From an optimization exercise on the open Yosys and OpenROAD flow, aimed at small area; shortcuts taken in it are not production practice.
In this exercise RTL edits were held to simulation tests only and were not proved equivalent to the original.
Some runs may be left out. An edit can pass the tests and still lose a function that they never use.
Power is estimated from default activity; no workload was simulated.

[design/flow/config.mk]
export PLATFORM = sky130hd
export DESIGN_NAME = tree
export DESIGN_NICKNAME = tree
export VERILOG_FILES = /design/flow/design.v
export SDC_FILE = /design/flow/constraint.sdc
export NUM_CORES = 4
export LEC_CHECK = 0
export CAP_MARGIN = 20
export CORE_AREA = 10 10 550 310
export DIE_AREA = 0 0 560 320
export SLEW_MARGIN = 20
export SYNTH_HIERARCHICAL = 1
[design/flow/constraint.sdc]
create_clock -name core_clock -period 2.0 [get_ports {clk}]
set_input_delay 0.4000 -clock core_clock [delete_from_list [all_inputs] [get_ports {clk}]]
set_output_delay 0.4000 -clock core_clock [all_outputs]
set_load 0.01 [all_outputs]
[design/flow/design.v]
module tree#(parameter NUM = 128, LEN = 16, LEVEL = $clog2(NUM) )(
    input  clk,
    input  [NUM*LEN-1:0] in,
    output [LEN-1:0] sum
    );
    localparam G   = 16;              
    localparam NG  = NUM / G;         
    localparam LAT = LEVEL;           
    wire [NG*LEN-1:0] gres;
    genvar g;
    for (g = 0; g < NG; g = g + 1) begin : g_grp
        prio_sel #(.N(G), .LEN(LEN)) u_sel (.in(in[g*G*LEN +: G*LEN]), .out(gres[g*LEN +: LEN]));
    end
    reg [NG*LEN-1:0] r1;
    always @(posedge clk)
        r1 <= gres;
    localparam NH = NG / 2;
    wire [2*LEN-1:0] hres;
    prio_sel #(.N(NH), .LEN(LEN)) u_lo (.in(r1[0 +: NH*LEN]), .out(hres[0 +: LEN]));
    prio_sel #(.N(NH), .LEN(LEN)) u_hi (.in(r1[NH*LEN +: NH*LEN]), .out(hres[LEN +: LEN]));
    reg [2*LEN-1:0] r2;
    always @(posedge clk)
        r2 <= hres;
    wire [LEN-1:0] res = r2[0] ? r2[0 +: LEN] : r2[LEN +: LEN];
    reg [(LAT-2)*LEN-1:0] pipe;
    always @(posedge clk)
        pipe <= {pipe[(LAT-3)*LEN-1:0], res};
    assign sum = pipe[(LAT-2)*LEN-1 -: LEN];
endmodule
module prio_sel#(parameter N = 16, LEN = 16)(
    input  [N*LEN-1:0] in,
    output [LEN-1:0]   out
    );
    localparam NT = (N + 1) / 2;      
    wire [N-1:0] f;
    wire [N-1:0] np;                  
    genvar i, b;
    for (i = 0; i < N; i = i + 1) begin : g_flag
        assign f[i] = in[i*LEN];
    end
    onehot_n #(.N(N)) u_oh (.f(f), .np(np));
    or_tree #(.N(N)) u_any (.x(f), .y(out[0]));
    for (b = 1; b < LEN; b = b + 1) begin : g_bit
        wire [N-1:0] w;
        wire [NT-1:0] t;              
        for (i = 0; i < N; i = i + 1) begin : g_w
            assign w[i] = in[i*LEN+b];
        end
        for (i = 0; i < NT; i = i + 1) begin : g_t
            if (2*i+1 < N) begin : g_2
                oai22 u_oa (.a0(np[2*i]), .b0(w[2*i]), .a1(np[2*i+1]), .b1(w[2*i+1]), .y(t[i]));
            end else begin : g_1
                nor2 u_oa (.a(np[2*i]), .b(w[2*i]), .y(t[i]));
            end
        end
        nor_tree #(.N(NT)) u_and (.x(t), .y(out[b]));
    end
endmodule
module onehot_n#(parameter N = 16)(
    input  [N-1:0] f,
    output [N-1:0] np
    );
    wire [N-1:0] e;                   
    genvar i;
    for (i = 1; i < N; i = i + 1) begin : g_e
        assign e[i] = ~|f[i-1:0];
    end
    assign np[0] = ~f[0];
    for (i = 1; i < N-1; i = i + 1) begin : g_p
        nand2 u_p (.a(f[i]), .b(e[i]), .y(np[i]));
    end
    assign np[N-1] = ~e[N-1];
endmodule
module or_tree#(parameter N = 16)(
    input  [N-1:0] x,
    output         y
    );
    assign y = |x;
endmodule
module nor_tree#(parameter N = 8)(
    input  [N-1:0] x,
    output         y
    );
    localparam M = (N + 1) / 2;
    wire [M-1:0] z;
    genvar i;
    for (i = 0; i < N/2; i = i + 1) begin : g_pair
        nor2 u_nor (.a(x[2*i]), .b(x[2*i+1]), .y(z[i]));
    end
    if (N % 2) begin : g_odd
        assign z[M-1] = ~x[N-1];
    end
    and_tree #(.N(M)) u_and (.x(z), .y(y));
endmodule
module and_tree#(parameter N = 4)(
    input  [N-1:0] x,
    output         y
    );
    assign y = &x;
endmodule
module oai22(
    input a0, b0, a1, b1,
    output y
    );
    assign y = ~((a0 | b0) & (a1 | b1));
endmodule
module nor2(
    input a, b,
    output y
    );
    assign y = ~(a | b);
endmodule
module nand2(
    input a, b,
    output y
    );
    assign y = ~(a & b);
endmodule
[design/flow/flow/run.sh]
#!/bin/bash
# The standard layout, except that
# - the port buffers buffer_ports inserts during placement are the smallest
#   buffer (buf_1) instead of the one it picks itself,
# - the pin placer puts the data pins on the top and bottom edges only (met2),
#   one routing track apart, so that the 2065 ports fit along a smaller die,
# - and the clock pin sits alone on the left edge (flow/io.tcl).
set -euo pipefail
export BUFFER_PORTS_ARGS="-inputs -outputs -buffer_cell sky130_fd_sc_hd__buf_1"
export PLACE_PINS_ARGS="-min_distance 1 -min_distance_in_tracks -exclude left:* -exclude right:*"
export IO_CONSTRAINTS="$PWD/flow/io.tcl"
bash standard.sh finish > standard_flow.log 2>&1
[design/flow/flow/io.tcl]
# The clock pin alone on the left edge (met3), away from the densely packed
# data pins on the top and bottom edges.
place_pin -pin_name clk -layer met3 -location {0.4 160.14} -pin_size {0.8 0.3} -force_to_die_boundary
[design/flow/standard.sh]
#!/bin/bash
# synth_recipe.tcl (not shown) runs the flow's synth.tcl, then flattens the netlist and writes it again
# the make line also repeats each setting of config.mk as NAME=value (left out here)
make -C /OpenROAD-flow-scripts/flow DESIGN_CONFIG=/design/flow/config.mk WORK_HOME=/design/flow/orfs CLKGATE_MAP_FILE= SYNTH_SCRIPT=/design/flow/synth_recipe.tcl "${@:-finish}"
Fig. 1: run 1, port wiring
The bar under the picture is 200 µm long.
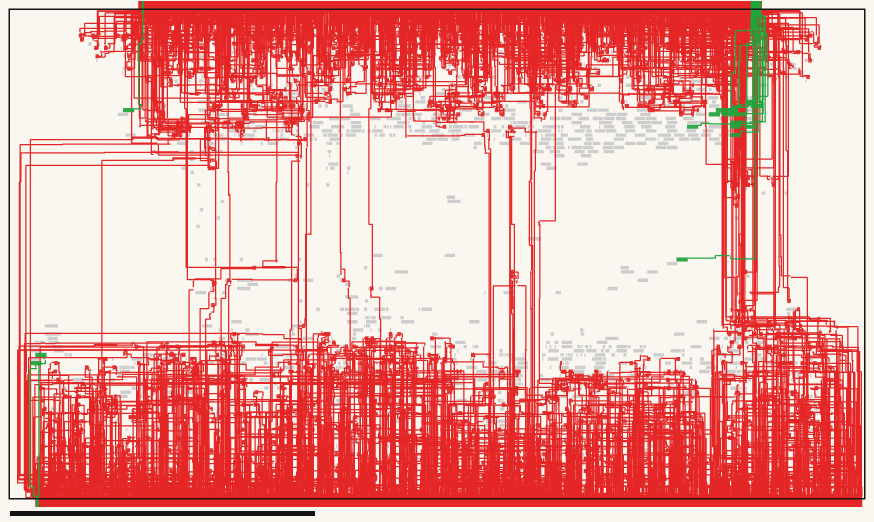
legend:
  green:
    port: sum
    bits: 16
    direction: output
    end_cells: 16
    buffers: 16
    wire: 1,520 µm
  red:
    port: in
    bits: 2,048
    direction: input
    end_cells: 1,224
    buffers: 2,165
    wire: 156 mm
I/O pins: 2,064
IO buf count: 2,064

Fig. 2: run 1, a small window of the routed layout
Window x 265 to 295, y 81 to 111 µm. Cells in gray, sequential cells in the stronger gray; small squares are vias.
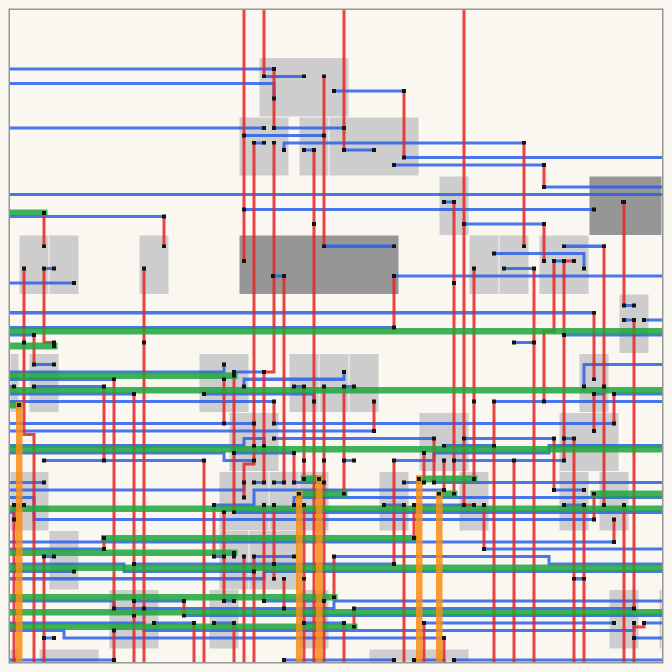
legend:
  orange:
    layer: met4
  green:
    layer: met3
  red:
    layer: met2
  blue:
    layer: met1
most frequent: buf_1 (18), o22ai_1 (8), nor2_1 (6)
netlist names of flops here include: r2 (1)
sequential cells in the window: 1
cells with their middle in the window: 37

Fig. 3: run 1, pin map
The bar under the picture is 200 µm long. Pins as bars across the die edge, other pins in gray.
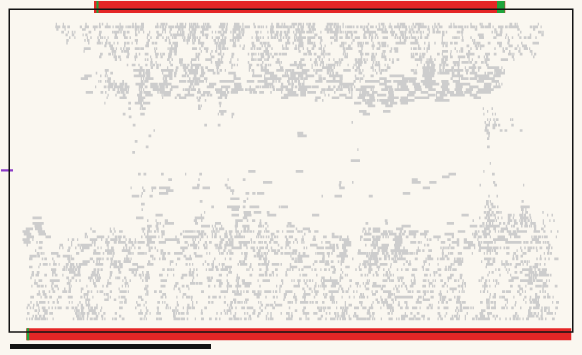
legend:
  green:
    port: sum
    pins: 16
    direction: output
    edge: 14 north, 2 south
  purple:
    port: clk
    pins: 1
    direction: input
    edge: west
  red:
    port: in
    pins: 2,048
    direction: input
    edge: 1,175 south, 873 north
all pins by edge: 1,177 south, 887 north, 1 west
die height: 320 µm
Die Wd: 560 µm

==> qor.txt, run 1 <==
Status - failed layout checks
Most frequent cells in the layout - buf_1 (2,063), o22ai_1 (1,014), nor2_1 (552)
HPWL Detailed - 226,500 µm
Top cell type's share of synthesized area - 0.3846
Final WL - 261,700 µm
Die footprint - 179,200 µm²
Row count - 109
PwrDens - 457.4 nW/µm²
Worst Max-Slew Pin Slew - 0.7478 ns
# setup viols final - 2
Synth Cell Area - 16,590 µm²
Final period utilization - 1.033
Post-route ant nets - 0
Clk_skew - 0.02817 ns
First-pass GRT wire length - 328,300 µm
Main synth FF type - dfxtp_1
CORE AREA - 160,000 µm²
Final WS setup - -0.06655 ns
Vias in the first global route - 34,950
Area leader, netlist - o22ai_1
Number of flops mapped to enable cells by yosys - 0
Vias per std cell - 4.968
R2R Path End - r2[3]
Skew-Pair Late Insertion Delay - 0.64 ns
Minimum clock period after layout - 2.067 ns
HP Class - in2reg
CP Launch Type - register
CP arrival - 2.58 ns
HP Start - in[736]
Post-synthesis instance total - 2,296
Worst Hold Endpoint - r1[32]
Average cell area after synthesis - 7.226 µm²
Residual DRC - 0
Total clock sinks - 240
Worst R2R Setup Slack - -0.07 ns
Register area - 4805 µm²
Fmax - 483.9 MHz
Worst slew margin - 0.5015
CTS HTree Levels - 1
WL met2 - 119,200 µm
Multi-input gate area - 11,230 µm²
Clk Tree Root Cell - clkbuf_16
Area delta synth->final - 97.36%
Initial antenna violation count - 326
DR pass1 iterations - 7
Crit-path max FO - 6
Worst-path clk slew - 0.07 ns
CTS tree - yes
FF+latch count, synth - 240
Peak supply drop - 0.6025 mV
Worst r2r src - r1[16]
Main area contributors after synthesis - o22ai_1 (38%), dfxtp_1 (29%), nor2_1 (12%)
GR Overflow Total - 0
Met3 WL - 24,360 µm
Global-route usage over all layers - 0.2690
WP data required - 2.51 ns
Yosys cell types - 22
Maximum clock path buffer count - 3
Hold depth - 3
Cell Count, Final, Fillers Out - 7,284
Initial DRC count - 4,510
Commonest non-fill, non-tap cell in the layout - buf_1
Syn nets - 4,345
Via count - 36,190
Initial core utilization - 0.1037
Fin. Hold Viols - 0
Placed Cells - 6,934
Critical path class - reg2reg
GPL Wtd Cong - 1.157
CP max-delay cell - or3_1
Layout cells sized above 1 - 0.1200
Violated checks - negative setup slack
Worst path cell trace - or3_1 > o22ai_1 > buf_4 > nor2_1
Final slew viol count - 0
Fin nets - 6,851
Warnings from Yosys - 7
Avg WL per Cell - 35.93 µm
Top Metal Used - met5
Largest net degree at the start of global routing - 17
Layout fillers - 18,740
RSZ-0062 raised after global routing - true
Crit path largest cell delay - 0.64 ns
Ys async rst share - 0
R2R cell count - 4
Leakage power - 10.26 nW
M1 wire length - 84,860 µm
Final core utilization - 0.2047
Setup crit end kind - register
Post-synthesis sequential area ratio - 0.2896
Total clock buffers created by CTS - 28
Max Cap Violations - 0
## run 1: Yosys stat by module, one instance, submodules excluded, excerpt
module | flops+latches | copies in the design | cells | area [µm²]
nand2 | 0 | 116 | 1 | 3.754
nor2 | 0 | 510 | 1 | 3.754
oai22 | 0 | 1020 | 1 | 6.256
tree | 240 | 1 | 274 | 5165
## run 1: registers in the layout, summed over array words and instances, names as in the netlist
register,cells
pipe,80
r1,128
r2,32
## run 1: per-layer routing
layer / track usage / vias to the layer above
li1: - / 14760
met1: 0.2632 / 16800
met2: 0.4067 / 3086
met3: 0.1021 / 1496
met4: 0.3202 / 52
met5: 0.006911 / -
## run 1: power by group
group          total, W  internal (W)  switching [W]  leakage, nW
sequential      0.00563       0.00527       0.000355         2.02
combinational   0.00370       0.00176        0.00194         7.78
clock           0.00566       0.00295        0.00271        0.457
## run 1: Yosys cell counts, types with 8 or more instances
library cell,number
or4_1,10
nor4_2,8
buf_4,56
clkinv_2,8
mux2_4,9
nor3_1,24
nor3_2,8
or3_4,8
nor2_1,552
o22ai_1,1020
nor4_1,48
or3_1,10
dfxtp_1,240
inv_1,26
nand2_1,124
nand3_4,8
nand4_1,8
and4_1,120
## run 1: worst max path at each step
stage                  start       to
floorplan           in[1536]  r1[100]
global placement    in[1632]  r1[104]
detailed placement  in[1632]  r1[104]
CTS                 in[1792]  r1[123]
global route          r1[16]    r2[3]
finish                r1[16]    r2[3]
## run 1: worst max-delay path: cells and delay by family, from the launching register on
kind	cells	cell delay (ns)
AOI/OAI and AO/OA	1	0.56
DFF	1	0.49
buffers and inverters	1	0.23
and+or+nand+nor	2	0.68
## run 1: kinds of logic (layout without fill, tap and decap cells)
group,after synthesis,after routing,synth area share
buffers and inverters,92,2620,0.03552
AND/OR/NAND/NOR,929,929,0.2781
flip-flops,240,240,0.2896
multiplexers,15,15,0.01222
AO/OA/AOI/OAI,1020,1020,0.3846
other,0,296,0
## run 1: area by class of cell
class,instances,area share
inverters,34,0.004203
well taps,2164,0.08269
flip-flops and latches,240,0.1467
clock buffers,31,0.02174
repair buffers,2534,0.3709
diodes,296,0.02262
multi-input cells,1964,0.3431
clock inverters,21,0.007986
## run 1: what timing repair did
| action | in CTS | in global routing |
|---|---|---|
| setup buffers | 0 | 0 |
| endpoints found under the setup margin | 2 | 12 |
| hold endpoints to repair | 2 | 0 |
| pin swaps | 0 | 0 |
| hold buffers | 2 | 0 |
| resized for setup | 2 | 5 |
## run 1: stage by stage
stage | TNS (ns) | total power [W] | hold WS (ns) | instance area [µm²] | setup WS [ns]
6_report | -0.1229 | 0.01498 | 0.1097 | 32740 | -0.06655
5_1_grt | -0.01275 | 0.01565 | 0.08985 | 32640 | -0.01132
4_1_cts | 0 | 0.01512 | 0.04472 | 31980 | 0.02378
3_5_place_dp | -41.50 | 0.009300 | 0.3121 | 30970 | -0.7185
3_3_place_gp | -40.12 | 0.009338 | 0.3159 | 30970 | -0.6780
2_1_floorplan | 0 | 0.006409 | 0.3096 | 16590 | 0.05189
==> run 1 -> run 2 <==
--- a/design/flow/config.mk
+++ b/design/flow/config.mk
@@ -9,4 +9,5 @@
 export CORE_AREA = 10 10 550 310
 export DIE_AREA = 0 0 560 320
+export SETUP_SLACK_MARGIN = 0.1
 export SLEW_MARGIN = 20
 export SYNTH_HIERARCHICAL = 1
Fig. 4: run 2, pin map
The bar under the picture is 200 µm long. Pins as bars across the die edge, other pins in gray.
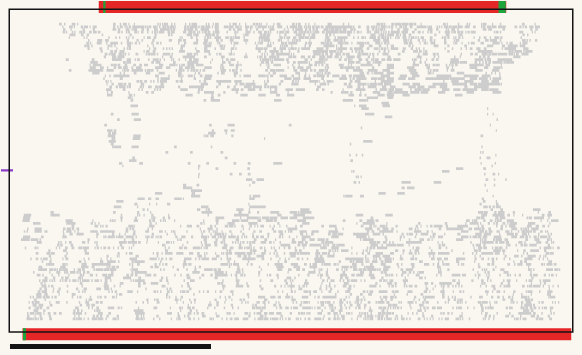
legend:
  red:
    port: in
    pins: 2,048
    direction: input
    edge: 1,182 south, 866 north
  purple:
    port: clk
    pins: 1
    direction: input
    edge: west
  green:
    port: sum
    pins: 16
    direction: output
    edge: 13 north, 3 south
all pins by edge: 1,185 south, 879 north, 1 west

Fig. 5: run 2, finished layout with every layer on
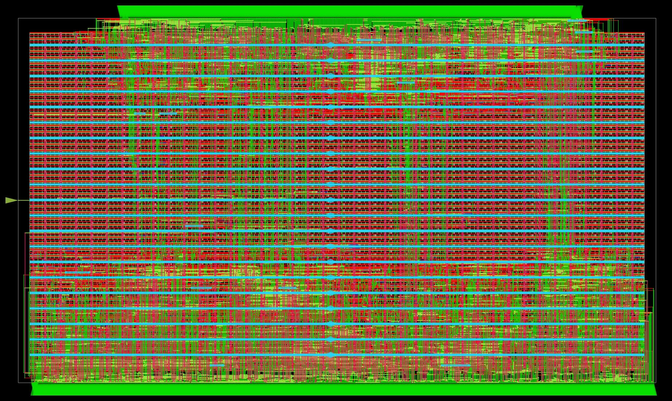
row count: 109
final WL: 266,800 µm
die footprint: 179,200 µm²
Final Cell Area: 32,950 µm²
Cell Count, Final, Fillers Out: 7,308

==> qor.txt, run 2 <==
Status - timing/DRC/antenna clean
Setup crit end kind - register
Area leader, netlist - o22ai_1
Area delta synth->final - 98.61%
Largest net degree at the start of global routing - 17 (unchanged)
Minimum clock period after layout - 1.865 ns (-0.2014 ns)
Layout cells sized above 1 - 0.1224 (+0.002331)
Crit path largest cell delay - 0.57 ns (-0.07 ns)
Synth Cell Area - 16,590 µm² (unchanged)
Final slew viol count - 0 (unchanged)
Total clock buffers created by CTS - 30 (+7.1%)
WP data required - 2.53 ns (+0.02 ns)
RSZ-0062 raised after global routing - false
Commonest non-fill, non-tap cell in the layout - buf_1
Number of hold buffers added after CTS - 0 (-2)
Worst-path clk slew - 0.07 ns (about the same)
Skew-Pair Late Insertion Delay - 0.67 ns (+0.03 ns)
CTS tree - yes
Post-synthesis instance total - 2,296 (unchanged)
FF+latch count, synth - 240 (unchanged)
I/O pins - 2,064 (unchanged)
Placed Cells - 6,930 (-0.058%)
Yosys cell types - 22 (unchanged)
Main synth FF type - dfxtp_1
Post-route ant nets - 0 (unchanged)
Global-route usage over all layers - 0.2773 (+0.008255)
Maximum clock path buffer count - 3 (unchanged)
HPWL Detailed - 231,800 µm (+2.4%)
Ys async rst share - 0 (unchanged)
Fin. Hold Viols - 0 (unchanged)
Leakage power - 10.36 nW (+1.0%)
Worst slew margin - 0.5340 (+0.03252)
Setup bufs post-CTS - 0 (unchanged)
Largest reg by FF count - r1
Met3 Resource Use GR - 0.1032 (+0.001101)
Clk Tree Root Cell - clkbuf_16
Clk_skew - 0.04365 ns (+0.01548 ns)
Max Cap Violations - 0 (unchanged)
CORE AREA - 160,000 µm² (unchanged)
Via count - 36,480 (+0.81%)
Main area contributors after synthesis - o22ai_1 (38%), dfxtp_1 (29%), nor2_1 (12%)
First-pass GRT wire length - 336,600 µm (+2.6%)
Peak supply drop - 0.6746 mV (+12%)
Die Wd - 560 µm (unchanged)
Largest regs - r1 (128), pipe (80), r2 (32)
Max FFs per register - 128 (unchanged)
DR pass1 iterations - 8 (+1)
Most frequent cells in the layout - buf_1 (2,064), o22ai_1 (1,012), nor2_1 (552)
Fmax - 536.1 MHz (+11%)
Fin nets - 6,847 (-0.058%)
CP Launch Type - input pin
Top cell type's share of synthesized area - 0.3846 (unchanged)
Tot Pwr - 0.01547 W (+3.3%)
Avg WL per Cell - 36.51 µm (+1.6%)
Die height - 320 µm (unchanged)
HP Class - in2reg
Initial DRC count - 5,250 (+16%)
Grt peak-use layer - met2
Post-synthesis sequential area ratio - 0.2896 (unchanged)
Final period utilization - 0.9326 (-0.1007)
CP max-delay cell - or4_1
Number of flops mapped to enable cells by yosys - 0 (unchanged)
# setup viols final - 0 (-2)
Grt met2 use - 0.4319 (+0.02517)
Crit-path max FO - 15 (+9)
GPL Wtd Cong - 1.161 (+0.41%)
Vias per std cell - 4.992 (+0.48%)
Initial antenna violation count - 354 (+8.6%)
IO buf count - 2,064 (unchanged)
Average cell area after synthesis - 7.226 µm² (unchanged)
Residual DRC - 0 (unchanged)
Syn nets - 4,345 (unchanged)
Worst Max-Slew Pin Slew - 0.6926 ns (-0.05517 ns)
Most numerous cell in the Yosys netlist - o22ai_1
Met1 track demand over resource - 0.2657 (+0.002498)
GR Overflow Total - 0 (unchanged)
Critical path class - in2reg
PwrDens - 469.3 nW/µm² (+2.6%)
CTS HTree Levels - 1 (unchanged)
Warnings from Yosys - 7 (unchanged)
Initial core utilization - 0.1037 (unchanged)
Worst path cell trace - buf_1 > or4_1 > buf_4 > or3_4 > o22ai_1 > nor2_1 > and4_1
Vias in the first global route - 35,090 (+0.41%)
CP arrival - 2.39 ns (-0.19 ns)
Total clock sinks - 240 (unchanged)
Top cells by count, synth - o22ai_1 (1,020), nor2_1 (552), dfxtp_1 (240), nand2_1 (124), and4_1 (120)
==> run 2: cell count changes in the layout (fill, tap and decap cells not counted), moves of 2 or more <==
cell / before / now
o22ai_2: 6 / 8
or3_1: 10 / 1
diode_2: 296 / 322
clkbuf_16: 28 / 30
dlygate4sd3_1: 2 / 0
clkinv_4: 2 / 4
inv_8: 2 / 0
inv_6: 7 / 11
buf_12: 69 / 75
or3_4: 8 / 17
clkinvlp_4: 5 / 1
buf_4: 399 / 389
o22ai_1: 1014 / 1012
==> run 2: cells by family after synthesis <==
logic type | after synthesis | share of synthesized area
mux | 15 | 0.01222
flops | 240 | 0.2896
compound gates | 1020 | 0.3846
buf+inv | 92 | 0.03552
simple gates | 929 | 0.2781
==> run 2: metrics by stage <==
| stage | TNS (ns) | hold slack [ns] | util | setup slack [ns] | instance area (µm²) |
|---|---|---|---|---|---|
| floorplan | 0 | 0.3096 | - | 0.1273 | 16630 |
| global placement | -29.23 | 0.3135 | 0.1941 | -0.4889 | 31060 |
| detailed placement | -29.21 | 0.3121 | 0.1941 | -0.5262 | 31060 |
| CTS | 0 | 0.01577 | 0.2007 | 0.06462 | 32100 |
| global route | 0 | 0.04410 | 0.2050 | 0.1180 | 32800 |
| finish | 0 | 0.07430 | 0.2060 | 0.1348 | 32950 |
==> run 2: final timing paths <==
kind                            startpoint       end  slack (ns)  cells past startpoint
worst max-delay path              in[1952]   r1[118]        0.13                      7
worst min register to register    pipe[38]  pipe[54]        0.31                      0
worst max register to register      r1[64]    r2[29]        0.17                      4
worst min-delay path               in[752]    r1[32]        0.07                      3
==> run 2: Yosys stat by module, one instance, submodules excluded, a selection <==
module	flops+latches	cells inside	copies in the design	cell area, µm²
oai22	0	1	1020	6.256
nand2	0	1	116	3.754
nor2	0	1	510	3.754
tree	240	274	1	5165
==> run 2: layer usage <==
metal / vias up / part of all wire
li1: 14780 / -
met1: 16830 / 0.32
met2: 3253 / 0.47
met3: 1591 / 0.090
met4: 26 / 0.13
met5: - / 0.00073
==> run 2: final cells by class <==
cell class | count | area (µm²)
diodes | 322 | 805.8
inverters | 34 | 137.6
clock inverters | 21 | 250.2
repair buffers | 2528 | 12170
well taps | 2164 | 2708
fillers | 18820 | 127000
multi-input cells | 1964 | 11290
flip-flops and latches | 240 | 4806
clock buffers | 35 | 779.5
==> run 2: report_power, final <==
part           internal (W)  switching (W)
combinational       0.00174        0.00198
sequential          0.00527       0.000380
clock               0.00316        0.00293
total                0.0102        0.00529
==> run 2: repair_timing <==
item                                    CTS  global route
endpoints found under the setup margin    3            16
cloned                                    0             0
resized for setup                         3             8
hold endpoints to repair                  0             0
pin swaps                                 0             0
==> run 2: critical path: cells and delay by family <==
family | cells | cell delay, ns
AO/OA/AOI/OAI | 1 | 0.42
buffers and inverters | 2 | 0.24
AND/OR/NAND/NOR | 4 | 1.32
==> run 2 -> run 3 <==
--- a/design/flow/config.mk
+++ b/design/flow/config.mk
@@ -9,4 +9,5 @@
 export CORE_AREA = 10 10 550 310
 export DIE_AREA = 0 0 560 320
+export GPL_TIMING_DRIVEN = 0
 export SETUP_SLACK_MARGIN = 0.1
 export SLEW_MARGIN = 20
Fig. 6: run 3, clock routing
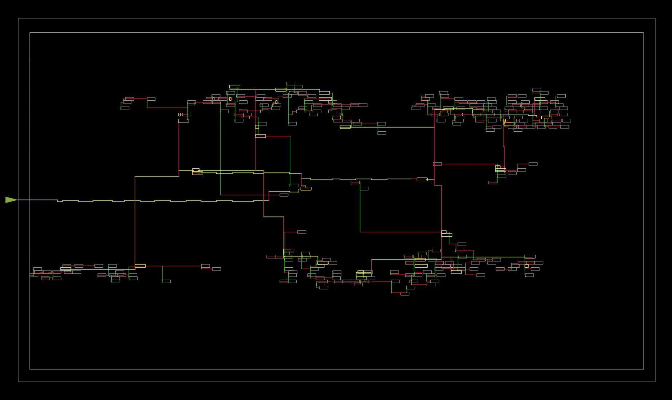
Skew-Pair Late Insertion Delay: 0.59 ns
total clock buffers created by CTS: 24

Fig. 7: run 3, finished layout with every layer on
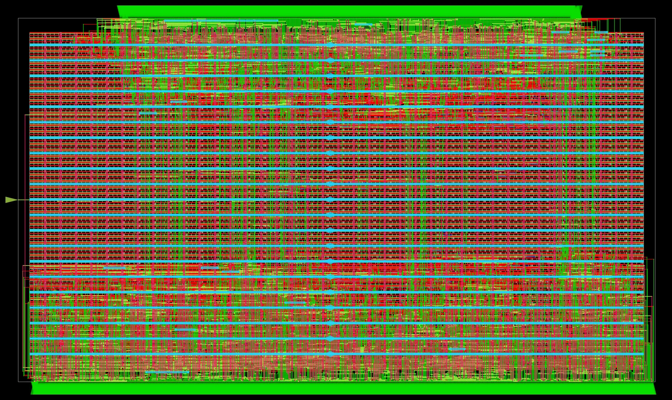
Final Cell Area: 30,840 µm²
Cell Count, Final, Fillers Out: 6,948
final core utilization: 0.1928
final WL: 255,500 µm

==> qor.txt, run 3 <==
IO buf count - 2,064 (unchanged)
Area post-placement - 27,090 µm² (-13%)
Initial DRC count - 4,318 (-18%)
Violated checks - negative setup slack
Final period utilization - 1.045 (+0.1123)
I/O pins - 2,064 (unchanged)
Largest reg by FF count - r1
Commonest non-fill, non-tap cell in the layout - buf_1
Ys async rst share - 0 (unchanged)
Critical path class - in2reg
HP Class - in2reg
CP arrival - 2.54 ns (+0.15 ns)
Fmax - 478.5 MHz (-11%)
Global-route usage over all layers - 0.2631 (-0.01411)
CP Launch Type - input pin
Largest net degree at the start of global routing - 17 (unchanged)
Yosys cell types - 22 (unchanged)
Fin. Hold Viols - 0 (unchanged)
Post-synthesis instance total - 2,296 (unchanged)
Average cell area after synthesis - 7.226 µm² (unchanged)
Hold WS - 0.1159 ns (+0.04156 ns)
PwrDens - 450.2 nW/µm² (-4.1%)
Layout cells sized above 1 - 0.09512 (-0.02724)
Top cells by count, synth - o22ai_1 (1,020), nor2_1 (552), dfxtp_1 (240), nand2_1 (124), and4_1 (120)
Residual DRC - 0 (unchanged)
CTS tree - yes
Maximum clock path buffer count - 3 (unchanged)
CORE AREA - 160,000 µm² (unchanged)
Crit-path max FO - 15 (unchanged)
RSZ-0062 raised after global routing - true
First-pass GRT wire length - 318,800 µm (-5.3%)
Largest regs - r1 (128), pipe (80), r2 (32)
# setup viols final - 7 (+7)
Main synth FF type - dfxtp_1
Avg WL per Cell - 36.77 µm (+0.71%)
Worst slew margin - 0.3996 (-0.1344)
Most numerous cell in the Yosys netlist - o22ai_1
Syn nets - 4,345 (unchanged)
Most frequent cells in the layout - buf_1 (2,060), o22ai_1 (940), nor2_1 (537)
Initial core utilization - 0.1037 (unchanged)
Final WS setup - -0.08970 ns (-0.2245 ns)
Warnings from Yosys - 7 (unchanged)
Clk_skew - 0.01591 ns (-0.02774 ns)
Minimum clock period after layout - 2.090 ns (+0.2245 ns)
Via count - 34,900 (-4.3%)
WP data required - 2.45 ns (-0.08 ns)
Synth Cell Area - 16,590 µm² (unchanged)
Initial antenna violation count - 333 (-5.9%)
Worst Max-Slew Pin Slew - 0.8984 ns (+0.2058 ns)
Die Wd - 560 µm (unchanged)
Vias per std cell - 5.023 (+0.64%)
Die footprint - 179,200 µm² (unchanged)
Area delta synth->final - 85.90%
Vias in the first global route - 33,290 (-5.1%)
Leakage power - 8.767 nW (-15%)
GR Overflow Total - 0 (unchanged)
Die height - 320 µm (unchanged)
Clk Tree Root Cell - clkbuf_16
Post-route ant nets - 0 (unchanged)
Final slew viol count - 0 (unchanged)
Worst-path clk slew - 0.06 ns (about the same)
HPWL Detailed - 215,400 µm (-7.1%)
FF+latch count, synth - 240 (unchanged)
DP Worst Slack - -2.276 ns (-1.750 ns)
Status - failed layout checks
Max FFs per register - 128 (unchanged)
Number of flops mapped to enable cells by yosys - 0 (unchanged)
Total clock sinks - 240 (unchanged)
Max Cap Violations - 0 (unchanged)
Setup crit end kind - register
Setup TNS - -0.3087 ns (-0.3087 ns)
Row count - 109 (unchanged)
CTS HTree Levels - 1 (unchanged)
DR pass1 iterations - 16 (+8)
Fin nets - 6,503 (-5.0%)
Main area contributors after synthesis - o22ai_1 (38%), dfxtp_1 (29%), nor2_1 (12%)
Post-synthesis sequential area ratio - 0.2896 (unchanged)
Peak supply drop - 0.5348 mV (-21%)
GPL Wtd Cong - 1.106 (-4.8%)
Area leader, netlist - o22ai_1
Top cell type's share of synthesized area - 0.3846 (unchanged)
[run 3: cell type report]
cell class / count / area [µm²]
flip-flops and latches: 240 / 4805
diodes: 316 / 790.8
well taps: 2164 / 2708
multi-input cells: 1968 / 12620
clock buffers: 30 / 653.1
fillers: 18940 / 129100
clock inverters: 10 / 131.4
repair buffers: 2128 / 8548
inverters: 34 / 138.9
plain buffers: 58 / 451.7
[run 3: path summary, 6_finish.rpt]
path | from | to | slack, ns | depth (start not counted)
max | in[0] | r1[4] | -0.09 | 7
min | in[1744] | r1[96] | 0.12 | 3
max reg2reg | r1[80] | r2[22] | 0.06 | 4
min reg2reg | pipe[22] | pipe[38] | 0.33 | 0
[run 3: power by group]
group / switching, W / internal [W]
Sequential: 0.000286 / 0.00527
Combinational: 0.00200 / 0.00159
Clock: 0.00215 / 0.00259
Total: 0.00443 / 0.00945
[run 3: metal layers]
layer	track usage	share of wire	vias to the layer above
li1	-	-	14050
met4	0.2989	0.13	36
met3	0.1031	0.088	1574
met2	0.4110	0.47	3106
met1	0.2503	0.32	16140
met5	0.01063	0.0014	-
[run 3: kinds of logic (layout without fill, tap and decap cells)]
logic type / Yosys count / in the layout / synth area share
buf+inv: 92 / 2260 / 0.03552
simple gates: 929 / 933 / 0.2781
compound gates: 1020 / 1020 / 0.3846
mux: 15 / 15 / 0.01222
flops: 240 / 240 / 0.2896
other cells: 0 / 316 / 0
[run 3: repair_timing]
action / 4_1_cts / 5_1_grt
hold buffers: 2 / 0
gates resized for setup: 194 / 106
endpoints found under the hold margin: 2 / 0
setup endpoints to repair: 118 / 112
buffers inserted: 23 / 39
pin swaps: 25 / 29
gates cloned: 1 / 3
[run 3: per-module statistics from Yosys (local to each module, per instance), excerpt]
module  cells  copies in the design  flip-flops and latches  area (µm²)
oai22       1                  1020                       0       6.256
nand2       1                   116                       0       3.754
nor2        1                   510                       0       3.754
tree      274                     1                     240        5165
[run 3: worst max-delay path: stages]
cell     delay [ns]
buf_1          0.12
or3_4          0.48
nor2_1         0.14
nand2_2        0.37
o22ai_2        0.52
nor2_1         0.24
and4_1         0.25
[run 3: through the flow]
| step | cells | total power (W) |
|---|---|---|
| floorplan | 2296 | 0.006410 |
| global placement | 6524 | 0.008960 |
| detailed placement | 6524 | 0.008956 |
| CTS | 6590 | 0.01398 |
| global route | 6887 | 0.01458 |
| finish | 6948 | 0.01389 |
==> run 3 -> run 4 <==
--- a/design/flow/config.mk
+++ b/design/flow/config.mk
@@ -10,5 +10,5 @@
 export DIE_AREA = 0 0 560 320
 export GPL_TIMING_DRIVEN = 0
-export SETUP_SLACK_MARGIN = 0.1
+export SETUP_SLACK_MARGIN = 0.3
 export SLEW_MARGIN = 20
 export SYNTH_HIERARCHICAL = 1
==> qor.txt, run 4 <==
Main area contributors after synthesis - o22ai_1 (38%), dfxtp_1 (29%), nor2_1 (12%)
Number of flops mapped to enable cells by yosys - 0 (unchanged)
Clk Tree Root Cell - clkbuf_16
GR Overflow Total - 10
Top cells by count, synth - o22ai_1 (1,020), nor2_1 (552), dfxtp_1 (240), nand2_1 (124), and4_1 (120)
Global-route usage over all layers - 0.2718
Total clock sinks - 240 (unchanged)
CTS HTree Levels - 1 (unchanged)
Die Wd - 560 µm (unchanged)
Maximum clock path buffer count - 3 (unchanged)
I/O pins - 2,064 (unchanged)
Warnings from Yosys - 7 (unchanged)
Total clock buffers created by CTS - 24 (unchanged)
Area post-placement - 27,280 µm² (+0.70%)
FF+latch count, synth - 240 (unchanged)
Most numerous cell in the Yosys netlist - o22ai_1
Synth Cell Area - 16,590 µm² (unchanged)
Die height - 320 µm (unchanged)
Stage reached - 5_1_grt
Top cell type's share of synthesized area - 0.3846 (unchanged)
GPL Wtd Cong - 1.104 (-0.18%)
Vias in the first global route - 34,920
HPWL Detailed - 211,900 µm (-1.6%)
Placed Cells - 6,524 (unchanged)
Initial core utilization - 0.1037 (unchanged)
Error Message - [ERROR GRT-0116] Global routing finished with congestion. Check the congestion regions in the DRC Viewer.
Largest net degree at the start of global routing - 18
Yosys cell types - 22 (unchanged)
Row count - 109 (unchanged)
Post-synthesis instance total - 2,296 (unchanged)
Syn nets - 4,345 (unchanged)
Area leader, netlist - o22ai_1
IO buf count - 2,064 (unchanged)
Average cell area after synthesis - 7.226 µm² (unchanged)
Status - did not finish
Post-synthesis sequential area ratio - 0.2896 (unchanged)
Main synth FF type - dfxtp_1
Ys async rst share - 0 (unchanged)
First-pass GRT wire length - 328,100 µm
[run 4: cells by family after synthesis]
family / Yosys count / synth area share
AOI/OAI and AO/OA: 1020 / 0.3846
and+or+nand+nor: 929 / 0.2781
DFF: 240 / 0.2896
buffers and inverters: 92 / 0.03552
muxes: 15 / 0.01222
[run 4: worst max path at each step]
stage	startpoint	end	slack, ns	cells past startpoint
after CTS	in[0]	r1[13]	0.20	8
after detailed placement	in[1808]	r1[124]	-1.17	9
after global placement	in[1808]	r1[124]	-1.24	9
after floorplan	in[1808]	r1[120]	0.16	7
[run 4: per-layer routing]
| layer | overflow | global-route usage |
|---|---|---|
| met4 | 1 | 0.3187 |
| met5 | 0 | 0.002392 |
| met3 | 0 | 0.07618 |
| met2 | 9 | 0.4003 |
| met1 | 0 | 0.2926 |
[run 4: power by group through the flow]
stage / Combinational [W] / Sequential, W / Clock (W)
after floorplan: 0.000964 / 0.00545 / 0
after global placement: 0.00340 / 0.00566 / 0
after detailed placement: 0.00340 / 0.00566 / 0
after CTS: 0.00360 / 0.00557 / 0.00534
[run 4: modules after synthesis (local to each module, per instance), excerpt]
module	cells inside	area, µm²	flops+latches	times used
nand2	1	3.754	0	116
nor2	1	3.754	0	510
oai22	1	6.256	0	1020
tree	274	5165	240	1
[run 4: timing repair]
action,CTS
buffers inserted,57
resized for setup,294
pin swaps,44
endpoints found under the hold margin,1
setup endpoints to repair,142
cloned,6
hold buffers,1
[run 4: metrics by stage]
step / TNS [ns] / hold WS, ns / worst slack (ns) / util
detailed placement: -74.26 / 0.3121 / -1.165 / 0.1705
CTS: 0 / 0.01179 / 0.1954 / 0.1880
global placement: -73.94 / 0.3146 / -1.238 / 0.1705
floorplan: 0 / 0.3096 / 0.1642 / -
==> run 4 -> run 5 <==
==> design/flow/config.mk (replaced) <==
export PLATFORM = sky130hd
export DESIGN_NAME = tree
export DESIGN_NICKNAME = tree
export VERILOG_FILES = /design/flow/design.v
export SDC_FILE = /design/flow/constraint.sdc
export NUM_CORES = 4
export LEC_CHECK = 0
export CAP_MARGIN = 5
export CORE_AREA = 10 10 550 310
export DIE_AREA = 0 0 560 320
export SETUP_SLACK_MARGIN = 0.1
export SLEW_MARGIN = 5
export SYNTH_HIERARCHICAL = 1
Fig. 8: run 5, the metal 4 layer
Supply wires on this layer in gray.
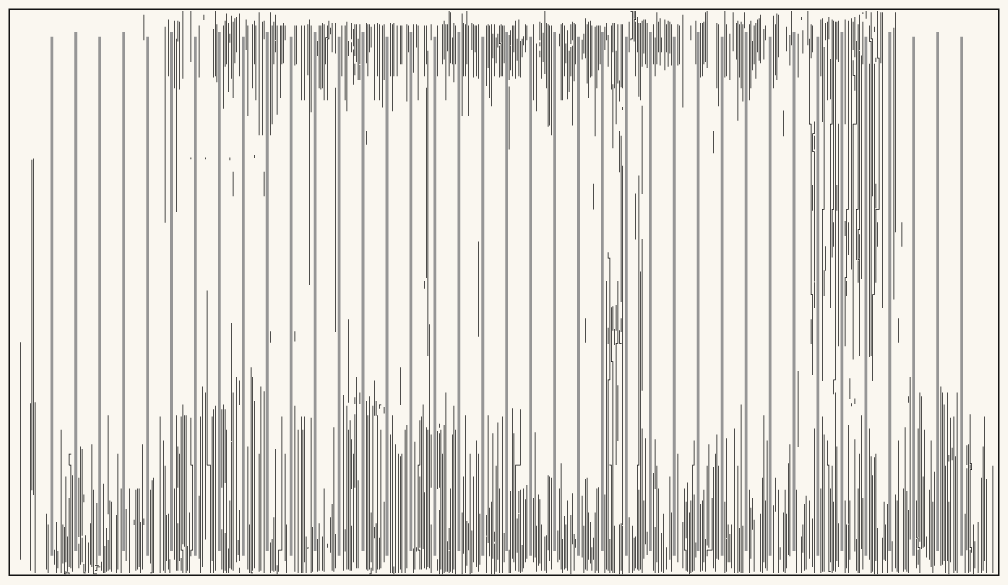
longest straight run: 203 µm
nets with wire on the layer: 726
main direction: vertical
via count: 36,480
final WL: 266,800 µm

Fig. 9: run 5, port wiring
The bar under the picture is 200 µm long.
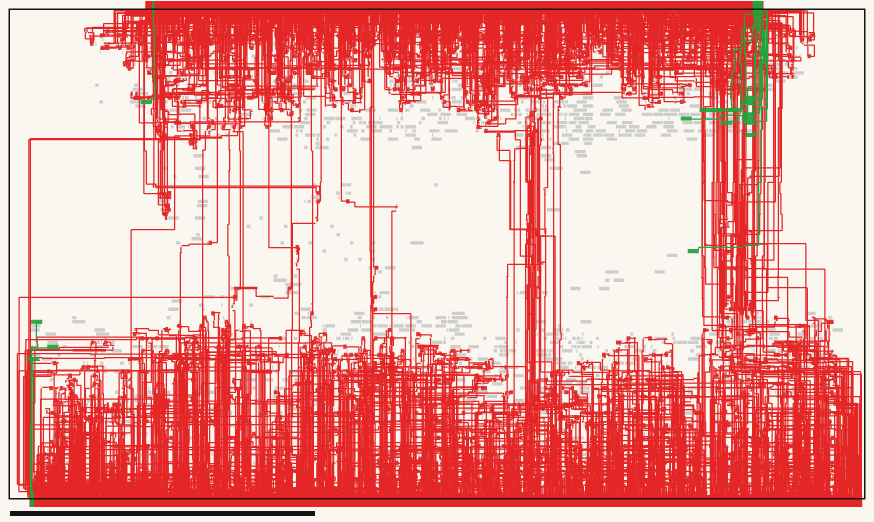
legend:
  green:
    port: sum
    bits: 16
    direction: output
    end_cells: 16
    buffers: 16
    wire: 1,540 µm
  red:
    port: in
    bits: 2,048
    direction: input
    end_cells: 1,224
    buffers: 2,159
    wire: 163 mm

==> qor.txt, run 5 <==
Average cell area after synthesis - 7.226 µm² (unchanged)
Syn nets - 4,345 (unchanged)
GR Overflow Total - 0
Setup crit end kind - register
Die footprint - 179,200 µm²
Max FFs per register - 128
Most frequent cells in the layout - buf_1 (2,064), o22ai_1 (1,012), nor2_1 (552)
First-pass GRT wire length - 336,600 µm
HP Class - in2reg
Minimum clock period after layout - 1.865 ns
Main synth FF type - dfxtp_1
Fin. Hold Viols - 0
Die height - 320 µm (unchanged)
Initial DRC count - 5,250
Post-route ant nets - 0
Synth Cell Area - 16,590 µm² (unchanged)
CTS HTree Levels - 1 (unchanged)
Post-synthesis sequential area ratio - 0.2896 (unchanged)
RSZ-0062 raised after global routing - false
# setup viols final - 0
DR pass1 iterations - 8
Main area contributors after synthesis - o22ai_1 (38%), dfxtp_1 (29%), nor2_1 (12%)
Worst Max-Slew Pin Slew - 0.6926 ns
Row count - 109 (unchanged)
Final Cell Area - 32,950 µm²
CP arrival - 2.39 ns
Clk Tree Root Cell - clkbuf_16
Top cell type's share of synthesized area - 0.3846 (unchanged)
Maximum clock path buffer count - 3 (unchanged)
Setup TNS - 0 ns
Vias per std cell - 4.992
Area post-placement - 31,060 µm² (+14%)
Worst r2r src - r1[64]
Peak supply drop - 0.6746 mV
Fin nets - 6,847
Final slew viol count - 0
Layout cells sized above 1 - 0.1224
CTS tree - yes
Commonest non-fill, non-tap cell in the layout - buf_1
Worst-path clk slew - 0.07 ns
Skew-Pair Late Insertion Delay - 0.67 ns
DP Worst Slack - -0.5262 ns (+0.6390 ns)
Leakage power - 10.36 nW
FF+latch count, synth - 240 (unchanged)
Setup crit start - in[1952]
Tot Pwr - 0.01547 W
Critical path class - in2reg
Max Cap Violations - 0
Ys async rst share - 0 (unchanged)
Vias in the first global route - 35,090
Die Wd - 560 µm (unchanged)
Total clock sinks - 240 (unchanged)
Largest reg by FF count - r1
Initial core utilization - 0.1037 (unchanged)
Post-synthesis instance total - 2,296 (unchanged)
Clk_skew - 0.04365 ns
CORE AREA - 160,000 µm²
Top cells by count, synth - o22ai_1 (1,020), nor2_1 (552), dfxtp_1 (240), nand2_1 (124), and4_1 (120)
Area leader, netlist - o22ai_1
Area delta synth->final - 98.61%
Residual DRC - 0
Multi-input gate area - 11,290 µm²
Most numerous cell in the Yosys netlist - o22ai_1
Avg WL per Cell - 36.51 µm
WP data required - 2.53 ns
IO buf count - 2,064 (unchanged)
Initial antenna violation count - 354
CP Launch Type - input pin
Total clock buffers created by CTS - 30 (+25%)
Crit-path max FO - 15
Largest net degree at the start of global routing - 17
Number of hold buffers added after CTS - 0 (-1)
Hold WS - 0.07430 ns
I/O pins - 2,064 (unchanged)
HPWL Detailed - 231,800 µm (+9.4%)
Yosys cell types - 22 (unchanged)
PwrDens - 469.3 nW/µm²
Layout fillers - 18,820
Register area - 4806 µm²
Number of flops mapped to enable cells by yosys - 0 (unchanged)
Status - timing/DRC/antenna clean
Largest regs - r1 (128), pipe (80), r2 (32)
Warnings from Yosys - 7 (unchanged)
HP Start - in[752]
GPL Wtd Cong - 1.161 (+5.2%)
Final period utilization - 0.9326
Global-route usage over all layers - 0.2773
Final WS setup - 0.1348 ns
Fmax - 536.1 MHz
Worst slew margin - 0.5340
run 5: routing by layer:
layer	up-vias	GRT usage	part of all wire
li1	14780	-	-
met3	1591	0.1032	0.090
met5	-	0.01090	0.00073
met2	3253	0.4319	0.47
met4	26	0.3209	0.13
met1	16830	0.2657	0.32
run 5: cells by family (layout without fill, tap and decap cells):
group                  count (synthesis)  count (layout)  synth area share
other                                  0             322                 0
multiplexers                          15              15           0.01222
flip-flops                           240             240            0.2896
AO/OA/AOI/OAI                       1020            1020            0.3846
buffers and inverters                 92            2618           0.03552
AND/OR/NAND/NOR                      929             929            0.2781
run 5: final cells by class:
type                       count  area share
antenna                      322     0.02445
clock inverter                21    0.007594
tap                         2164     0.08217
inverter                      34    0.004177
multi-input combinational   1964      0.3428
sequential                   240      0.1459
timing repair buffer        2528      0.3693
clock buffer                  35     0.02366
run 5: timing repair:
item                                    CTS  global route
resized for setup                         3             8
setup buffers                             0             0
endpoints found under the setup margin    3            16
endpoints found under the hold margin     0             0
run 5: worst max-delay path, stage by stage:
cell and delay [ns]:
buf_1 0.08, or4_1 0.57, buf_4 0.16, or3_4 0.47, o22ai_1 0.42, nor2_1 0.09
and4_1 0.19
run 5: worst paths after layout:
check                           depth (start not counted)  slack (ns)  endpoint
worst max register to register                          4        0.17    r2[29]
worst max-delay path                                    7        0.13   r1[118]
worst min register to register                          0        0.31  pipe[54]
worst min-delay path                                    3        0.07    r1[32]
run 5: per-module statistics from Yosys, one instance, submodules excluded, excerpt:
module / cell area [µm²] / times used / cells inside
nand2: 3.754 / 116 / 1
tree: 5165 / 1 / 274
nor2: 3.754 / 510 / 1
oai22: 6.256 / 1020 / 1
run 5: stage by stage:
stage,instances,utilization
after floorplan,2296,-
after global placement,6930,0.1941
after detailed placement,6930,0.1941
after CTS,6986,0.2007
after global routing,7247,0.2050
final,7308,0.2060
run 5: report_power, final:
part / switching, W / leakage, nW / total, W / internal (W)
combinational: 0.00198 / 7.84 / 0.00372 / 0.00174
clock: 0.00293 / 0.501 / 0.00609 / 0.00316
sequential: 0.000380 / 2.02 / 0.00565 / 0.00527
==> run 5 -> run 6 <==
--- a/design/flow/config.mk
+++ b/design/flow/config.mk
@@ -6,8 +6,9 @@
 export NUM_CORES = 4
 export LEC_CHECK = 0
-export CAP_MARGIN = 5
+export CAP_MARGIN = 20
 export CORE_AREA = 10 10 550 310
+export CTS_BUF_LIST = sky130_fd_sc_hd__clkbuf_4 sky130_fd_sc_hd__clkbuf_8
 export DIE_AREA = 0 0 560 320
 export SETUP_SLACK_MARGIN = 0.1
-export SLEW_MARGIN = 5
+export SLEW_MARGIN = 20
 export SYNTH_HIERARCHICAL = 1
Fig. 10: run 6, pin map
The bar under the picture is 200 µm long. Pins as bars across the die edge, other pins in gray.
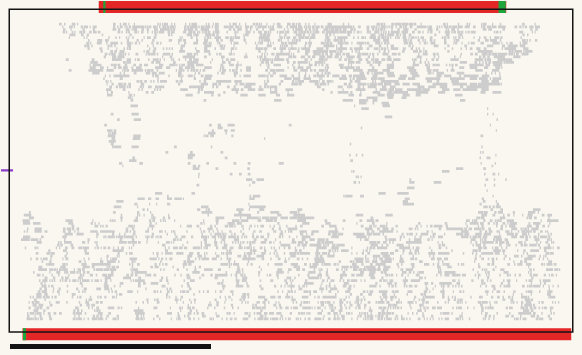
legend:
  purple:
    port: clk
    pins: 1
    direction: input
    edge: west
  red:
    port: in
    pins: 2,048
    direction: input
    edge: 1,182 south, 866 north
  green:
    port: sum
    pins: 16
    direction: output
    edge: 13 north, 3 south
all pins by edge: 1,185 south, 879 north, 1 west

Fig. 11: run 6, a small window of the routed layout
Window x 265 to 295, y 81 to 111 µm. Cells in gray, sequential cells in the stronger gray; small squares are vias.
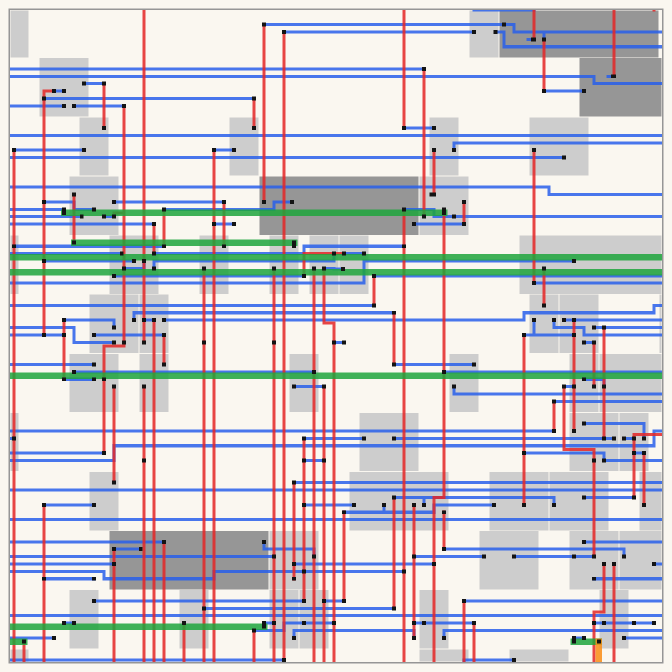
legend:
  green:
    layer: met3
  orange:
    layer: met4
  blue:
    layer: met1
  red:
    layer: met2
cells with their middle in the window: 44
sequential cells in the window: 4
netlist names of flops here include: r1 (2)
most frequent: buf_1 (16), o22ai_1 (7), buf_4 (6)

==> qor.txt, run 6 <==
Top cells by count, synth - o22ai_1 (1,020), nor2_1 (552), dfxtp_1 (240), nand2_1 (124), and4_1 (120)
# setup viols final - 0 (unchanged)
Max Cap Violations - 0 (unchanged)
Synth Area in Compound Gates - 0.3846 (unchanged)
Minimum clock period after layout - 1.856 ns (-0.009341 ns)
Via count - 36,580 (+0.27%)
Largest regs - r1 (128), pipe (80), r2 (32)
Post-synthesis instance total - 2,296 (unchanged)
CP max-delay cell - or3_1
Final WL - 268,100 µm (+0.48%)
Area delta synth->final - 100.2%
CTS HTree Levels - 2 (+1)
Clk_skew - 0.07692 ns (+0.03326 ns)
Status - timing/DRC/antenna clean
CTS tree - yes
Syn nets - 4,345 (unchanged)
RSZ-0062 raised after global routing - false
DR pass1 iterations - 12 (+4)
Area post-placement - 31,060 µm² (unchanged)
Worst path bufs/invs - 0 (-2)
Main area contributors after synthesis - o22ai_1 (38%), dfxtp_1 (29%), nor2_1 (12%)
Worst path cell trace - or3_1 > o22ai_1 > nor2_1
Total clock sinks - 240 (unchanged)
Maximum clock path buffer count - 3 (unchanged)
CP Launch Type - register
Main synth FF type - dfxtp_1
CORE AREA - 160,000 µm² (unchanged)
Crit path largest cell delay - 0.70 ns (+0.13 ns)
First-pass GRT wire length - 337,700 µm (+0.32%)
HPWL Detailed - 231,800 µm (unchanged)
Most numerous cell in the Yosys netlist - o22ai_1
Synth Cell Area - 16,590 µm² (unchanged)
Yosys cell types - 22 (unchanged)
Leakage power - 10.53 nW (+1.6%)
Crit-path max FO - 15 (unchanged)
Avg WL per Cell - 36.44 µm (-0.19%)
Final slew viol count - 0 (unchanged)
Peak supply drop - 0.3751 mV (-44%)
Post-route ant nets - 0 (unchanged)
Grt peak-use layer - met2
Layout fillers - 18,810 (-0.058%)
Commonest non-fill, non-tap cell in the layout - buf_1
Total clock buffers created by CTS - 46 (+53%)
Adder-Cell Fraction of Synth Area - 0 (unchanged)
Residual DRC - 0 (unchanged)
IO buf count - 2,064 (unchanged)
Post-synthesis sequential area ratio - 0.2896 (unchanged)
Max FFs per register - 128 (unchanged)
Fmax - 538.8 MHz (+0.50%)
Multiplexer share of the synthesized area - 0.01222 (unchanged)
Initial antenna violation count - 358 (+1.1%)
Most frequent cells in the layout - buf_1 (2,062), o22ai_1 (1,012), nor2_1 (552)
Fin. Hold Viols - 0 (unchanged)
Die Wd - 560 µm (unchanged)
Setup crit start - r1[64]
Layout cells sized above 1 - 0.1298 (+0.007426)
Global-route usage over all layers - 0.2784 (+0.001190)
Area leader, netlist - o22ai_1
Largest net degree at the start of global routing - 17 (unchanged)
Crit path max-delay family - simple AND/OR/NAND/NOR gates
Worst r2r src - r1[64]
Worst slew margin - 0.4571 (-0.07693)
Number of flops mapped to enable cells by yosys - 0 (unchanged)
Vias in the first global route - 35,330 (+0.68%)
Warnings from Yosys - 7 (unchanged)
Row count - 109 (unchanged)
Worst Max-Slew Pin Slew - 0.8114 ns (+0.1188 ns)
Fin nets - 6,874 (+0.39%)
Vias per std cell - 4.972 (-0.40%)
Largest reg by FF count - r1
Die footprint - 179,200 µm² (unchanged)
Critical path class - reg2reg
HP Class - in2reg
Final period utilization - 0.9279 (-0.004671)
Skew-Pair Late Insertion Delay - 0.71 ns (+0.04 ns)
Final Cell Area - 33,220 µm² (+0.81%)
CP arrival - 2.37 ns (-0.02 ns)
GPL Wtd Cong - 1.161 (unchanged)
Setup TNS - 0 ns (unchanged)
Initial core utilization - 0.1037 (unchanged)
Setup crit end kind - register
HP Start - in[1913]
FF+latch count, synth - 240 (unchanged)
Die height - 320 µm (unchanged)
GR Overflow Total - 0 (unchanged)
[run 6: cell types whose count changed in the layout (fill, tap and decap cells not counted), sizes merged]
cell / change
inv: -7
clkbuf: +23
diode: +9
or3: +1
bufinv: +4
dlygate4sd3: +7
dlymetal6s4s: +2
clkinv: +10
[run 6: area by class of cell]
type	instances	area (µm²)	area share
repair buffers	2538	12300	0.3703
multi-input cells	1965	11340	0.3415
flip-flops and latches	240	4806	0.1447
well taps	2164	2708	0.08151
diodes	331	828.3	0.02494
clock buffers	57	753.2	0.02268
clock inverters	28	340.3	0.01025
inverters	34	137.6	0.004143
[run 6: stage by stage]
stage | hold WS [ns] | utilization | setup slack, ns | power [W] | std cells
floorplan | 0.3096 | - | 0.1273 | 0.006410 | 2296
global placement | 0.3135 | 0.1941 | -0.4889 | 0.009409 | 6930
detailed placement | 0.3121 | 0.1941 | -0.5262 | 0.009368 | 6930
CTS | 0.007614 | 0.2017 | 0.1258 | 0.01581 | 7024
global route | 0.03602 | 0.2065 | 0.1313 | 0.01632 | 7286
finish | 0.09092 | 0.2076 | 0.1442 | 0.01565 | 7357
[run 6: per-module statistics from Yosys (local to each module, per instance), excerpt]
| module | copies in the design | area, µm² | flip-flops and latches | cells |
|---|---|---|---|---|
| nand2 | 116 | 3.754 | 0 | 1 |
| oai22 | 1020 | 6.256 | 0 | 1 |
| nor2 | 510 | 3.754 | 0 | 1 |
| tree | 1 | 5165 | 240 | 274 |
[run 6: path summary, 6_finish.rpt]
kind / to / slack, ns / depth (start not counted)
worst max-delay path: r2[17] / 0.14 / 3
worst min-delay path: r1[121] / 0.09 / 4
worst max register to register: r2[17] / 0.14 / 3
worst min register to register: pipe[63] / 0.32 / 0
[run 6: cell families (layout without fill, tap and decap cells)]
kind of cell / count (synthesis) / in the layout
AO/OA/AOI/OAI: 1020 / 1020
buffers and inverters: 92 / 2657
flip-flops: 240 / 240
multiplexers: 15 / 15
other: 0 / 331
AND/OR/NAND/NOR: 929 / 930
[run 6: repair_timing]
item                                    in CTS  in global routing
cloned                                       0                  2
hold buffers                                 9                  0
endpoints found under the hold margin        4                  0
setup buffers                                0                  0
gates resized for setup                      5                 21
pin swaps                                    0                  5
endpoints found under the setup margin       8                 23
[run 6: layer usage]
metal / wire [µm] / vias to the layer above
met3: 23530 / 1594
met5: 228 / -
met2: 123400 / 3192
met4: 34980 / 34
li1: - / 14860
met1: 86000 / 16900
[run 6: worst reg2reg max path, cell delays in order (launching register included)]
cell and delay [ns]:
dfxtp_1 0.42, or3_1 0.71, o22ai_1 0.48, nor2_1 0.09
[run 6: report_power, final]
part	leakage [nW]	internal (W)	switching (W)	total, W
logic	7.93	0.00176	0.00200	0.00375
registers	2.02	0.00527	0.000378	0.00565
clock network	0.576	0.00335	0.00291	0.00625
==> run 6 -> run 7 <==
==> design/flow/flow/run.sh (replaced) <==
#!/bin/bash
# The standard layout, except that
# - the port buffers buffer_ports inserts during placement are the smallest
#   buffer (buf_1) instead of the one it picks itself,
# - the pin placer may put pins one routing track apart (instead of two), so
#   that the 2065 ports fit along a smaller die,
# - and flow/io.tcl gives each group of data pins its own stretch of the top or
#   bottom edge, the result pins the right edge and the clock pin the left.
set -euo pipefail
export BUFFER_PORTS_ARGS="-inputs -outputs -buffer_cell sky130_fd_sc_hd__buf_1"
export PLACE_PINS_ARGS="-min_distance 1 -min_distance_in_tracks"
export IO_CONSTRAINTS="$PWD/flow/io.tcl"
bash standard.sh finish > standard_flow.log 2>&1
==> design/flow/flow/io.tcl (replaced) <==
# The clock pin alone on the left edge (met3).
place_pin -pin_name clk -layer met3 -location {0.4 160.14} -pin_size {0.8 0.3} -force_to_die_boundary
# Each stage-1 group of 16 words (256 pins) gets its own 130 um stretch of the
# bottom (groups 0-3) or top (groups 4-7) edge, so that its logic stays close
# together; the result pins go on the right edge.
for {set g 0} {$g < 8} {incr g} {
  set names {}
  for {set i [expr {$g * 256}]} {$i < [expr {($g + 1) * 256}]} {incr i} {
    lappend names "in\[$i\]"
  }
  set x0 [expr {20 + 130 * ($g % 4)}]
  set edge [expr {$g < 4 ? "bottom" : "top"}]
  set_io_pin_constraint -pin_names $names -region $edge:$x0-[expr {$x0 + 130}]
}
set names {}
for {set i 0} {$i < 16} {incr i} { lappend names "sum\[$i\]" }
set_io_pin_constraint -pin_names $names -region right:100-220
--- a/design/flow/config.mk
+++ b/design/flow/config.mk
@@ -8,5 +8,4 @@
 export CAP_MARGIN = 20
 export CORE_AREA = 10 10 550 310
-export CTS_BUF_LIST = sky130_fd_sc_hd__clkbuf_4 sky130_fd_sc_hd__clkbuf_8
 export DIE_AREA = 0 0 560 320
 export SETUP_SLACK_MARGIN = 0.1
Fig. 12: run 7, pin map
The bar under the picture is 200 µm long. Pins as bars across the die edge, other pins in gray.
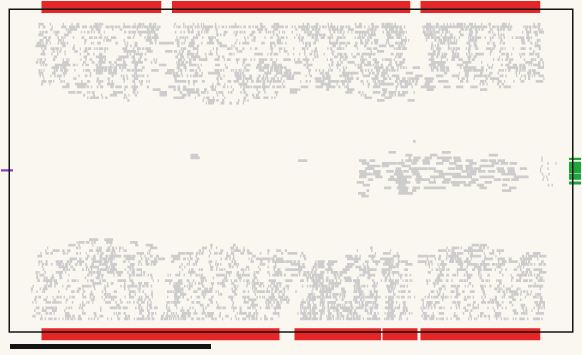
legend:
  purple:
    port: clk
    pins: 1
    direction: input
    edge: west
  red:
    port: in
    pins: 2,048
    direction: input
    edge: 1,024 south, 1,024 north
  green:
    port: sum
    pins: 16
    direction: output
    edge: east
all pins by edge: 1,024 south, 1,024 north, 16 east, 1 west

Fig. 13: run 7, clock routing
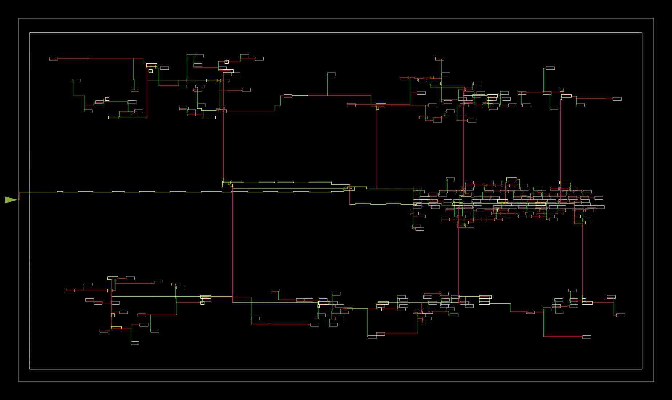
total clock sinks: 240
clock network power: 0.00558 W
total clock buffers created by CTS: 27
clk_buf instances: 32
FFs & Latches: 240

==> qor.txt, run 7 <==
CP max-delay cell - or3_4
Area delta synth->final - 90.01%
RSZ-0062 raised after global routing - false
Final period utilization - 0.8961 (-0.03183)
Grt peak-use layer - met2
CTS HTree Levels - 1 (-1)
HP Class - in2reg
Final slew viol count - 0 (unchanged)
CP arrival - 2.32 ns (-0.05 ns)
Fmax - 558.0 MHz (+3.6%)
Post-synthesis sequential area ratio - 0.2896 (unchanged)
GR Overflow Total - 0 (unchanged)
Synth Cell Area - 16,590 µm² (unchanged)
Warnings from Yosys - 7 (unchanged)
Worst slew margin - 0.5705 (+0.1135)
Vias in the first global route - 33,570 (-5.0%)
Syn nets - 4,345 (unchanged)
Clk_skew - 0.04316 ns (-0.03375 ns)
Setup bufs post-CTS - 0 (unchanged)
Main area contributors after synthesis - o22ai_1 (38%), dfxtp_1 (29%), nor2_1 (12%)
Largest reg by FF count - r1
Skew-Pair Late Insertion Delay - 0.65 ns (-0.06 ns)
Avg WL per Cell - 28.71 µm (-21%)
Layout fillers - 18,770 (-0.22%)
CORE AREA - 160,000 µm² (unchanged)
DR pass1 iterations - 8 (-4)
Final core utilization - 0.1971 (-0.01057)
Die height - 320 µm (unchanged)
GPL Wtd Cong - 1.135 (-2.3%)
Worst Max-Slew Pin Slew - 0.6383 ns (-0.1731 ns)
Post-synthesis instance total - 2,296 (unchanged)
Residual DRC - 0 (unchanged)
Status - timing/DRC/antenna clean
IO buf count - 2,064 (unchanged)
Setup crit end kind - register
Fin nets - 6,726 (-2.2%)
Maximum clock path buffer count - 3 (unchanged)
Most numerous cell in the Yosys netlist - o22ai_1
First-pass GRT wire length - 265,100 µm (-22%)
Critical path class - in2reg
CP Launch Type - input pin
Worst path bufs/invs - 3 (+3)
Commonest non-fill, non-tap cell in the layout - buf_1
Peak supply drop - 0.6913 mV (+84%)
Number of flops mapped to enable cells by yosys - 0 (unchanged)
Initial antenna violation count - 241 (-33%)
Final WL - 204,100 µm (-24%)
Yosys cell types - 22 (unchanged)
FF+latch count, synth - 240 (unchanged)
Layout cells sized above 1 - 0.09689 (-0.03289)
Via count - 34,380 (-6.0%)
Vias per std cell - 4.837 (-2.7%)
Setup TNS - 0 ns (unchanged)
Max FFs per register - 128 (unchanged)
Top cells by count, synth - o22ai_1 (1,020), nor2_1 (552), dfxtp_1 (240), nand2_1 (124), and4_1 (120)
Largest net degree at the start of global routing - 17 (unchanged)
# setup viols final - 0 (unchanged)
Area leader, netlist - o22ai_1
Most frequent cells in the layout - buf_1 (2,064), o22ai_1 (1,017), nor2_1 (552)
Crit path largest cell delay - 0.43 ns (-0.27 ns)
Row count - 109 (unchanged)
Die Wd - 560 µm (unchanged)
## run 7: worst paths after layout
kind         startpoint        to  slack (ns)  cells past startpoint
min reg2reg     pipe[1]  pipe[17]        0.32                      0
min             in[720]    r1[32]         0.1                      3
max               in[0]    r1[15]        0.21                     10
max reg2reg      r1[64]    r2[25]        0.28                      3
## run 7: area by class of cell
class | instances | area [µm²] | area share
inverter | 34 | 137.6 | 0.004366
tap | 2164 | 2708 | 0.08589
timing repair buffer | 2410 | 11080 | 0.3516
clock buffer | 32 | 724.4 | 0.02298
antenna | 247 | 618.1 | 0.01961
clock inverter | 16 | 190.2 | 0.006033
multi-input combinational | 1964 | 11260 | 0.3571
sequential | 240 | 4806 | 0.1524
## run 7: tightest hold or removal path: stages
cell,delay (ns)
buf_1,0.12
nor4_1,0.06
nand4_1,0.09
## run 7: kinds of logic (layout without fill, tap and decap cells)
family | after synthesis | count (layout) | share of synthesized area
compound gates | 1020 | 1020 | 0.3846
simple gates | 929 | 929 | 0.2781
flops | 240 | 240 | 0.2896
buf+inv | 92 | 2492 | 0.03552
mux | 15 | 15 | 0.01222
other cells | 0 | 247 | 0
## run 7: per-module statistics from Yosys (local to each module, per instance), a selection
module  times used  cells  flops+latches
tree             1    274            240
oai22         1020      1              0
nand2          116      1              0
nor2           510      1              0
## run 7: through the flow
| stage | hold slack, ns | area [µm²] | power, W |
|---|---|---|---|
| after global placement | 0.3123 | 29920 | 0.009239 |
| after floorplan | 0.3096 | 16630 | 0.006410 |
| after detailed placement | 0.3121 | 29920 | 0.009183 |
| after CTS | 0.01995 | 30900 | 0.01492 |
| final | 0.09660 | 31530 | 0.01482 |
| after global routing | 0.05718 | 31450 | 0.01546 |
## run 7: report_power, final
part	total, W	switching (W)	internal (W)
Combinational	0.00360	0.00189	0.00171
Sequential	0.00565	0.000374	0.00527
Clock	0.00558	0.00266	0.00291
Total	0.0148	0.00492	0.00990
## run 7: routing by layer
layer  vias up  wire length, µm
met1     15670            71530
met5         -              150
met4        18            24400
met2      2936            88940
li1      14410                -
met3      1350            19040
## run 7: repair_timing
action / in CTS / in global routing
resized for setup: 2 / 3
hold buffers: 5 / 0
endpoints found under the setup margin: 2 / 4
endpoints found under the hold margin: 3 / 0
==> run 7 -> run 8 <==
--- a/design/flow/config.mk
+++ b/design/flow/config.mk
@@ -9,5 +9,6 @@
 export CORE_AREA = 10 10 550 310
 export DIE_AREA = 0 0 560 320
-export SETUP_SLACK_MARGIN = 0.1
+export GPL_TIMING_DRIVEN = 0
+export SETUP_SLACK_MARGIN = 0.2
 export SLEW_MARGIN = 20
 export SYNTH_HIERARCHICAL = 1
Fig. 14: run 8, the metal 4 layer
Supply wires on this layer in gray.
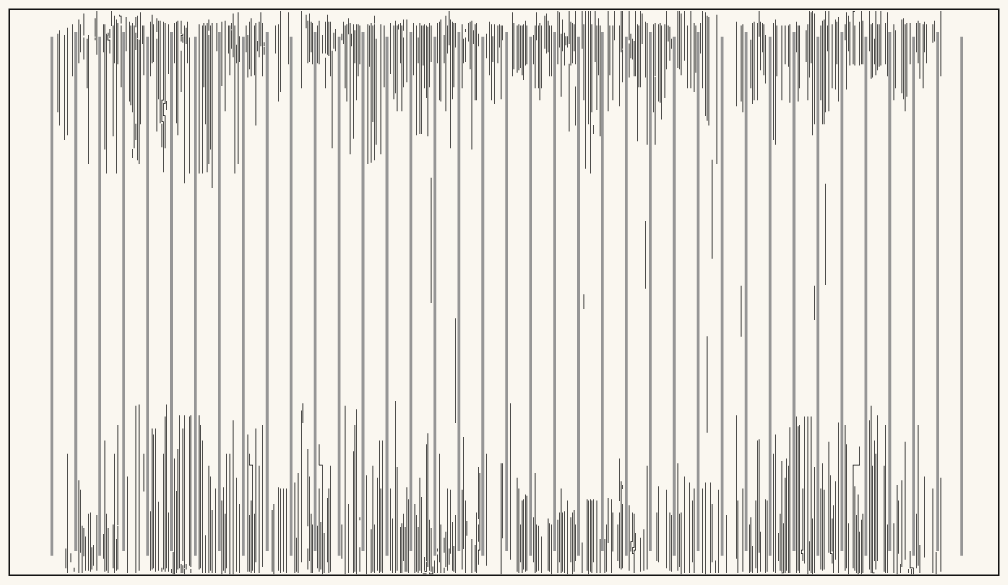
nets with wire on the layer: 640
share of all routed wire: 12%
longest straight run: 97.2 µm
final WL: 215,200 µm
via count: 33,210

Fig. 15: run 8, a small window of the routed layout
Window x 265 to 295, y 81 to 111 µm. Cells in gray, sequential cells in the stronger gray; small squares are vias.
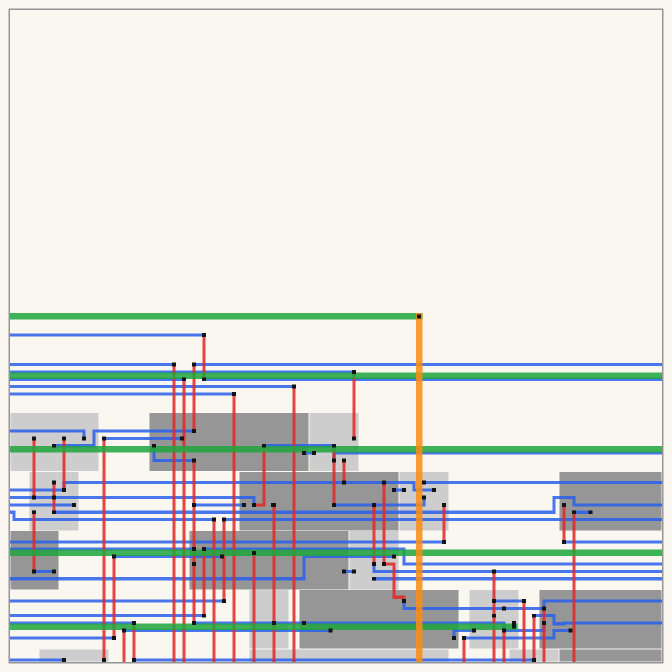
legend:
  red:
    layer: met2
  orange:
    layer: met4
  green:
    layer: met3
  blue:
    layer: met1
netlist names of flops here include: r1 (6)
sequential cells in the window: 6
cells with their middle in the window: 13
most frequent: dfxtp_1 (6), o22ai_1 (5)

==> qor.txt, run 8 <==
Status - timing/DRC/antenna clean
I/O pins - 2,064
Top cells by count, synth - o22ai_1 (1,020), nor2_1 (552), dfxtp_1 (240), nand2_1 (124), and4_1 (120)
Total clock buffers created by CTS - 23 (-15%)
Commonest non-fill, non-tap cell in the layout - buf_1
GR Overflow Total - 0 (unchanged)
Critical path class - in2reg
Crit-path max FO - 15
Max FFs per register - 128 (unchanged)
WP data required - 2.47 ns
HPWL Detailed - 183,100 µm
Final slew viol count - 0 (unchanged)
Tot Pwr - 0.01358 W (-8.4%)
Initial core utilization - 0.1037
Fmax - 535.8 MHz (-4.0%)
Layout cells sized above 1 - 0.09308 (-0.003810)
Row count - 109 (unchanged)
Leakage power - 8.553 nW
Residual DRC - 0 (unchanged)
Fin nets - 6,471 (-3.8%)
Worst r2r src - r1[80]
Warnings from Yosys - 7 (unchanged)
Vias in the first global route - 32,360 (-3.6%)
Initial antenna violation count - 276 (+15%)
Worst R2R Setup Slack - 0.18 ns (-0.10 ns)
Syn nets - 4,345 (unchanged)
Area leader, netlist - o22ai_1
Peak supply drop - 0.6956 mV (+0.62%)
Max Cap Violations - 0
Post-route ant nets - 0
HP Class - in2reg
Minimum clock period after layout - 1.866 ns
Global-route usage over all layers - 0.2144
DR pass1 iterations - 6 (-2)
Clk Tree Root Cell - clkbuf_16
Post-synthesis instance total - 2,296 (unchanged)
Total clock sinks - 240 (unchanged)
Worst Max-Slew Pin Slew - 0.8141 ns (+0.1757 ns)
Main area contributors after synthesis - o22ai_1 (38%), dfxtp_1 (29%), nor2_1 (12%)
Average cell area after synthesis - 7.226 µm²
Number of flops mapped to enable cells by yosys - 0 (unchanged)
Largest net degree at the start of global routing - 16 (-1)
Clk_skew - 0.03404 ns (-0.009123 ns)
Area delta synth->final - 81.33%
CP arrival - 2.33 ns (about the same)
Final period utilization - 0.9332 (+0.03711)
HP Start - in[752]
Synth Cell Area - 16,590 µm² (unchanged)
Worst-path clk slew - 0.06 ns
CORE AREA - 160,000 µm² (unchanged)
Most frequent cells in the layout - buf_1 (2,053), o22ai_1 (952), nor2_1 (545)
Final core utilization - 0.1881 (-0.009002)
Post-synthesis sequential area ratio - 0.2896 (unchanged)
IO buf count - 2,064 (unchanged)
Maximum clock path buffer count - 3 (unchanged)
Initial DRC count - 3,378
Skew-Pair Late Insertion Delay - 0.59 ns (-0.06 ns)
Setup TNS - 0 ns (unchanged)
PwrDens - 451.5 nW/µm²
Ys async rst share - 0
FF+latch count, synth - 240 (unchanged)
Setup crit end kind - register
GPL Wtd Cong - 1.050 (-7.5%)
First-pass GRT wire length - 271,500 µm (+2.4%)
Most numerous cell in the Yosys netlist - o22ai_1
Vias per std cell - 4.833 (about the same)
Fin. Hold Viols - 0
Top cell type's share of synthesized area - 0.3846
Largest reg by FF count - r1
Die footprint - 179,200 µm²
CTS tree - yes
CP Launch Type - input pin
Yosys cell types - 22 (unchanged)
Avg WL per Cell - 31.31 µm (+9.0%)
Die Wd - 560 µm (unchanged)
CTS HTree Levels - 1 (unchanged)
Layout fillers - 18,880 (+0.58%)
Worst slew margin - 0.4560 (-0.1145)
Die height - 320 µm (unchanged)
Main synth FF type - dfxtp_1
RSZ-0062 raised after global routing - true
# setup viols final - 0 (unchanged)
Largest regs - r1 (128), pipe (80), r2 (32)
Setup crit start - in[864]
## run 8: final timing paths
check              to  cells past startpoint
max            r1[53]                      8
min reg2reg  pipe[64]                      0
min            r1[32]                      3
max reg2reg    r2[27]                      4
## run 8: where the power goes
part           switching, W  internal (W)
Clock               0.00210       0.00246
Sequential         0.000253       0.00527
Combinational       0.00192       0.00159
## run 8: cell type report
cell class	count	area, µm²	area share
Antenna cell	271	678.2	0.02254
Buffer	58	451.7	0.01501
Clock buffer	30	651.9	0.02167
Clock inverter	10	110.1	0.003660
Inverter	34	167.7	0.005573
Multi-Input combinational cell	1981	12550	0.4171
Sequential cell	240	4806	0.1597
Tap cell	2164	2708	0.09000
Timing Repair Buffer	2084	7965	0.2648
## run 8: cell families after synthesis
logic type / Yosys count / share of synthesized area
muxes: 15 / 0.01222
AOI/OAI and AO/OA: 1020 / 0.3846
DFF: 240 / 0.2896
buffers and inverters: 92 / 0.03552
and+or+nand+nor: 929 / 0.2781
## run 8: Yosys stat by module (local to each module, per instance), excerpt
module | cells | flip-flops and latches
nand2 | 1 | 0
nor2 | 1 | 0
oai22 | 1 | 0
tree | 274 | 240
## run 8: worst max-delay path, cell delays in order
cell and delay, ns:
buf_1 0.43, nor4_4 0.08, nand3_4 0.14, nor2_1 0.09, nand2_4 0.22, o22ai_1 0.12
nor2_1 0.44, and4_1 0.39
## run 8: what timing repair did
action,4_1_cts,5_1_grt
endpoints found under the setup margin,88,129
gates cloned,3,14
pin swaps,6,21
resized for setup,96,149
hold buffers,0,0
buffers inserted,13,7
hold endpoints to repair,0,0
## run 8: per-layer routing
metal,vias to the layer above,share of wire,track usage
li1,13950,-,-
met1,15350,0.35,0.2233
met2,2523,0.46,0.3249
met4,24,0.12,0.2443
met5,-,0.00070,0.006380
met3,1362,0.070,0.06467
## run 8: stage by stage
stage	instances	hold WS [ns]	area, µm²	setup WS, ns
detailed placement	6524	0.3121	27280	-0.8590
global route	6840	0.04542	30010	0.1325
CTS	6580	0.03128	28630	0.1550
global placement	6524	0.3123	27280	-0.8984
finish	6872	0.07467	30090	0.1336
floorplan	2296	0.3096	16820	0.1642
==> run 8 -> run 9 <==
--- a/design/flow/config.mk
+++ b/design/flow/config.mk
@@ -10,4 +10,5 @@
 export DIE_AREA = 0 0 560 320
 export GPL_TIMING_DRIVEN = 0
+export PLACE_DENSITY = 0.4
 export SETUP_SLACK_MARGIN = 0.2
 export SLEW_MARGIN = 20
Fig. 16: run 9, a small window of the routed layout
Window x 265 to 295, y 81 to 111 µm. Cells in gray, sequential cells in the stronger gray; small squares are vias.
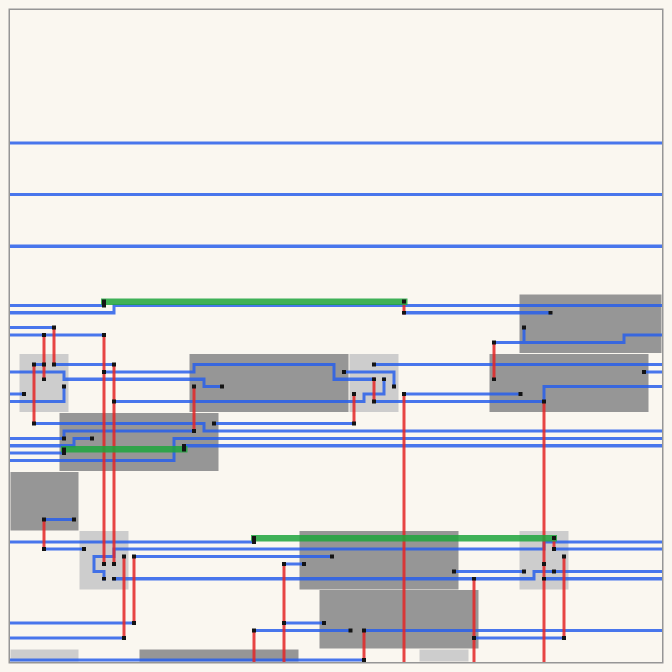
legend:
  green:
    layer: met3
  blue:
    layer: met1
  red:
    layer: met2
sequential cells in the window: 6
netlist names of flops here include: r1 (6)
cells with their middle in the window: 10
most frequent: dfxtp_1 (6), o22ai_1 (4)

Fig. 17: run 9, clock routing
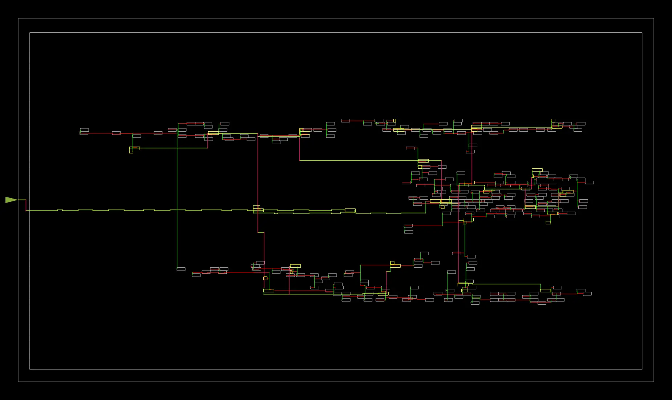
total clock buffers created by CTS: 24
clk_skew: 0.02519 ns
clock network power: 0.00460 W
clk_buf instances: 29

==> qor.txt, run 9 <==
Post-synthesis simple-gate area fraction - 0.2781 (unchanged)
GPL Wtd Cong - 1.058 (+0.79%)
Main synth FF type - dfxtp_1
Layout fillers - 18,880 (+0.021%)
IO buf count - 2,064 (unchanged)
RSZ-0062 raised after global routing - true
Initial antenna violation count - 267 (-3.3%)
Largest family of logic cells by synthesized area - compound AO/OA/AOI/OAI gates
Fin. Hold Viols - 0 (unchanged)
Worst-path clk slew - 0.07 ns (about the same)
CTS HTree Levels - 1 (unchanged)
I/O pins - 2,064 (unchanged)
Yosys cell types - 22 (unchanged)
Max FFs per register - 128 (unchanged)
Status - timing/DRC/antenna clean
Worst r2r src - r1[80]
# setup viols final - 0 (unchanged)
Clock network power share - 0.339 (+0.004)
Placed Cells - 6,524 (unchanged)
Post-route ant nets - 0 (unchanged)
Setup crit end kind - register
DP Worst Slack - -0.9806 ns (-0.1216 ns)
HP Class - in2reg
Post-synthesis sequential area ratio - 0.2896 (unchanged)
Area leader, netlist - o22ai_1
Via count - 32,720 (-1.5%)
Combinational Power Share - 0.250 (-0.008)
Residual DRC - 0 (unchanged)
Final slew viol count - 0 (unchanged)
Die Wd - 560 µm (unchanged)
Final Cell Area - 29,980 µm² (-0.35%)
CTS tree - yes
Number of flops mapped to enable cells by yosys - 0 (unchanged)
Minimum clock period after layout - 1.908 ns (+0.04179 ns)
R2R Path End - r2[22]
Adder-Cell Fraction of Synth Area - 0 (unchanged)
Largest reg by FF count - r1
Layout cells sized above 1 - 0.08674 (-0.006339)
Fmax - 524.1 MHz (-2.2%)
Die height - 320 µm (unchanged)
R2R cell count - 4 (unchanged)
First-pass GRT wire length - 268,200 µm (-1.2%)
Final period utilization - 0.9541 (+0.02090)
Skew-Pair Late Insertion Delay - 0.59 ns (about the same)
CORE AREA - 160,000 µm² (unchanged)
Fin nets - 6,484 (+0.20%)
Worst R2R Setup Slack - 0.11 ns (-0.07 ns)
Main area contributors after synthesis - o22ai_1 (38%), dfxtp_1 (29%), nor2_1 (12%)
Pint - 0.009234 W (-0.90%)
Synth Cell Area - 16,590 µm² (unchanged)
Sequential share of power - 0.411 (+0.004)
FF+latch count, synth - 240 (unchanged)
Worst slew margin - 0.4567 (+0.0006760)
Avg WL per Cell - 30.96 µm (-1.1%)
Top cell type's share of synthesized area - 0.3846 (unchanged)
Xor/xnor share of the synthesized area - 0 (unchanged)
Area delta synth->final - 80.69%
PwrDens - 451.8 nW/µm² (about the same)
Cell Count, Final, Fillers Out - 6,887 (+0.22%)
Clk Tree Root Cell - clkbuf_16
Die footprint - 179,200 µm² (unchanged)
Worst Max-Slew Pin Slew - 0.8076 ns (-0.006489 ns)
Vias per std cell - 4.751 (-1.7%)
Max Cap Violations - 0 (unchanged)
Leakage power - 8.499 nW (-0.63%)
Average cell area after synthesis - 7.226 µm² (unchanged)
Initial core utilization - 0.1037 (unchanged)
Largest regs - r1 (128), pipe (80), r2 (32)
Vias in the first global route - 31,790 (-1.8%)
Commonest non-fill, non-tap cell in the layout - buf_1
P_sw - 0.004312 W (+1.1%)
CP arrival - 2.33 ns (about the same)
Maximum clock path buffer count - 3 (unchanged)
Top cells by count, synth - o22ai_1 (1,020), nor2_1 (552), dfxtp_1 (240), nand2_1 (124), and4_1 (120)
Multiplexer share of the synthesized area - 0.01222 (unchanged)
Setup crit start - in[1024]
WP data required - 2.42 ns (-0.05 ns)
HPWL Detailed - 181,400 µm (-0.96%)
Ys async rst share - 0 (unchanged)
Global-route usage over all layers - 0.2129 (-0.001578)
Switching part of the total - 0.3183 (+0.004349)
GR Overflow Total - 0 (unchanged)
Final WL - 213,200 µm (-0.91%)
Area post-placement - 27,280 µm² (unchanged)
Crit-path max FO - 15 (unchanged)
Setup TNS - 0 ns (unchanged)
Synth Area in Compound Gates - 0.3846 (unchanged)
Post-synthesis instance total - 2,296 (unchanged)
Most numerous cell in the Yosys netlist - o22ai_1
Largest net degree at the start of global routing - 16 (unchanged)
Syn nets - 4,345 (unchanged)
run 9: how the worst min path moves through the flow:
stage / startpoint / end / slack [ns] / cells past startpoint
2_1_floorplan: pipe[0] / pipe[16] / 0.31 / 0
3_3_place_gp: pipe[25] / pipe[41] / 0.31 / 0
3_5_place_dp: pipe[6] / pipe[22] / 0.31 / 0
4_1_cts: in[752] / r1[32] / 0.005 / 3
5_1_grt: in[752] / r1[32] / 0.04 / 3
6_report: in[752] / r1[32] / 0.05 / 3
run 9: cells by family (layout without fill, tap and decap cells):
family,after synthesis,after routing
compound gates,1020,1020
buf+inv,92,2231
flops,240,240
mux,15,15
other cells,0,273
simple gates,929,944
run 9: cell type report:
type                       count  area (µm²)  share of cell area
multi-input combinational   1979       12350              0.4121
timing repair buffer        2098        8049              0.2685
sequential                   240        4805              0.1603
tap                         2164        2708             0.09032
antenna                      273       683.2             0.02279
clock buffer                  29       659.4             0.02199
buffer                        58       451.7             0.01507
inverter                      34       167.7            0.005593
clock inverter                12       102.6            0.003422
run 9: through the flow:
stage	utilization	power [W]	hold WS, ns
5_1_grt	0.1869	0.01428	0.04035
3_5_place_dp	0.1705	0.008850	0.3121
3_3_place_gp	0.1705	0.008884	0.3102
6_report	0.1874	0.01355	0.05315
2_1_floorplan	-	0.006417	0.3096
4_1_cts	0.1776	0.01363	0.005176
run 9: what timing repair did:
item	CTS	global route
endpoints found under the hold margin	0	0
setup endpoints to repair	70	124
setup buffers	12	22
gates resized for setup	61	145
gates cloned	3	12
hold buffers	0	0
pin swaps	8	28
run 9: power by group through the flow:
stage	Sequential (W)	Clock (W)	Combinational (W)
final	0.00556	0.00460	0.00339
after global routing	0.00559	0.00503	0.00366
after CTS	0.00555	0.00483	0.00326
after detailed placement	0.00565	0	0.00320
after global placement	0.00566	0	0.00323
after floorplan	0.00545	0	0.000964
run 9: critical path, stage by stage:
cell	delay, ns
buf_1	0.12
or3_4	0.43
clkinv_4	0.07
nand2_1	0.16
nor3_2	0.22
nand2_4	0.20
o22ai_4	0.32
nor2_1	0.07
and4_1	0.31
run 9: per-layer routing:
| metal | up-vias | GRT usage | routed length [µm] |
|---|---|---|---|
| li1 | 13970 | - | - |
| met1 | 14980 | 0.2156 | 73490 |
| met2 | 2414 | 0.3382 | 100900 |
| met3 | 1335 | 0.05366 | 12680 |
| met4 | 24 | 0.2432 | 25850 |
| met5 | - | 0.004253 | 266 |
run 9: modules after synthesis, one instance, submodules excluded, excerpt:
| module | area [µm²] | flip-flops and latches | cells inside | copies in the design |
|---|---|---|---|---|
| tree | 5165 | 240 | 274 | 1 |
| oai22 | 6.256 | 0 | 1 | 1020 |
| nand2 | 3.754 | 0 | 1 | 116 |
| nor2 | 3.754 | 0 | 1 | 510 |
==> run 9 -> run 10 <==
--- a/design/flow/flow/io.tcl
+++ b/design/flow/flow/io.tcl
@@ -1,4 +1,4 @@
 # The clock pin alone on the left edge (met3).
-place_pin -pin_name clk -layer met3 -location {0.4 160.14} -pin_size {0.8 0.3} -force_to_die_boundary
+place_pin -pin_name clk -layer met3 -location {0.4 120.02} -pin_size {0.8 0.3} -force_to_die_boundary
 # Each stage-1 group of 16 words (256 pins) gets its own 130 um stretch of the
 # bottom (groups 0-3) or top (groups 4-7) edge, so that its logic stays close
@@ -15,3 +15,3 @@
 set names {}
 for {set i 0} {$i < 16} {incr i} { lappend names "sum\[$i\]" }
-set_io_pin_constraint -pin_names $names -region right:100-220
+set_io_pin_constraint -pin_names $names -region right:60-180
--- a/design/flow/config.mk
+++ b/design/flow/config.mk
@@ -7,6 +7,6 @@
 export LEC_CHECK = 0
 export CAP_MARGIN = 20
-export CORE_AREA = 10 10 550 310
-export DIE_AREA = 0 0 560 320
+export CORE_AREA = 10 10 550 230
+export DIE_AREA = 0 0 560 240
 export GPL_TIMING_DRIVEN = 0
 export PLACE_DENSITY = 0.4
Fig. 18: run 10, the metal 4 layer
Supply wires on this layer in gray.
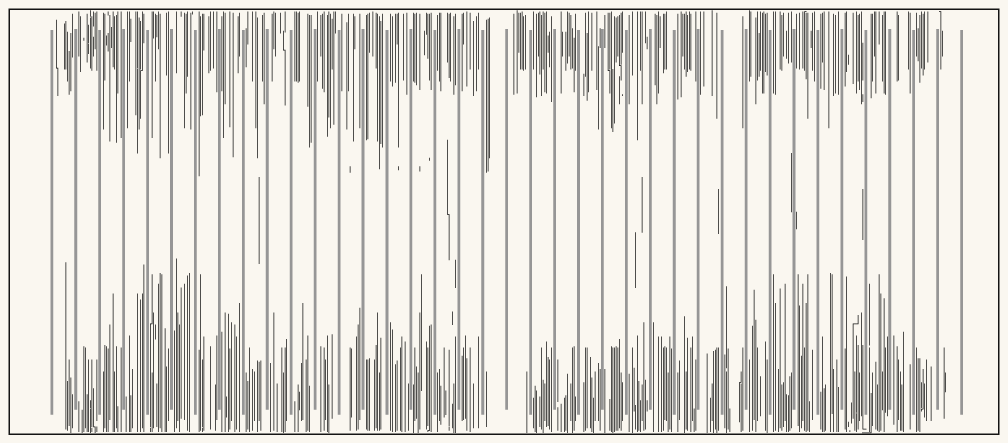
nets with wire on the layer: 599
share of all routed wire: 12%
main direction: vertical
wire length on this layer: 24.6 mm
longest straight run: 95.9 µm
final WL: 200,000 µm
via count: 33,040

Fig. 19: run 10, pin map
The bar under the picture is 200 µm long. Pins as bars across the die edge, other pins in gray.
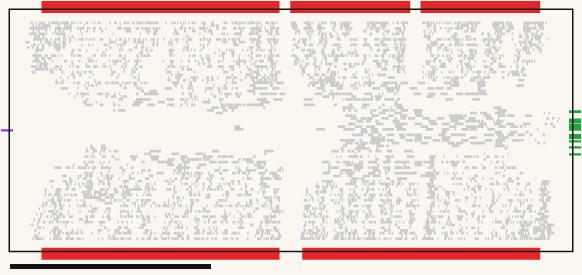
legend:
  green:
    port: sum
    pins: 16
    direction: output
    edge: east
  red:
    port: in
    pins: 2,048
    direction: input
    edge: 1,024 south, 1,024 north
  purple:
    port: clk
    pins: 1
    direction: input
    edge: west
die height: 240 µm

==> qor.txt, run 10 <==
Crit path largest cell delay - 0.75 ns (+0.32 ns)
Final period utilization - 0.9503 (-0.003826)
CP max-delay cell - o22ai_1
Number of hold buffers added after CTS - 0 (unchanged)
Fmax - 526.2 MHz (+0.40%)
Worst Hold Endpoint - r1[80]
Clk Tree Root Cell - clkbuf_16
IO buf count - 2,064 (unchanged)
Post-route ant nets - 0 (unchanged)
Worst slew margin - 0.3542 (-0.1024)
PwrDens - 455.3 nW/µm² (+0.76%)
RSZ-0062 raised after global routing - true
Max FFs per register - 128 (unchanged)
Worst r2r src - r1[16]
CP arrival - 2.33 ns (about the same)
Fin nets - 6,488 (+0.062%)
Number of flops mapped to enable cells by yosys - 0 (unchanged)
Final slew viol count - 0 (unchanged)
Setup crit start - r1[16]
Commonest non-fill, non-tap cell in the layout - buf_1
Worst path cell trace - nand2_1 > o22ai_1 > nor2_1 > buf_4
Initial antenna violation count - 225 (-16%)
Max Cap Violations - 0 (unchanged)
Fin. Hold Viols - 0 (unchanged)
Largest reg by FF count - r1
Maximum clock path buffer count - 3 (unchanged)
Clk_skew - 0.01709 ns (-0.008103 ns)
Status - timing/DRC/antenna clean
Global-route usage over all layers - 0.2605 (+0.04763)
R2R Path End - r2[1]
Most numerous cell in the Yosys netlist - o22ai_1
Post-synthesis instance total - 2,296 (unchanged)
# setup viols final - 0 (unchanged)
Setup TNS - 0 ns (unchanged)
Ys async rst share - 0 (unchanged)
CTS HTree Levels - 1 (unchanged)
Area leader, netlist - o22ai_1
GR Overflow Total - 0 (unchanged)
HP Start - in[1520]
Hold depth - 3 (unchanged)
Skew-Pair Late Insertion Delay - 0.54 ns (-0.05 ns)
Residual DRC - 0 (unchanged)
HPWL Detailed - 168,800 µm (-6.9%)
Main synth FF type - dfxtp_1
Syn nets - 4,345 (unchanged)
Largest regs - r1 (128), pipe (80), r2 (32)
Worst Max-Slew Pin Slew - 0.9598 ns (+0.1523 ns)
WP data required - 2.43 ns (about the same)
Initial core utilization - 0.1413 (+0.03759)
Layout cells sized above 1 - 0.09926 (+0.01252)
Setup crit end kind - register
Largest net degree at the start of global routing - 19 (+3)
FF+latch count, synth - 240 (unchanged)
Top cells by count, synth - o22ai_1 (1,020), nor2_1 (552), dfxtp_1 (240), nand2_1 (124), and4_1 (120)
Average cell area after synthesis - 7.226 µm² (unchanged)
Layout fillers - 13,720 (-27%)
Avg WL per Cell - 31.66 µm (+2.3%)
Crit-path max FO - 15 (unchanged)
CTS tree - yes
HP Class - in2reg
Area delta synth->final - 78.65%
CORE AREA - 117,400 µm² (-27%)
Worst-path clk slew - 0.07 ns (about the same)
Yosys cell types - 22 (unchanged)
Leakage power - 8.737 nW (+2.8%)
I/O pins - 2,064 (unchanged)
Minimum clock period after layout - 1.901 ns (-0.007651 ns)
Total clock buffers created by CTS - 20 (-17%)
First-pass GRT wire length - 249,100 µm (-7.1%)
R2R cell count - 4 (unchanged)
Main area contributors after synthesis - o22ai_1 (38%), dfxtp_1 (29%), nor2_1 (12%)
Crit path max-delay family - compound AO/OA/AOI/OAI gates
GPL Wtd Cong - 1.117 (+5.6%)
Vias per std cell - 5.231 (+10%)
Worst path bufs/invs - 1 (-1)
Tot Pwr - 0.01349 W (-0.38%)
CP Launch Type - register
Worst R2R Setup Slack - 0.1 ns (about the same)
run 10: cell counts after synthesis:
No cell type changed its count.
run 10: how the worst max path moves through the flow:
stage | slack, ns | cells after the start | end
CTS | 0.11 | 9 | r1[62]
global placement | -0.76 | 9 | r1[62]
floorplan | 0.16 | 7 | r1[120]
finish | 0.1 | 4 | r2[1]
detailed placement | -0.73 | 9 | r1[62]
global route | 0.06 | 9 | r1[121]
run 10: logic make-up (layout without fill, tap and decap cells):
group	after synthesis	after routing	synth area share
AO/OA/AOI/OAI	1020	1020	0.3846
buffers and inverters	92	2231	0.03552
flip-flops	240	240	0.2896
multiplexers	15	15	0.01222
other	0	265	0
AND/OR/NAND/NOR	929	947	0.2781
run 10: per-layer routing:
layer	vias up	wire length, µm	track usage
li1	13970	-	-
met1	15560	72280	0.2759
met2	2239	90960	0.3922
met3	1249	12020	0.06888
met4	22	24590	0.3121
met5	-	171	0
run 10: area by class of cell:
type                    instances  area (µm²)  share of cell area
diodes                        265       663.1             0.02237
plain buffers                  58       451.7             0.01524
clock buffers                  25       549.3             0.01853
clock inverters                11       170.2            0.005741
inverters                      34       167.7            0.005657
multi-input cells            1982       12670              0.4274
flip-flops and latches        240        4805              0.1621
well taps                    1599        2001             0.06750
repair buffers               2103        8164              0.2754
run 10: stage by stage:
stage	utilization	hold WS, ns	cell area (µm²)	cells	worst slack [ns]
2_1_floorplan	-	0.3096	16820	2296	0.1642
3_3_place_gp	0.2263	0.3140	26570	5959	-0.7629
3_5_place_dp	0.2263	0.3121	26570	5959	-0.7270
4_1_cts	0.2360	0.04711	27710	6014	0.1147
5_1_grt	0.2509	0.05374	29460	6247	0.05675
6_report	0.2524	0.1060	29640	6317	0.09948
run 10: power breakdown:
part	internal, W	total [W]	switching (W)
clock network	0.00249	0.00447	0.00198
registers	0.00527	0.00553	0.000267
logic	0.00160	0.00349	0.00189
run 10: repair_timing:
item | in CTS | in global routing
buffers inserted | 16 | 22
pin swaps | 8 | 38
hold endpoints to repair | 0 | 0
cloned | 3 | 16
resized for setup | 66 | 213
setup endpoints to repair | 58 | 131
run 10: worst min-delay path, cell delays in order:
cell and delay, ns:
buf_1 0.07, nor4_1 0.05, nand4_1 0.08
run 10: per-module statistics from Yosys, one instance, submodules excluded, a selection:
module	cells	area, µm²	copies in the design	flip-flops and latches
tree	274	5165	1	240
nand2	1	3.754	116	0
nor2	1	3.754	510	0
oai22	1	6.256	1020	0
==> run 10 -> run 11 <==
--- a/design/flow/design.v
+++ b/design/flow/design.v
@@ -15,16 +15,10 @@
     always @(posedge clk)
         r1 <= gres;
-    localparam NH = NG / 2;
-    wire [2*LEN-1:0] hres;
-    prio_sel #(.N(NH), .LEN(LEN)) u_lo (.in(r1[0 +: NH*LEN]), .out(hres[0 +: LEN]));
-    prio_sel #(.N(NH), .LEN(LEN)) u_hi (.in(r1[NH*LEN +: NH*LEN]), .out(hres[LEN +: LEN]));
-    reg [2*LEN-1:0] r2;
+    wire [LEN-1:0] res;
+    prio_sel #(.N(NG), .LEN(LEN)) u_top (.in(r1), .out(res));
+    reg [(LAT-1)*LEN-1:0] pipe;
     always @(posedge clk)
-        r2 <= hres;
-    wire [LEN-1:0] res = r2[0] ? r2[0 +: LEN] : r2[LEN +: LEN];
-    reg [(LAT-2)*LEN-1:0] pipe;
-    always @(posedge clk)
-        pipe <= {pipe[(LAT-3)*LEN-1:0], res};
-    assign sum = pipe[(LAT-2)*LEN-1 -: LEN];
+        pipe <= {pipe[(LAT-2)*LEN-1:0], res};
+    assign sum = pipe[(LAT-1)*LEN-1 -: LEN];
 endmodule
 module prio_sel#(parameter N = 16, LEN = 16)(
--- a/design/flow/flow/io.tcl
+++ b/design/flow/flow/io.tcl
@@ -1,4 +1,4 @@
 # The clock pin alone on the left edge (met3).
-place_pin -pin_name clk -layer met3 -location {0.4 120.02} -pin_size {0.8 0.3} -force_to_die_boundary
+place_pin -pin_name clk -layer met3 -location {0.4 160.14} -pin_size {0.8 0.3} -force_to_die_boundary
 # Each stage-1 group of 16 words (256 pins) gets its own 130 um stretch of the
 # bottom (groups 0-3) or top (groups 4-7) edge, so that its logic stays close
@@ -15,3 +15,3 @@
 set names {}
 for {set i 0} {$i < 16} {incr i} { lappend names "sum\[$i\]" }
-set_io_pin_constraint -pin_names $names -region right:60-180
+set_io_pin_constraint -pin_names $names -region right:100-220
==> design/flow/config.mk (replaced) <==
export PLATFORM = sky130hd
export DESIGN_NAME = tree
export DESIGN_NICKNAME = tree
export VERILOG_FILES = /design/flow/design.v
export SDC_FILE = /design/flow/constraint.sdc
export NUM_CORES = 4
export LEC_CHECK = 0
export CAP_MARGIN = 20
export CORE_AREA = 10 10 550 310
export DIE_AREA = 0 0 560 320
export SETUP_SLACK_MARGIN = 0.1
export SLEW_MARGIN = 20
export SYNTH_HIERARCHICAL = 1
Fig. 20: run 11, finished layout with every layer on
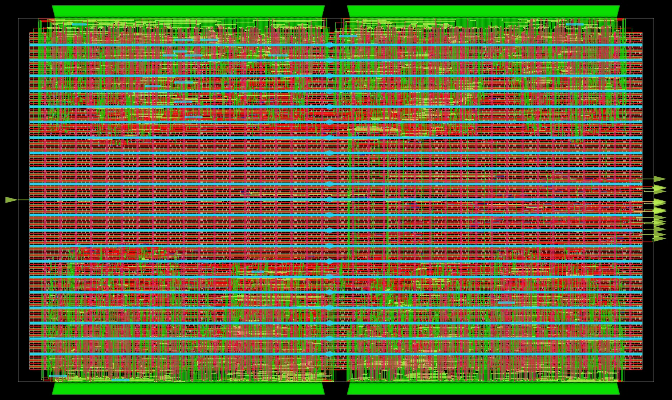
final WL: 242,100 µm
die height: 320 µm
Cell Count, Final, Fillers Out: 7,271
Final Cell Area: 32,270 µm²

Fig. 21: run 11, the metal 4 layer
Supply wires on this layer in gray.
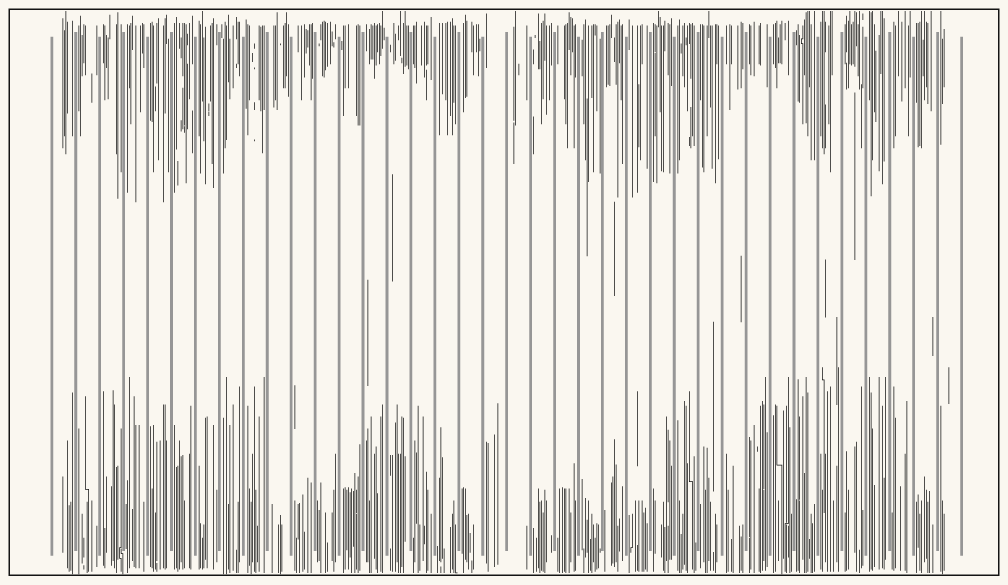
main direction: vertical
longest straight run: 116 µm
nets with wire on the layer: 633
share of all routed wire: 13%
wire length on this layer: 30.8 mm
via count: 34,500

==> qor.txt, run 11 <==
I/O pins - 2,064 (unchanged)
Syn nets - 4,301 (-1.0%)
Vias in the first global route - 33,860
Leakage power - 9.838 nW (+13%)
Clk_skew - 0.03452 ns (+0.01743 ns)
Initial antenna violation count - 347 (+54%)
Worst Hold Endpoint - r1[80]
Die footprint - 179,200 µm²
Worst r2r src - r1[0]
Crit path max-delay family - simple AND/OR/NAND/NOR gates
Synth Cell Area - 15,940 µm²
Worst Max-Slew Pin Slew - 0.6724 ns (-0.2875 ns)
Clk Tree Root Cell - clkbuf_16
Yosys cell types - 20 (-9.1%)
Area delta synth->final - 102.4%
Largest net degree at the start of global routing - 16 (-3)
R2R cell count - 7 (+3)
Max FFs per register - 128 (unchanged)
Fmax - 531.5 MHz (+1.0%)
Post-route ant nets - 0 (unchanged)
CP Launch Type - register
RSZ-0062 raised after global routing - true
Maximum clock path buffer count - 3 (unchanged)
WP data required - 2.52 ns (+0.09 ns)
Warnings from Yosys - 7
Top cell type's share of synthesized area - 0.4003
Critical path class - reg2reg
Tot Pwr - 0.01467 W (+8.7%)
# setup viols final - 0 (unchanged)
Largest reg by FF count - r1
Worst slew margin - 0.5476 (+0.1934)
HP Class - in2reg
Fin. Hold Viols - 0 (unchanged)
Main synth FF type - dfxtp_1
GR Overflow Total - 0 (unchanged)
Crit-path max FO - 15 (unchanged)
Peak supply drop - 0.7710 mV
CP arrival - 2.40 ns (+0.07 ns)
Initial DRC count - 3,555
First-pass GRT wire length - 304,700 µm (+22%)
Ys async rst share - 0 (unchanged)
Fin nets - 6,789 (+4.6%)
Total clock buffers created by CTS - 29 (+45%)
Initial core utilization - 0.09964 (-0.04166)
CP max-delay cell - o22ai_1
Vias per std cell - 4.745 (-9.3%)
Skew-Pair Late Insertion Delay - 0.66 ns (+0.12 ns)
Average cell area after synthesis - 7.078 µm² (-2.0%)
Setup crit end kind - register
HP Start - in[1520]
CTS tree - yes
CORE AREA - 160,000 µm² (+36%)
IO buf count - 2,064 (unchanged)
Most numerous cell in the Yosys netlist - o22ai_1
Post-synthesis sequential area ratio - 0.2813
Status - timing/DRC/antenna clean
Final WS setup - 0.1184 ns (+0.01895 ns)
Residual DRC - 0 (unchanged)
Setup bufs post-CTS - 0 (-16)
Worst path cell trace - buf_4 > inv_1 > nand2_1 > buf_4 > o22ai_1 > nor2_1 > and2_1
Commonest non-fill, non-tap cell in the layout - buf_1
Number of flops mapped to enable cells by yosys - 0 (unchanged)
Hold depth - 3 (unchanged)
Main area contributors after synthesis - o22ai_1 (40%), dfxtp_1 (28%), nor2_1 (13%)
R2R Path End - pipe[11]
Area post-placement - 30,230 µm² (+14%)
Worst path bufs/invs - 3 (+2)
Avg WL per Cell - 33.29 µm (+5.1%)
Most used cell, CP - buf_4
Minimum clock period after layout - 1.882 ns (-0.01895 ns)
Number of hold buffers added after CTS - 0 (unchanged)
Placed Cells - 6,872 (+15%)
Largest regs - r1 (128), pipe (96)
FF+latch count, synth - 224 (-6.7%)
Area leader, netlist - o22ai_1
Final slew viol count - 0 (unchanged)
Global-route usage over all layers - 0.2464 (-0.01411)
Layout fillers - 18,870 (+38%)
DP Worst Slack - -0.4553 ns (+0.2717 ns)
Total clock sinks - 224
Final period utilization - 0.9408 (-0.009477)
Top cells by count, synth - o22ai_1 (1,020), nor2_1 (552), dfxtp_1 (224), nand2_1 (128), and4_1 (120)
Row count - 109
Crit path largest cell delay - 0.45 ns (-0.30 ns)
Most frequent cells in the layout - buf_1 (2,064), o22ai_1 (1,006), nor2_1 (550)
GPL Wtd Cong - 1.082 (-3.1%)
Layout cells sized above 1 - 0.1141 (+0.01479)
Post-synthesis instance total - 2,252 (-1.9%)
HPWL Detailed - 212,400 µm (+26%)
CTS HTree Levels - 1 (unchanged)
Worst R2R Setup Slack - 0.12 ns (+0.02 ns)
Max Cap Violations - 0 (unchanged)
Die Wd - 560 µm
PwrDens - 454.7 nW/µm² (-0.11%)
DR pass1 iterations - 6
Worst-path clk slew - 0.07 ns (about the same)
Setup TNS - 0 ns (unchanged)
-- run 11: cell count changes after synthesis, moves of 2 or more --
cell and change:
mux2_2 -6, or4_1 -2, nor4_1 +3, mux2_4 -9
dfxtp_1 -16, buf_4 -31, and2_1 +15, nand2_1 +4
or3_1 -2
-- run 11: cell type report --
type                       instances  area [µm²]  share of cell area
timing repair buffer            2482       11760              0.3645
multi-input combinational       1969       11310              0.3504
sequential                       224        4487              0.1391
tap                             2164        2708             0.08392
antenna                          346       865.8             0.02683
clock buffer                      31       743.2             0.02303
clock inverter                    21       256.5            0.007949
inverter                          34       137.6            0.004266
-- run 11: worst max path at each step --
stage / startpoint / to / slack [ns] / cells after the start
after floorplan: in[1536] / r1[100] / 0.13 / 8
final: r1[0] / pipe[11] / 0.12 / 7
after detailed placement: in[0] / r1[14] / -0.46 / 10
after global routing: r1[32] / pipe[5] / 0.05 / 8
after global placement: in[864] / r1[58] / -0.49 / 9
after CTS: r1[32] / pipe[14] / 0.08 / 7
-- run 11: power by group --
| part | total, W | internal (W) | switching, W |
|---|---|---|---|
| sequential | 0.00534 | 0.00492 | 0.000420 |
| combinational | 0.00339 | 0.00167 | 0.00172 |
| clock | 0.00594 | 0.00316 | 0.00279 |
| total | 0.0147 | 0.00975 | 0.00493 |
-- run 11: modules after synthesis (local to each module, per instance), a selection --
module,flip-flops and latches,copies in the design,cells inside
nand2,0,118,1
nor2,0,510,1
oai22,0,1020,1
tree,224,1,240
-- run 11: kinds of logic (layout without fill, tap and decap cells) --
| family | after synthesis | in the layout | share of synthesized area |
|---|---|---|---|
| AOI/OAI and AO/OA | 1020 | 1020 | 0.4003 |
| DFF | 224 | 224 | 0.2813 |
| buffers and inverters | 59 | 2568 | 0.02041 |
| other | 0 | 346 | 0 |
| and+or+nand+nor | 949 | 949 | 0.2980 |
-- run 11: routing by layer --
layer / part of all wire / track usage
met4: 0.13 / 0.2957
met3: 0.067 / 0.06869
met1: 0.34 / 0.2500
met2: 0.46 / 0.3793
met5: 0.00091 / 0.002127
-- run 11: per-stage QoR --
stage                     hold WS [ns]    util
final                          0.09518  0.2017
after global routing           0.02969  0.2011
after CTS                      0.01051  0.1956
after detailed placement        0.3121  0.1890
after global placement          0.3124  0.1890
after floorplan                 0.3096       -
-- run 11: repair_timing --
item                       4_1_cts  5_1_grt
pin swaps                        1        1
setup endpoints to repair       15       14
gates resized for setup         11       18
gates cloned                     0        1
-- run 11: worst reg2reg max path: stages (launching register included) --
cell	delay, ns
dfxtp_2	0.35
buf_4	0.16
inv_1	0.11
nand2_1	0.07
buf_4	0.20
o22ai_1	0.46
nor2_1	0.21
and2_1	0.22
==> run 11 -> run 12 <==
--- a/design/flow/config.mk
+++ b/design/flow/config.mk
@@ -9,5 +9,7 @@
 export CORE_AREA = 10 10 550 310
 export DIE_AREA = 0 0 560 320
-export SETUP_SLACK_MARGIN = 0.1
+export GPL_TIMING_DRIVEN = 0
+export PLACE_DENSITY = 0.4
+export SETUP_SLACK_MARGIN = 0.2
 export SLEW_MARGIN = 20
 export SYNTH_HIERARCHICAL = 1
Fig. 22: run 12, finished layout with every layer on
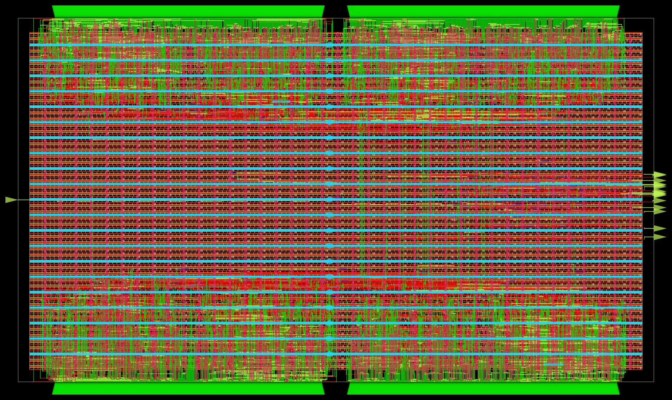
Final Cell Area: 29,490 µm²
final WL: 206,300 µm

Fig. 23: run 12, a small window of the routed layout
Window x 265 to 295, y 81 to 111 µm. Cells in gray, sequential cells in the stronger gray; small squares are vias.
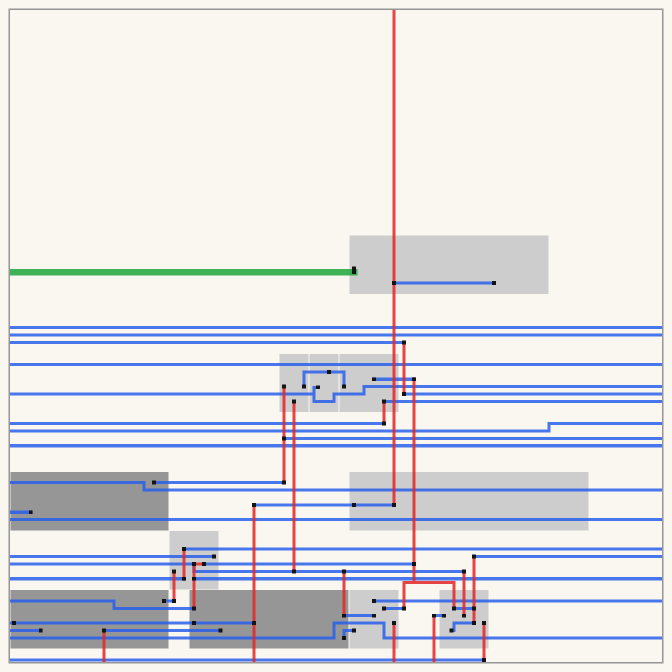
legend:
  red:
    layer: met2
  blue:
    layer: met1
  green:
    layer: met3
netlist names of flops here include: r1 (3)
cells with their middle in the window: 11
most frequent: o22ai_1 (3), dfxtp_1 (2)
sequential cells in the window: 3

==> qor.txt, run 12 <==
Worst slew margin - 0.3885 (-0.1591)
Initial core utilization - 0.09964 (unchanged)
Main area contributors after synthesis - o22ai_1 (40%), dfxtp_1 (28%), nor2_1 (13%)
Most frequent cells in the layout - buf_1 (2,059), o22ai_1 (965), nor2_1 (536)
Initial DRC count - 3,604 (+1.4%)
Max FFs per register - 128 (unchanged)
CTS tree - yes
Fin nets - 6,431 (-5.3%)
R2R cell count - 7 (unchanged)
Maximum clock path buffer count - 3 (unchanged)
Fin. Hold Viols - 0 (unchanged)
Clock network power share - 0.367 (-0.038)
R2R Path End - pipe[12]
Worst-path clk slew - 0.07 ns (about the same)
Minimum clock period after layout - 2.106 ns (+0.2241 ns)
Yosys cell types - 20 (unchanged)
Vias per std cell - 4.794 (+1.0%)
Die height - 320 µm (unchanged)
Area delta synth->final - 85.00%
Vias in the first global route - 31,270 (-7.7%)
Critical path class - reg2reg
CP arrival - 2.58 ns (+0.18 ns)
Grt peak-use layer - met2
Via count - 32,660 (-5.3%)
Worst R2R Setup Slack - -0.11 ns (-0.22 ns)
DP Worst Slack - -0.7829 ns (-0.3275 ns)
Final core utilization - 0.1843 (-0.01736)
HPWL Detailed - 174,800 µm (-18%)
Leakage power - 8.094 nW (-18%)
CORE AREA - 160,000 µm² (unchanged)
Total clock sinks - 224 (unchanged)
Met3 Resource Use GR - 0.05793 (-0.01076)
Commonest non-fill, non-tap cell in the layout - buf_1
Ys async rst share - 0 (unchanged)
WP data required - 2.47 ns (-0.05 ns)
Die footprint - 179,200 µm² (unchanged)
# setup viols final - 6 (+6)
Row count - 109 (unchanged)
Largest regs - r1 (128), pipe (96)
Average cell area after synthesis - 7.078 µm² (unchanged)
First-pass GRT wire length - 260,700 µm (-14%)
Warnings from Yosys - 7 (unchanged)
Largest net degree at the start of global routing - 19 (+3)
Synth Cell Area - 15,940 µm² (unchanged)
HP Class - in2reg
Total clock buffers created by CTS - 22 (-24%)
Met1 track demand over resource - 0.2223 (-0.02770)
Residual DRC - 0 (unchanged)
Switching part of the total - 0.3154 (-0.02035)
Peak supply drop - 0.5273 mV (-32%)
FF+latch count, synth - 224 (unchanged)
Placed Cells - 6,480 (-5.7%)
P_sw - 0.004207 W (-15%)
Post-synthesis instance total - 2,252 (unchanged)
Sequential share of power - 0.395 (+0.031)
Setup crit end kind - register
Grt met2 use - 0.3054 (-0.07391)
Layout fillers - 18,910 (+0.21%)
DR pass1 iterations - 8 (+2)
Clk_skew - 0.02772 ns (-0.006802 ns)
GPL Wtd Cong - 1.091 (+0.76%)
Tot Pwr - 0.01334 W (-9.1%)
Top cells by count, synth - o22ai_1 (1,020), nor2_1 (552), dfxtp_1 (224), nand2_1 (128), and4_1 (120)
Clk Tree Root Cell - clkbuf_16
Fmax - 474.9 MHz (-11%)
Global-route usage over all layers - 0.2057 (-0.04064)
Cell Count, Final, Fillers Out - 6,813 (-6.3%)
Number of flops mapped to enable cells by yosys - 0 (unchanged)
Avg WL per Cell - 30.28 µm (-9.1%)
CP Launch Type - register
Post-route ant nets - 0 (unchanged)
Crit-path max FO - 8 (-7)
Pint - 0.009131 W (-6.3%)
Most numerous cell in the Yosys netlist - o22ai_1
Largest reg by FF count - r1
CTS HTree Levels - 1 (unchanged)
Final slew viol count - 0 (unchanged)
Worst Max-Slew Pin Slew - 0.9089 ns (+0.2365 ns)
Main synth FF type - dfxtp_1
Initial antenna violation count - 223 (-36%)
Layout cells sized above 1 - 0.07778 (-0.03627)
Top cell type's share of synthesized area - 0.4003 (unchanged)
Violated checks - negative setup slack
Die Wd - 560 µm (unchanged)
Hold depth - 3 (unchanged)
IO buf count - 2,064 (unchanged)
Syn nets - 4,301 (unchanged)
Final period utilization - 1.053 (+0.1121)
Worst r2r src - r1[0]
GR Overflow Total - 0 (unchanged)
PwrDens - 452.3 nW/µm² (-0.53%)
Skew-Pair Late Insertion Delay - 0.58 ns (-0.08 ns)
Worst Hold Endpoint - r1[80]
Final WS setup - -0.1057 ns (-0.2241 ns)
I/O pins - 2,064 (unchanged)
Status - failed layout checks
Combinational Power Share - 0.238 (+0.007)
RSZ-0062 raised after global routing - true
Hold WS - 0.09368 ns (-0.001496 ns)
Max Cap Violations - 0 (unchanged)
HP Start - in[1520]
Area leader, netlist - o22ai_1
## run 12: per-stage QoR
step	cell area, µm²	TNS, ns
2_1_floorplan	16170	0
3_3_place_gp	26630	-66.24
3_5_place_dp	26630	-63.32
4_1_cts	28020	-0.4487
5_1_grt	29400	-0.8107
6_report	29490	-0.3538
## run 12: layer usage
metal,wire [µm],vias up,share of wire
met2,93120,2550,0.45
met4,24770,4,0.12
li1,-,13810,-
met3,15250,1319,0.074
met1,73110,14980,0.35
met5,28,-,0.00014
## run 12: power groups by stage
stage | Combinational (W) | Clock (W) | Sequential, W
6_report | 0.00318 | 0.00489 | 0.00527
5_1_grt | 0.00342 | 0.00540 | 0.00530
4_1_cts | 0.00306 | 0.00521 | 0.00524
3_5_place_dp | 0.00301 | 0 | 0.00530
3_3_place_gp | 0.00303 | 0 | 0.00531
2_1_floorplan | 0.000832 | 0 | 0.00509
## run 12: repair_timing
| action | 4_1_cts | 5_1_grt |
|---|---|---|
| hold buffers | 1 | 0 |
| resized for setup | 121 | 103 |
| gates cloned | 3 | 9 |
| endpoints found under the setup margin | 86 | 110 |
| setup buffers | 4 | 25 |
| hold endpoints to repair | 1 | 0 |
| pin swaps | 19 | 28 |
## run 12: worst max-delay path by stage
| stage | start | depth (start not counted) | slack (ns) | end |
|---|---|---|---|---|
| 3_5_place_dp | r1[0] | 6 | -0.78 | pipe[11] |
| 3_3_place_gp | r1[0] | 6 | -0.77 | pipe[11] |
| 4_1_cts | r1[0] | 6 | -0.08 | pipe[11] |
| 2_1_floorplan | in[1808] | 7 | 0.16 | r1[120] |
| 5_1_grt | r1[0] | 6 | -0.11 | pipe[11] |
| 6_report | r1[0] | 7 | -0.11 | pipe[12] |
## run 12: worst max-delay path: stages, from the launching register on
cell and delay, ns:
dfxtp_4 0.39, or3_4 0.43, nor3_4 0.30, nand2_4 0.22, buf_12 0.20, o22ai_4 0.23
nor2_4 0.06, and2_4 0.15
## run 12: final cells by class
type | instances | area, µm² | area share
antenna | 252 | 630.6 | 0.02138
tap | 2164 | 2708 | 0.09182
inverter | 34 | 167.7 | 0.005685
timing repair buffer | 2094 | 8051 | 0.2730
buffer | 25 | 187.7 | 0.006364
clock inverter | 15 | 242.7 | 0.008231
clock buffer | 24 | 568.0 | 0.01926
sequential | 224 | 4494 | 0.1524
multi-input combinational | 1981 | 12440 | 0.4218
## run 12: Yosys stat by module, one instance, submodules excluded, a selection
module | flops+latches | cells inside
oai22 | 0 | 1
nand2 | 0 | 1
nor2 | 0 | 1
tree | 224 | 240
## run 12: cell families (layout without fill, tap and decap cells)
kind of cell,after synthesis,count (layout),synth area share
and+or+nand+nor,949,961,0.2980
DFF,224,224,0.2813
AOI/OAI and AO/OA,1020,1020,0.4003
buffers and inverters,59,2192,0.02041
other,0,252,0

==> what the ideal ports hide <==
In the flow no input, the clock included, has a driving cell. The finished layouts below were timed again as built, in two steps.
Step 1 sets driving cells, clkbuf_16 on the clock port and buf_2 on the other inputs (assumed; they add their load-dependent delay and slew).
Step 2 times the ports against the registers' clock, not the clock port: input delays grow and output delays shrink by t, the midpoint of the rising clock arrivals with the driver on.
Slacks: no drivers / after step 1 / after step 2; pairs: no drivers / after step 1.
| run | shift t [ns] | setup WS [ns] | worst setup path at the end | worst register clock-pin slew, ns |
|---|---|---|---|---|
| run 1 | 0.689 | -0.067 / -0.067 / -0.744 | input to register | 0.08 / 0.08 |
| run 2 | 0.706 | 0.135 / 0.123 / -0.582 | input to register | 0.09 / 0.09 |
| run 3 | 0.640 | -0.090 / -0.107 / -0.747 | input to register | 0.08 / 0.08 |
| run 5 | 0.706 | 0.135 / 0.123 / -0.582 | input to register | 0.09 / 0.09 |
| run 6 | 0.728 | 0.144 / 0.122 / -0.606 | input to register | 0.09 / 0.09 |
| run 7 | 0.692 | 0.208 / 0.222 / -0.470 | input to register | 0.09 / 0.09 |
| run 8 | 0.635 | 0.134 / 0.104 / -0.531 | input to register | 0.08 / 0.08 |
| run 9 | 0.633 | 0.092 / 0.037 / -0.595 | input to register | 0.08 / 0.08 |
| run 10 | 0.597 | 0.099 / 0.099 / -0.493 | input to register | 0.08 / 0.08 |
| run 11 | 0.700 | 0.118 / 0.118 / -0.578 | input to register | 0.09 / 0.09 |
| run 12 | 0.629 | -0.106 / -0.106 / -0.491 | input to register | 0.08 / 0.08 |
Met with ideal ports but missed after step 2: setup timing in 8 of these runs. For run 6, which loses most, drivers alone change the setup slack by -0.022 ns; drivers and shift together by -0.750 ns.
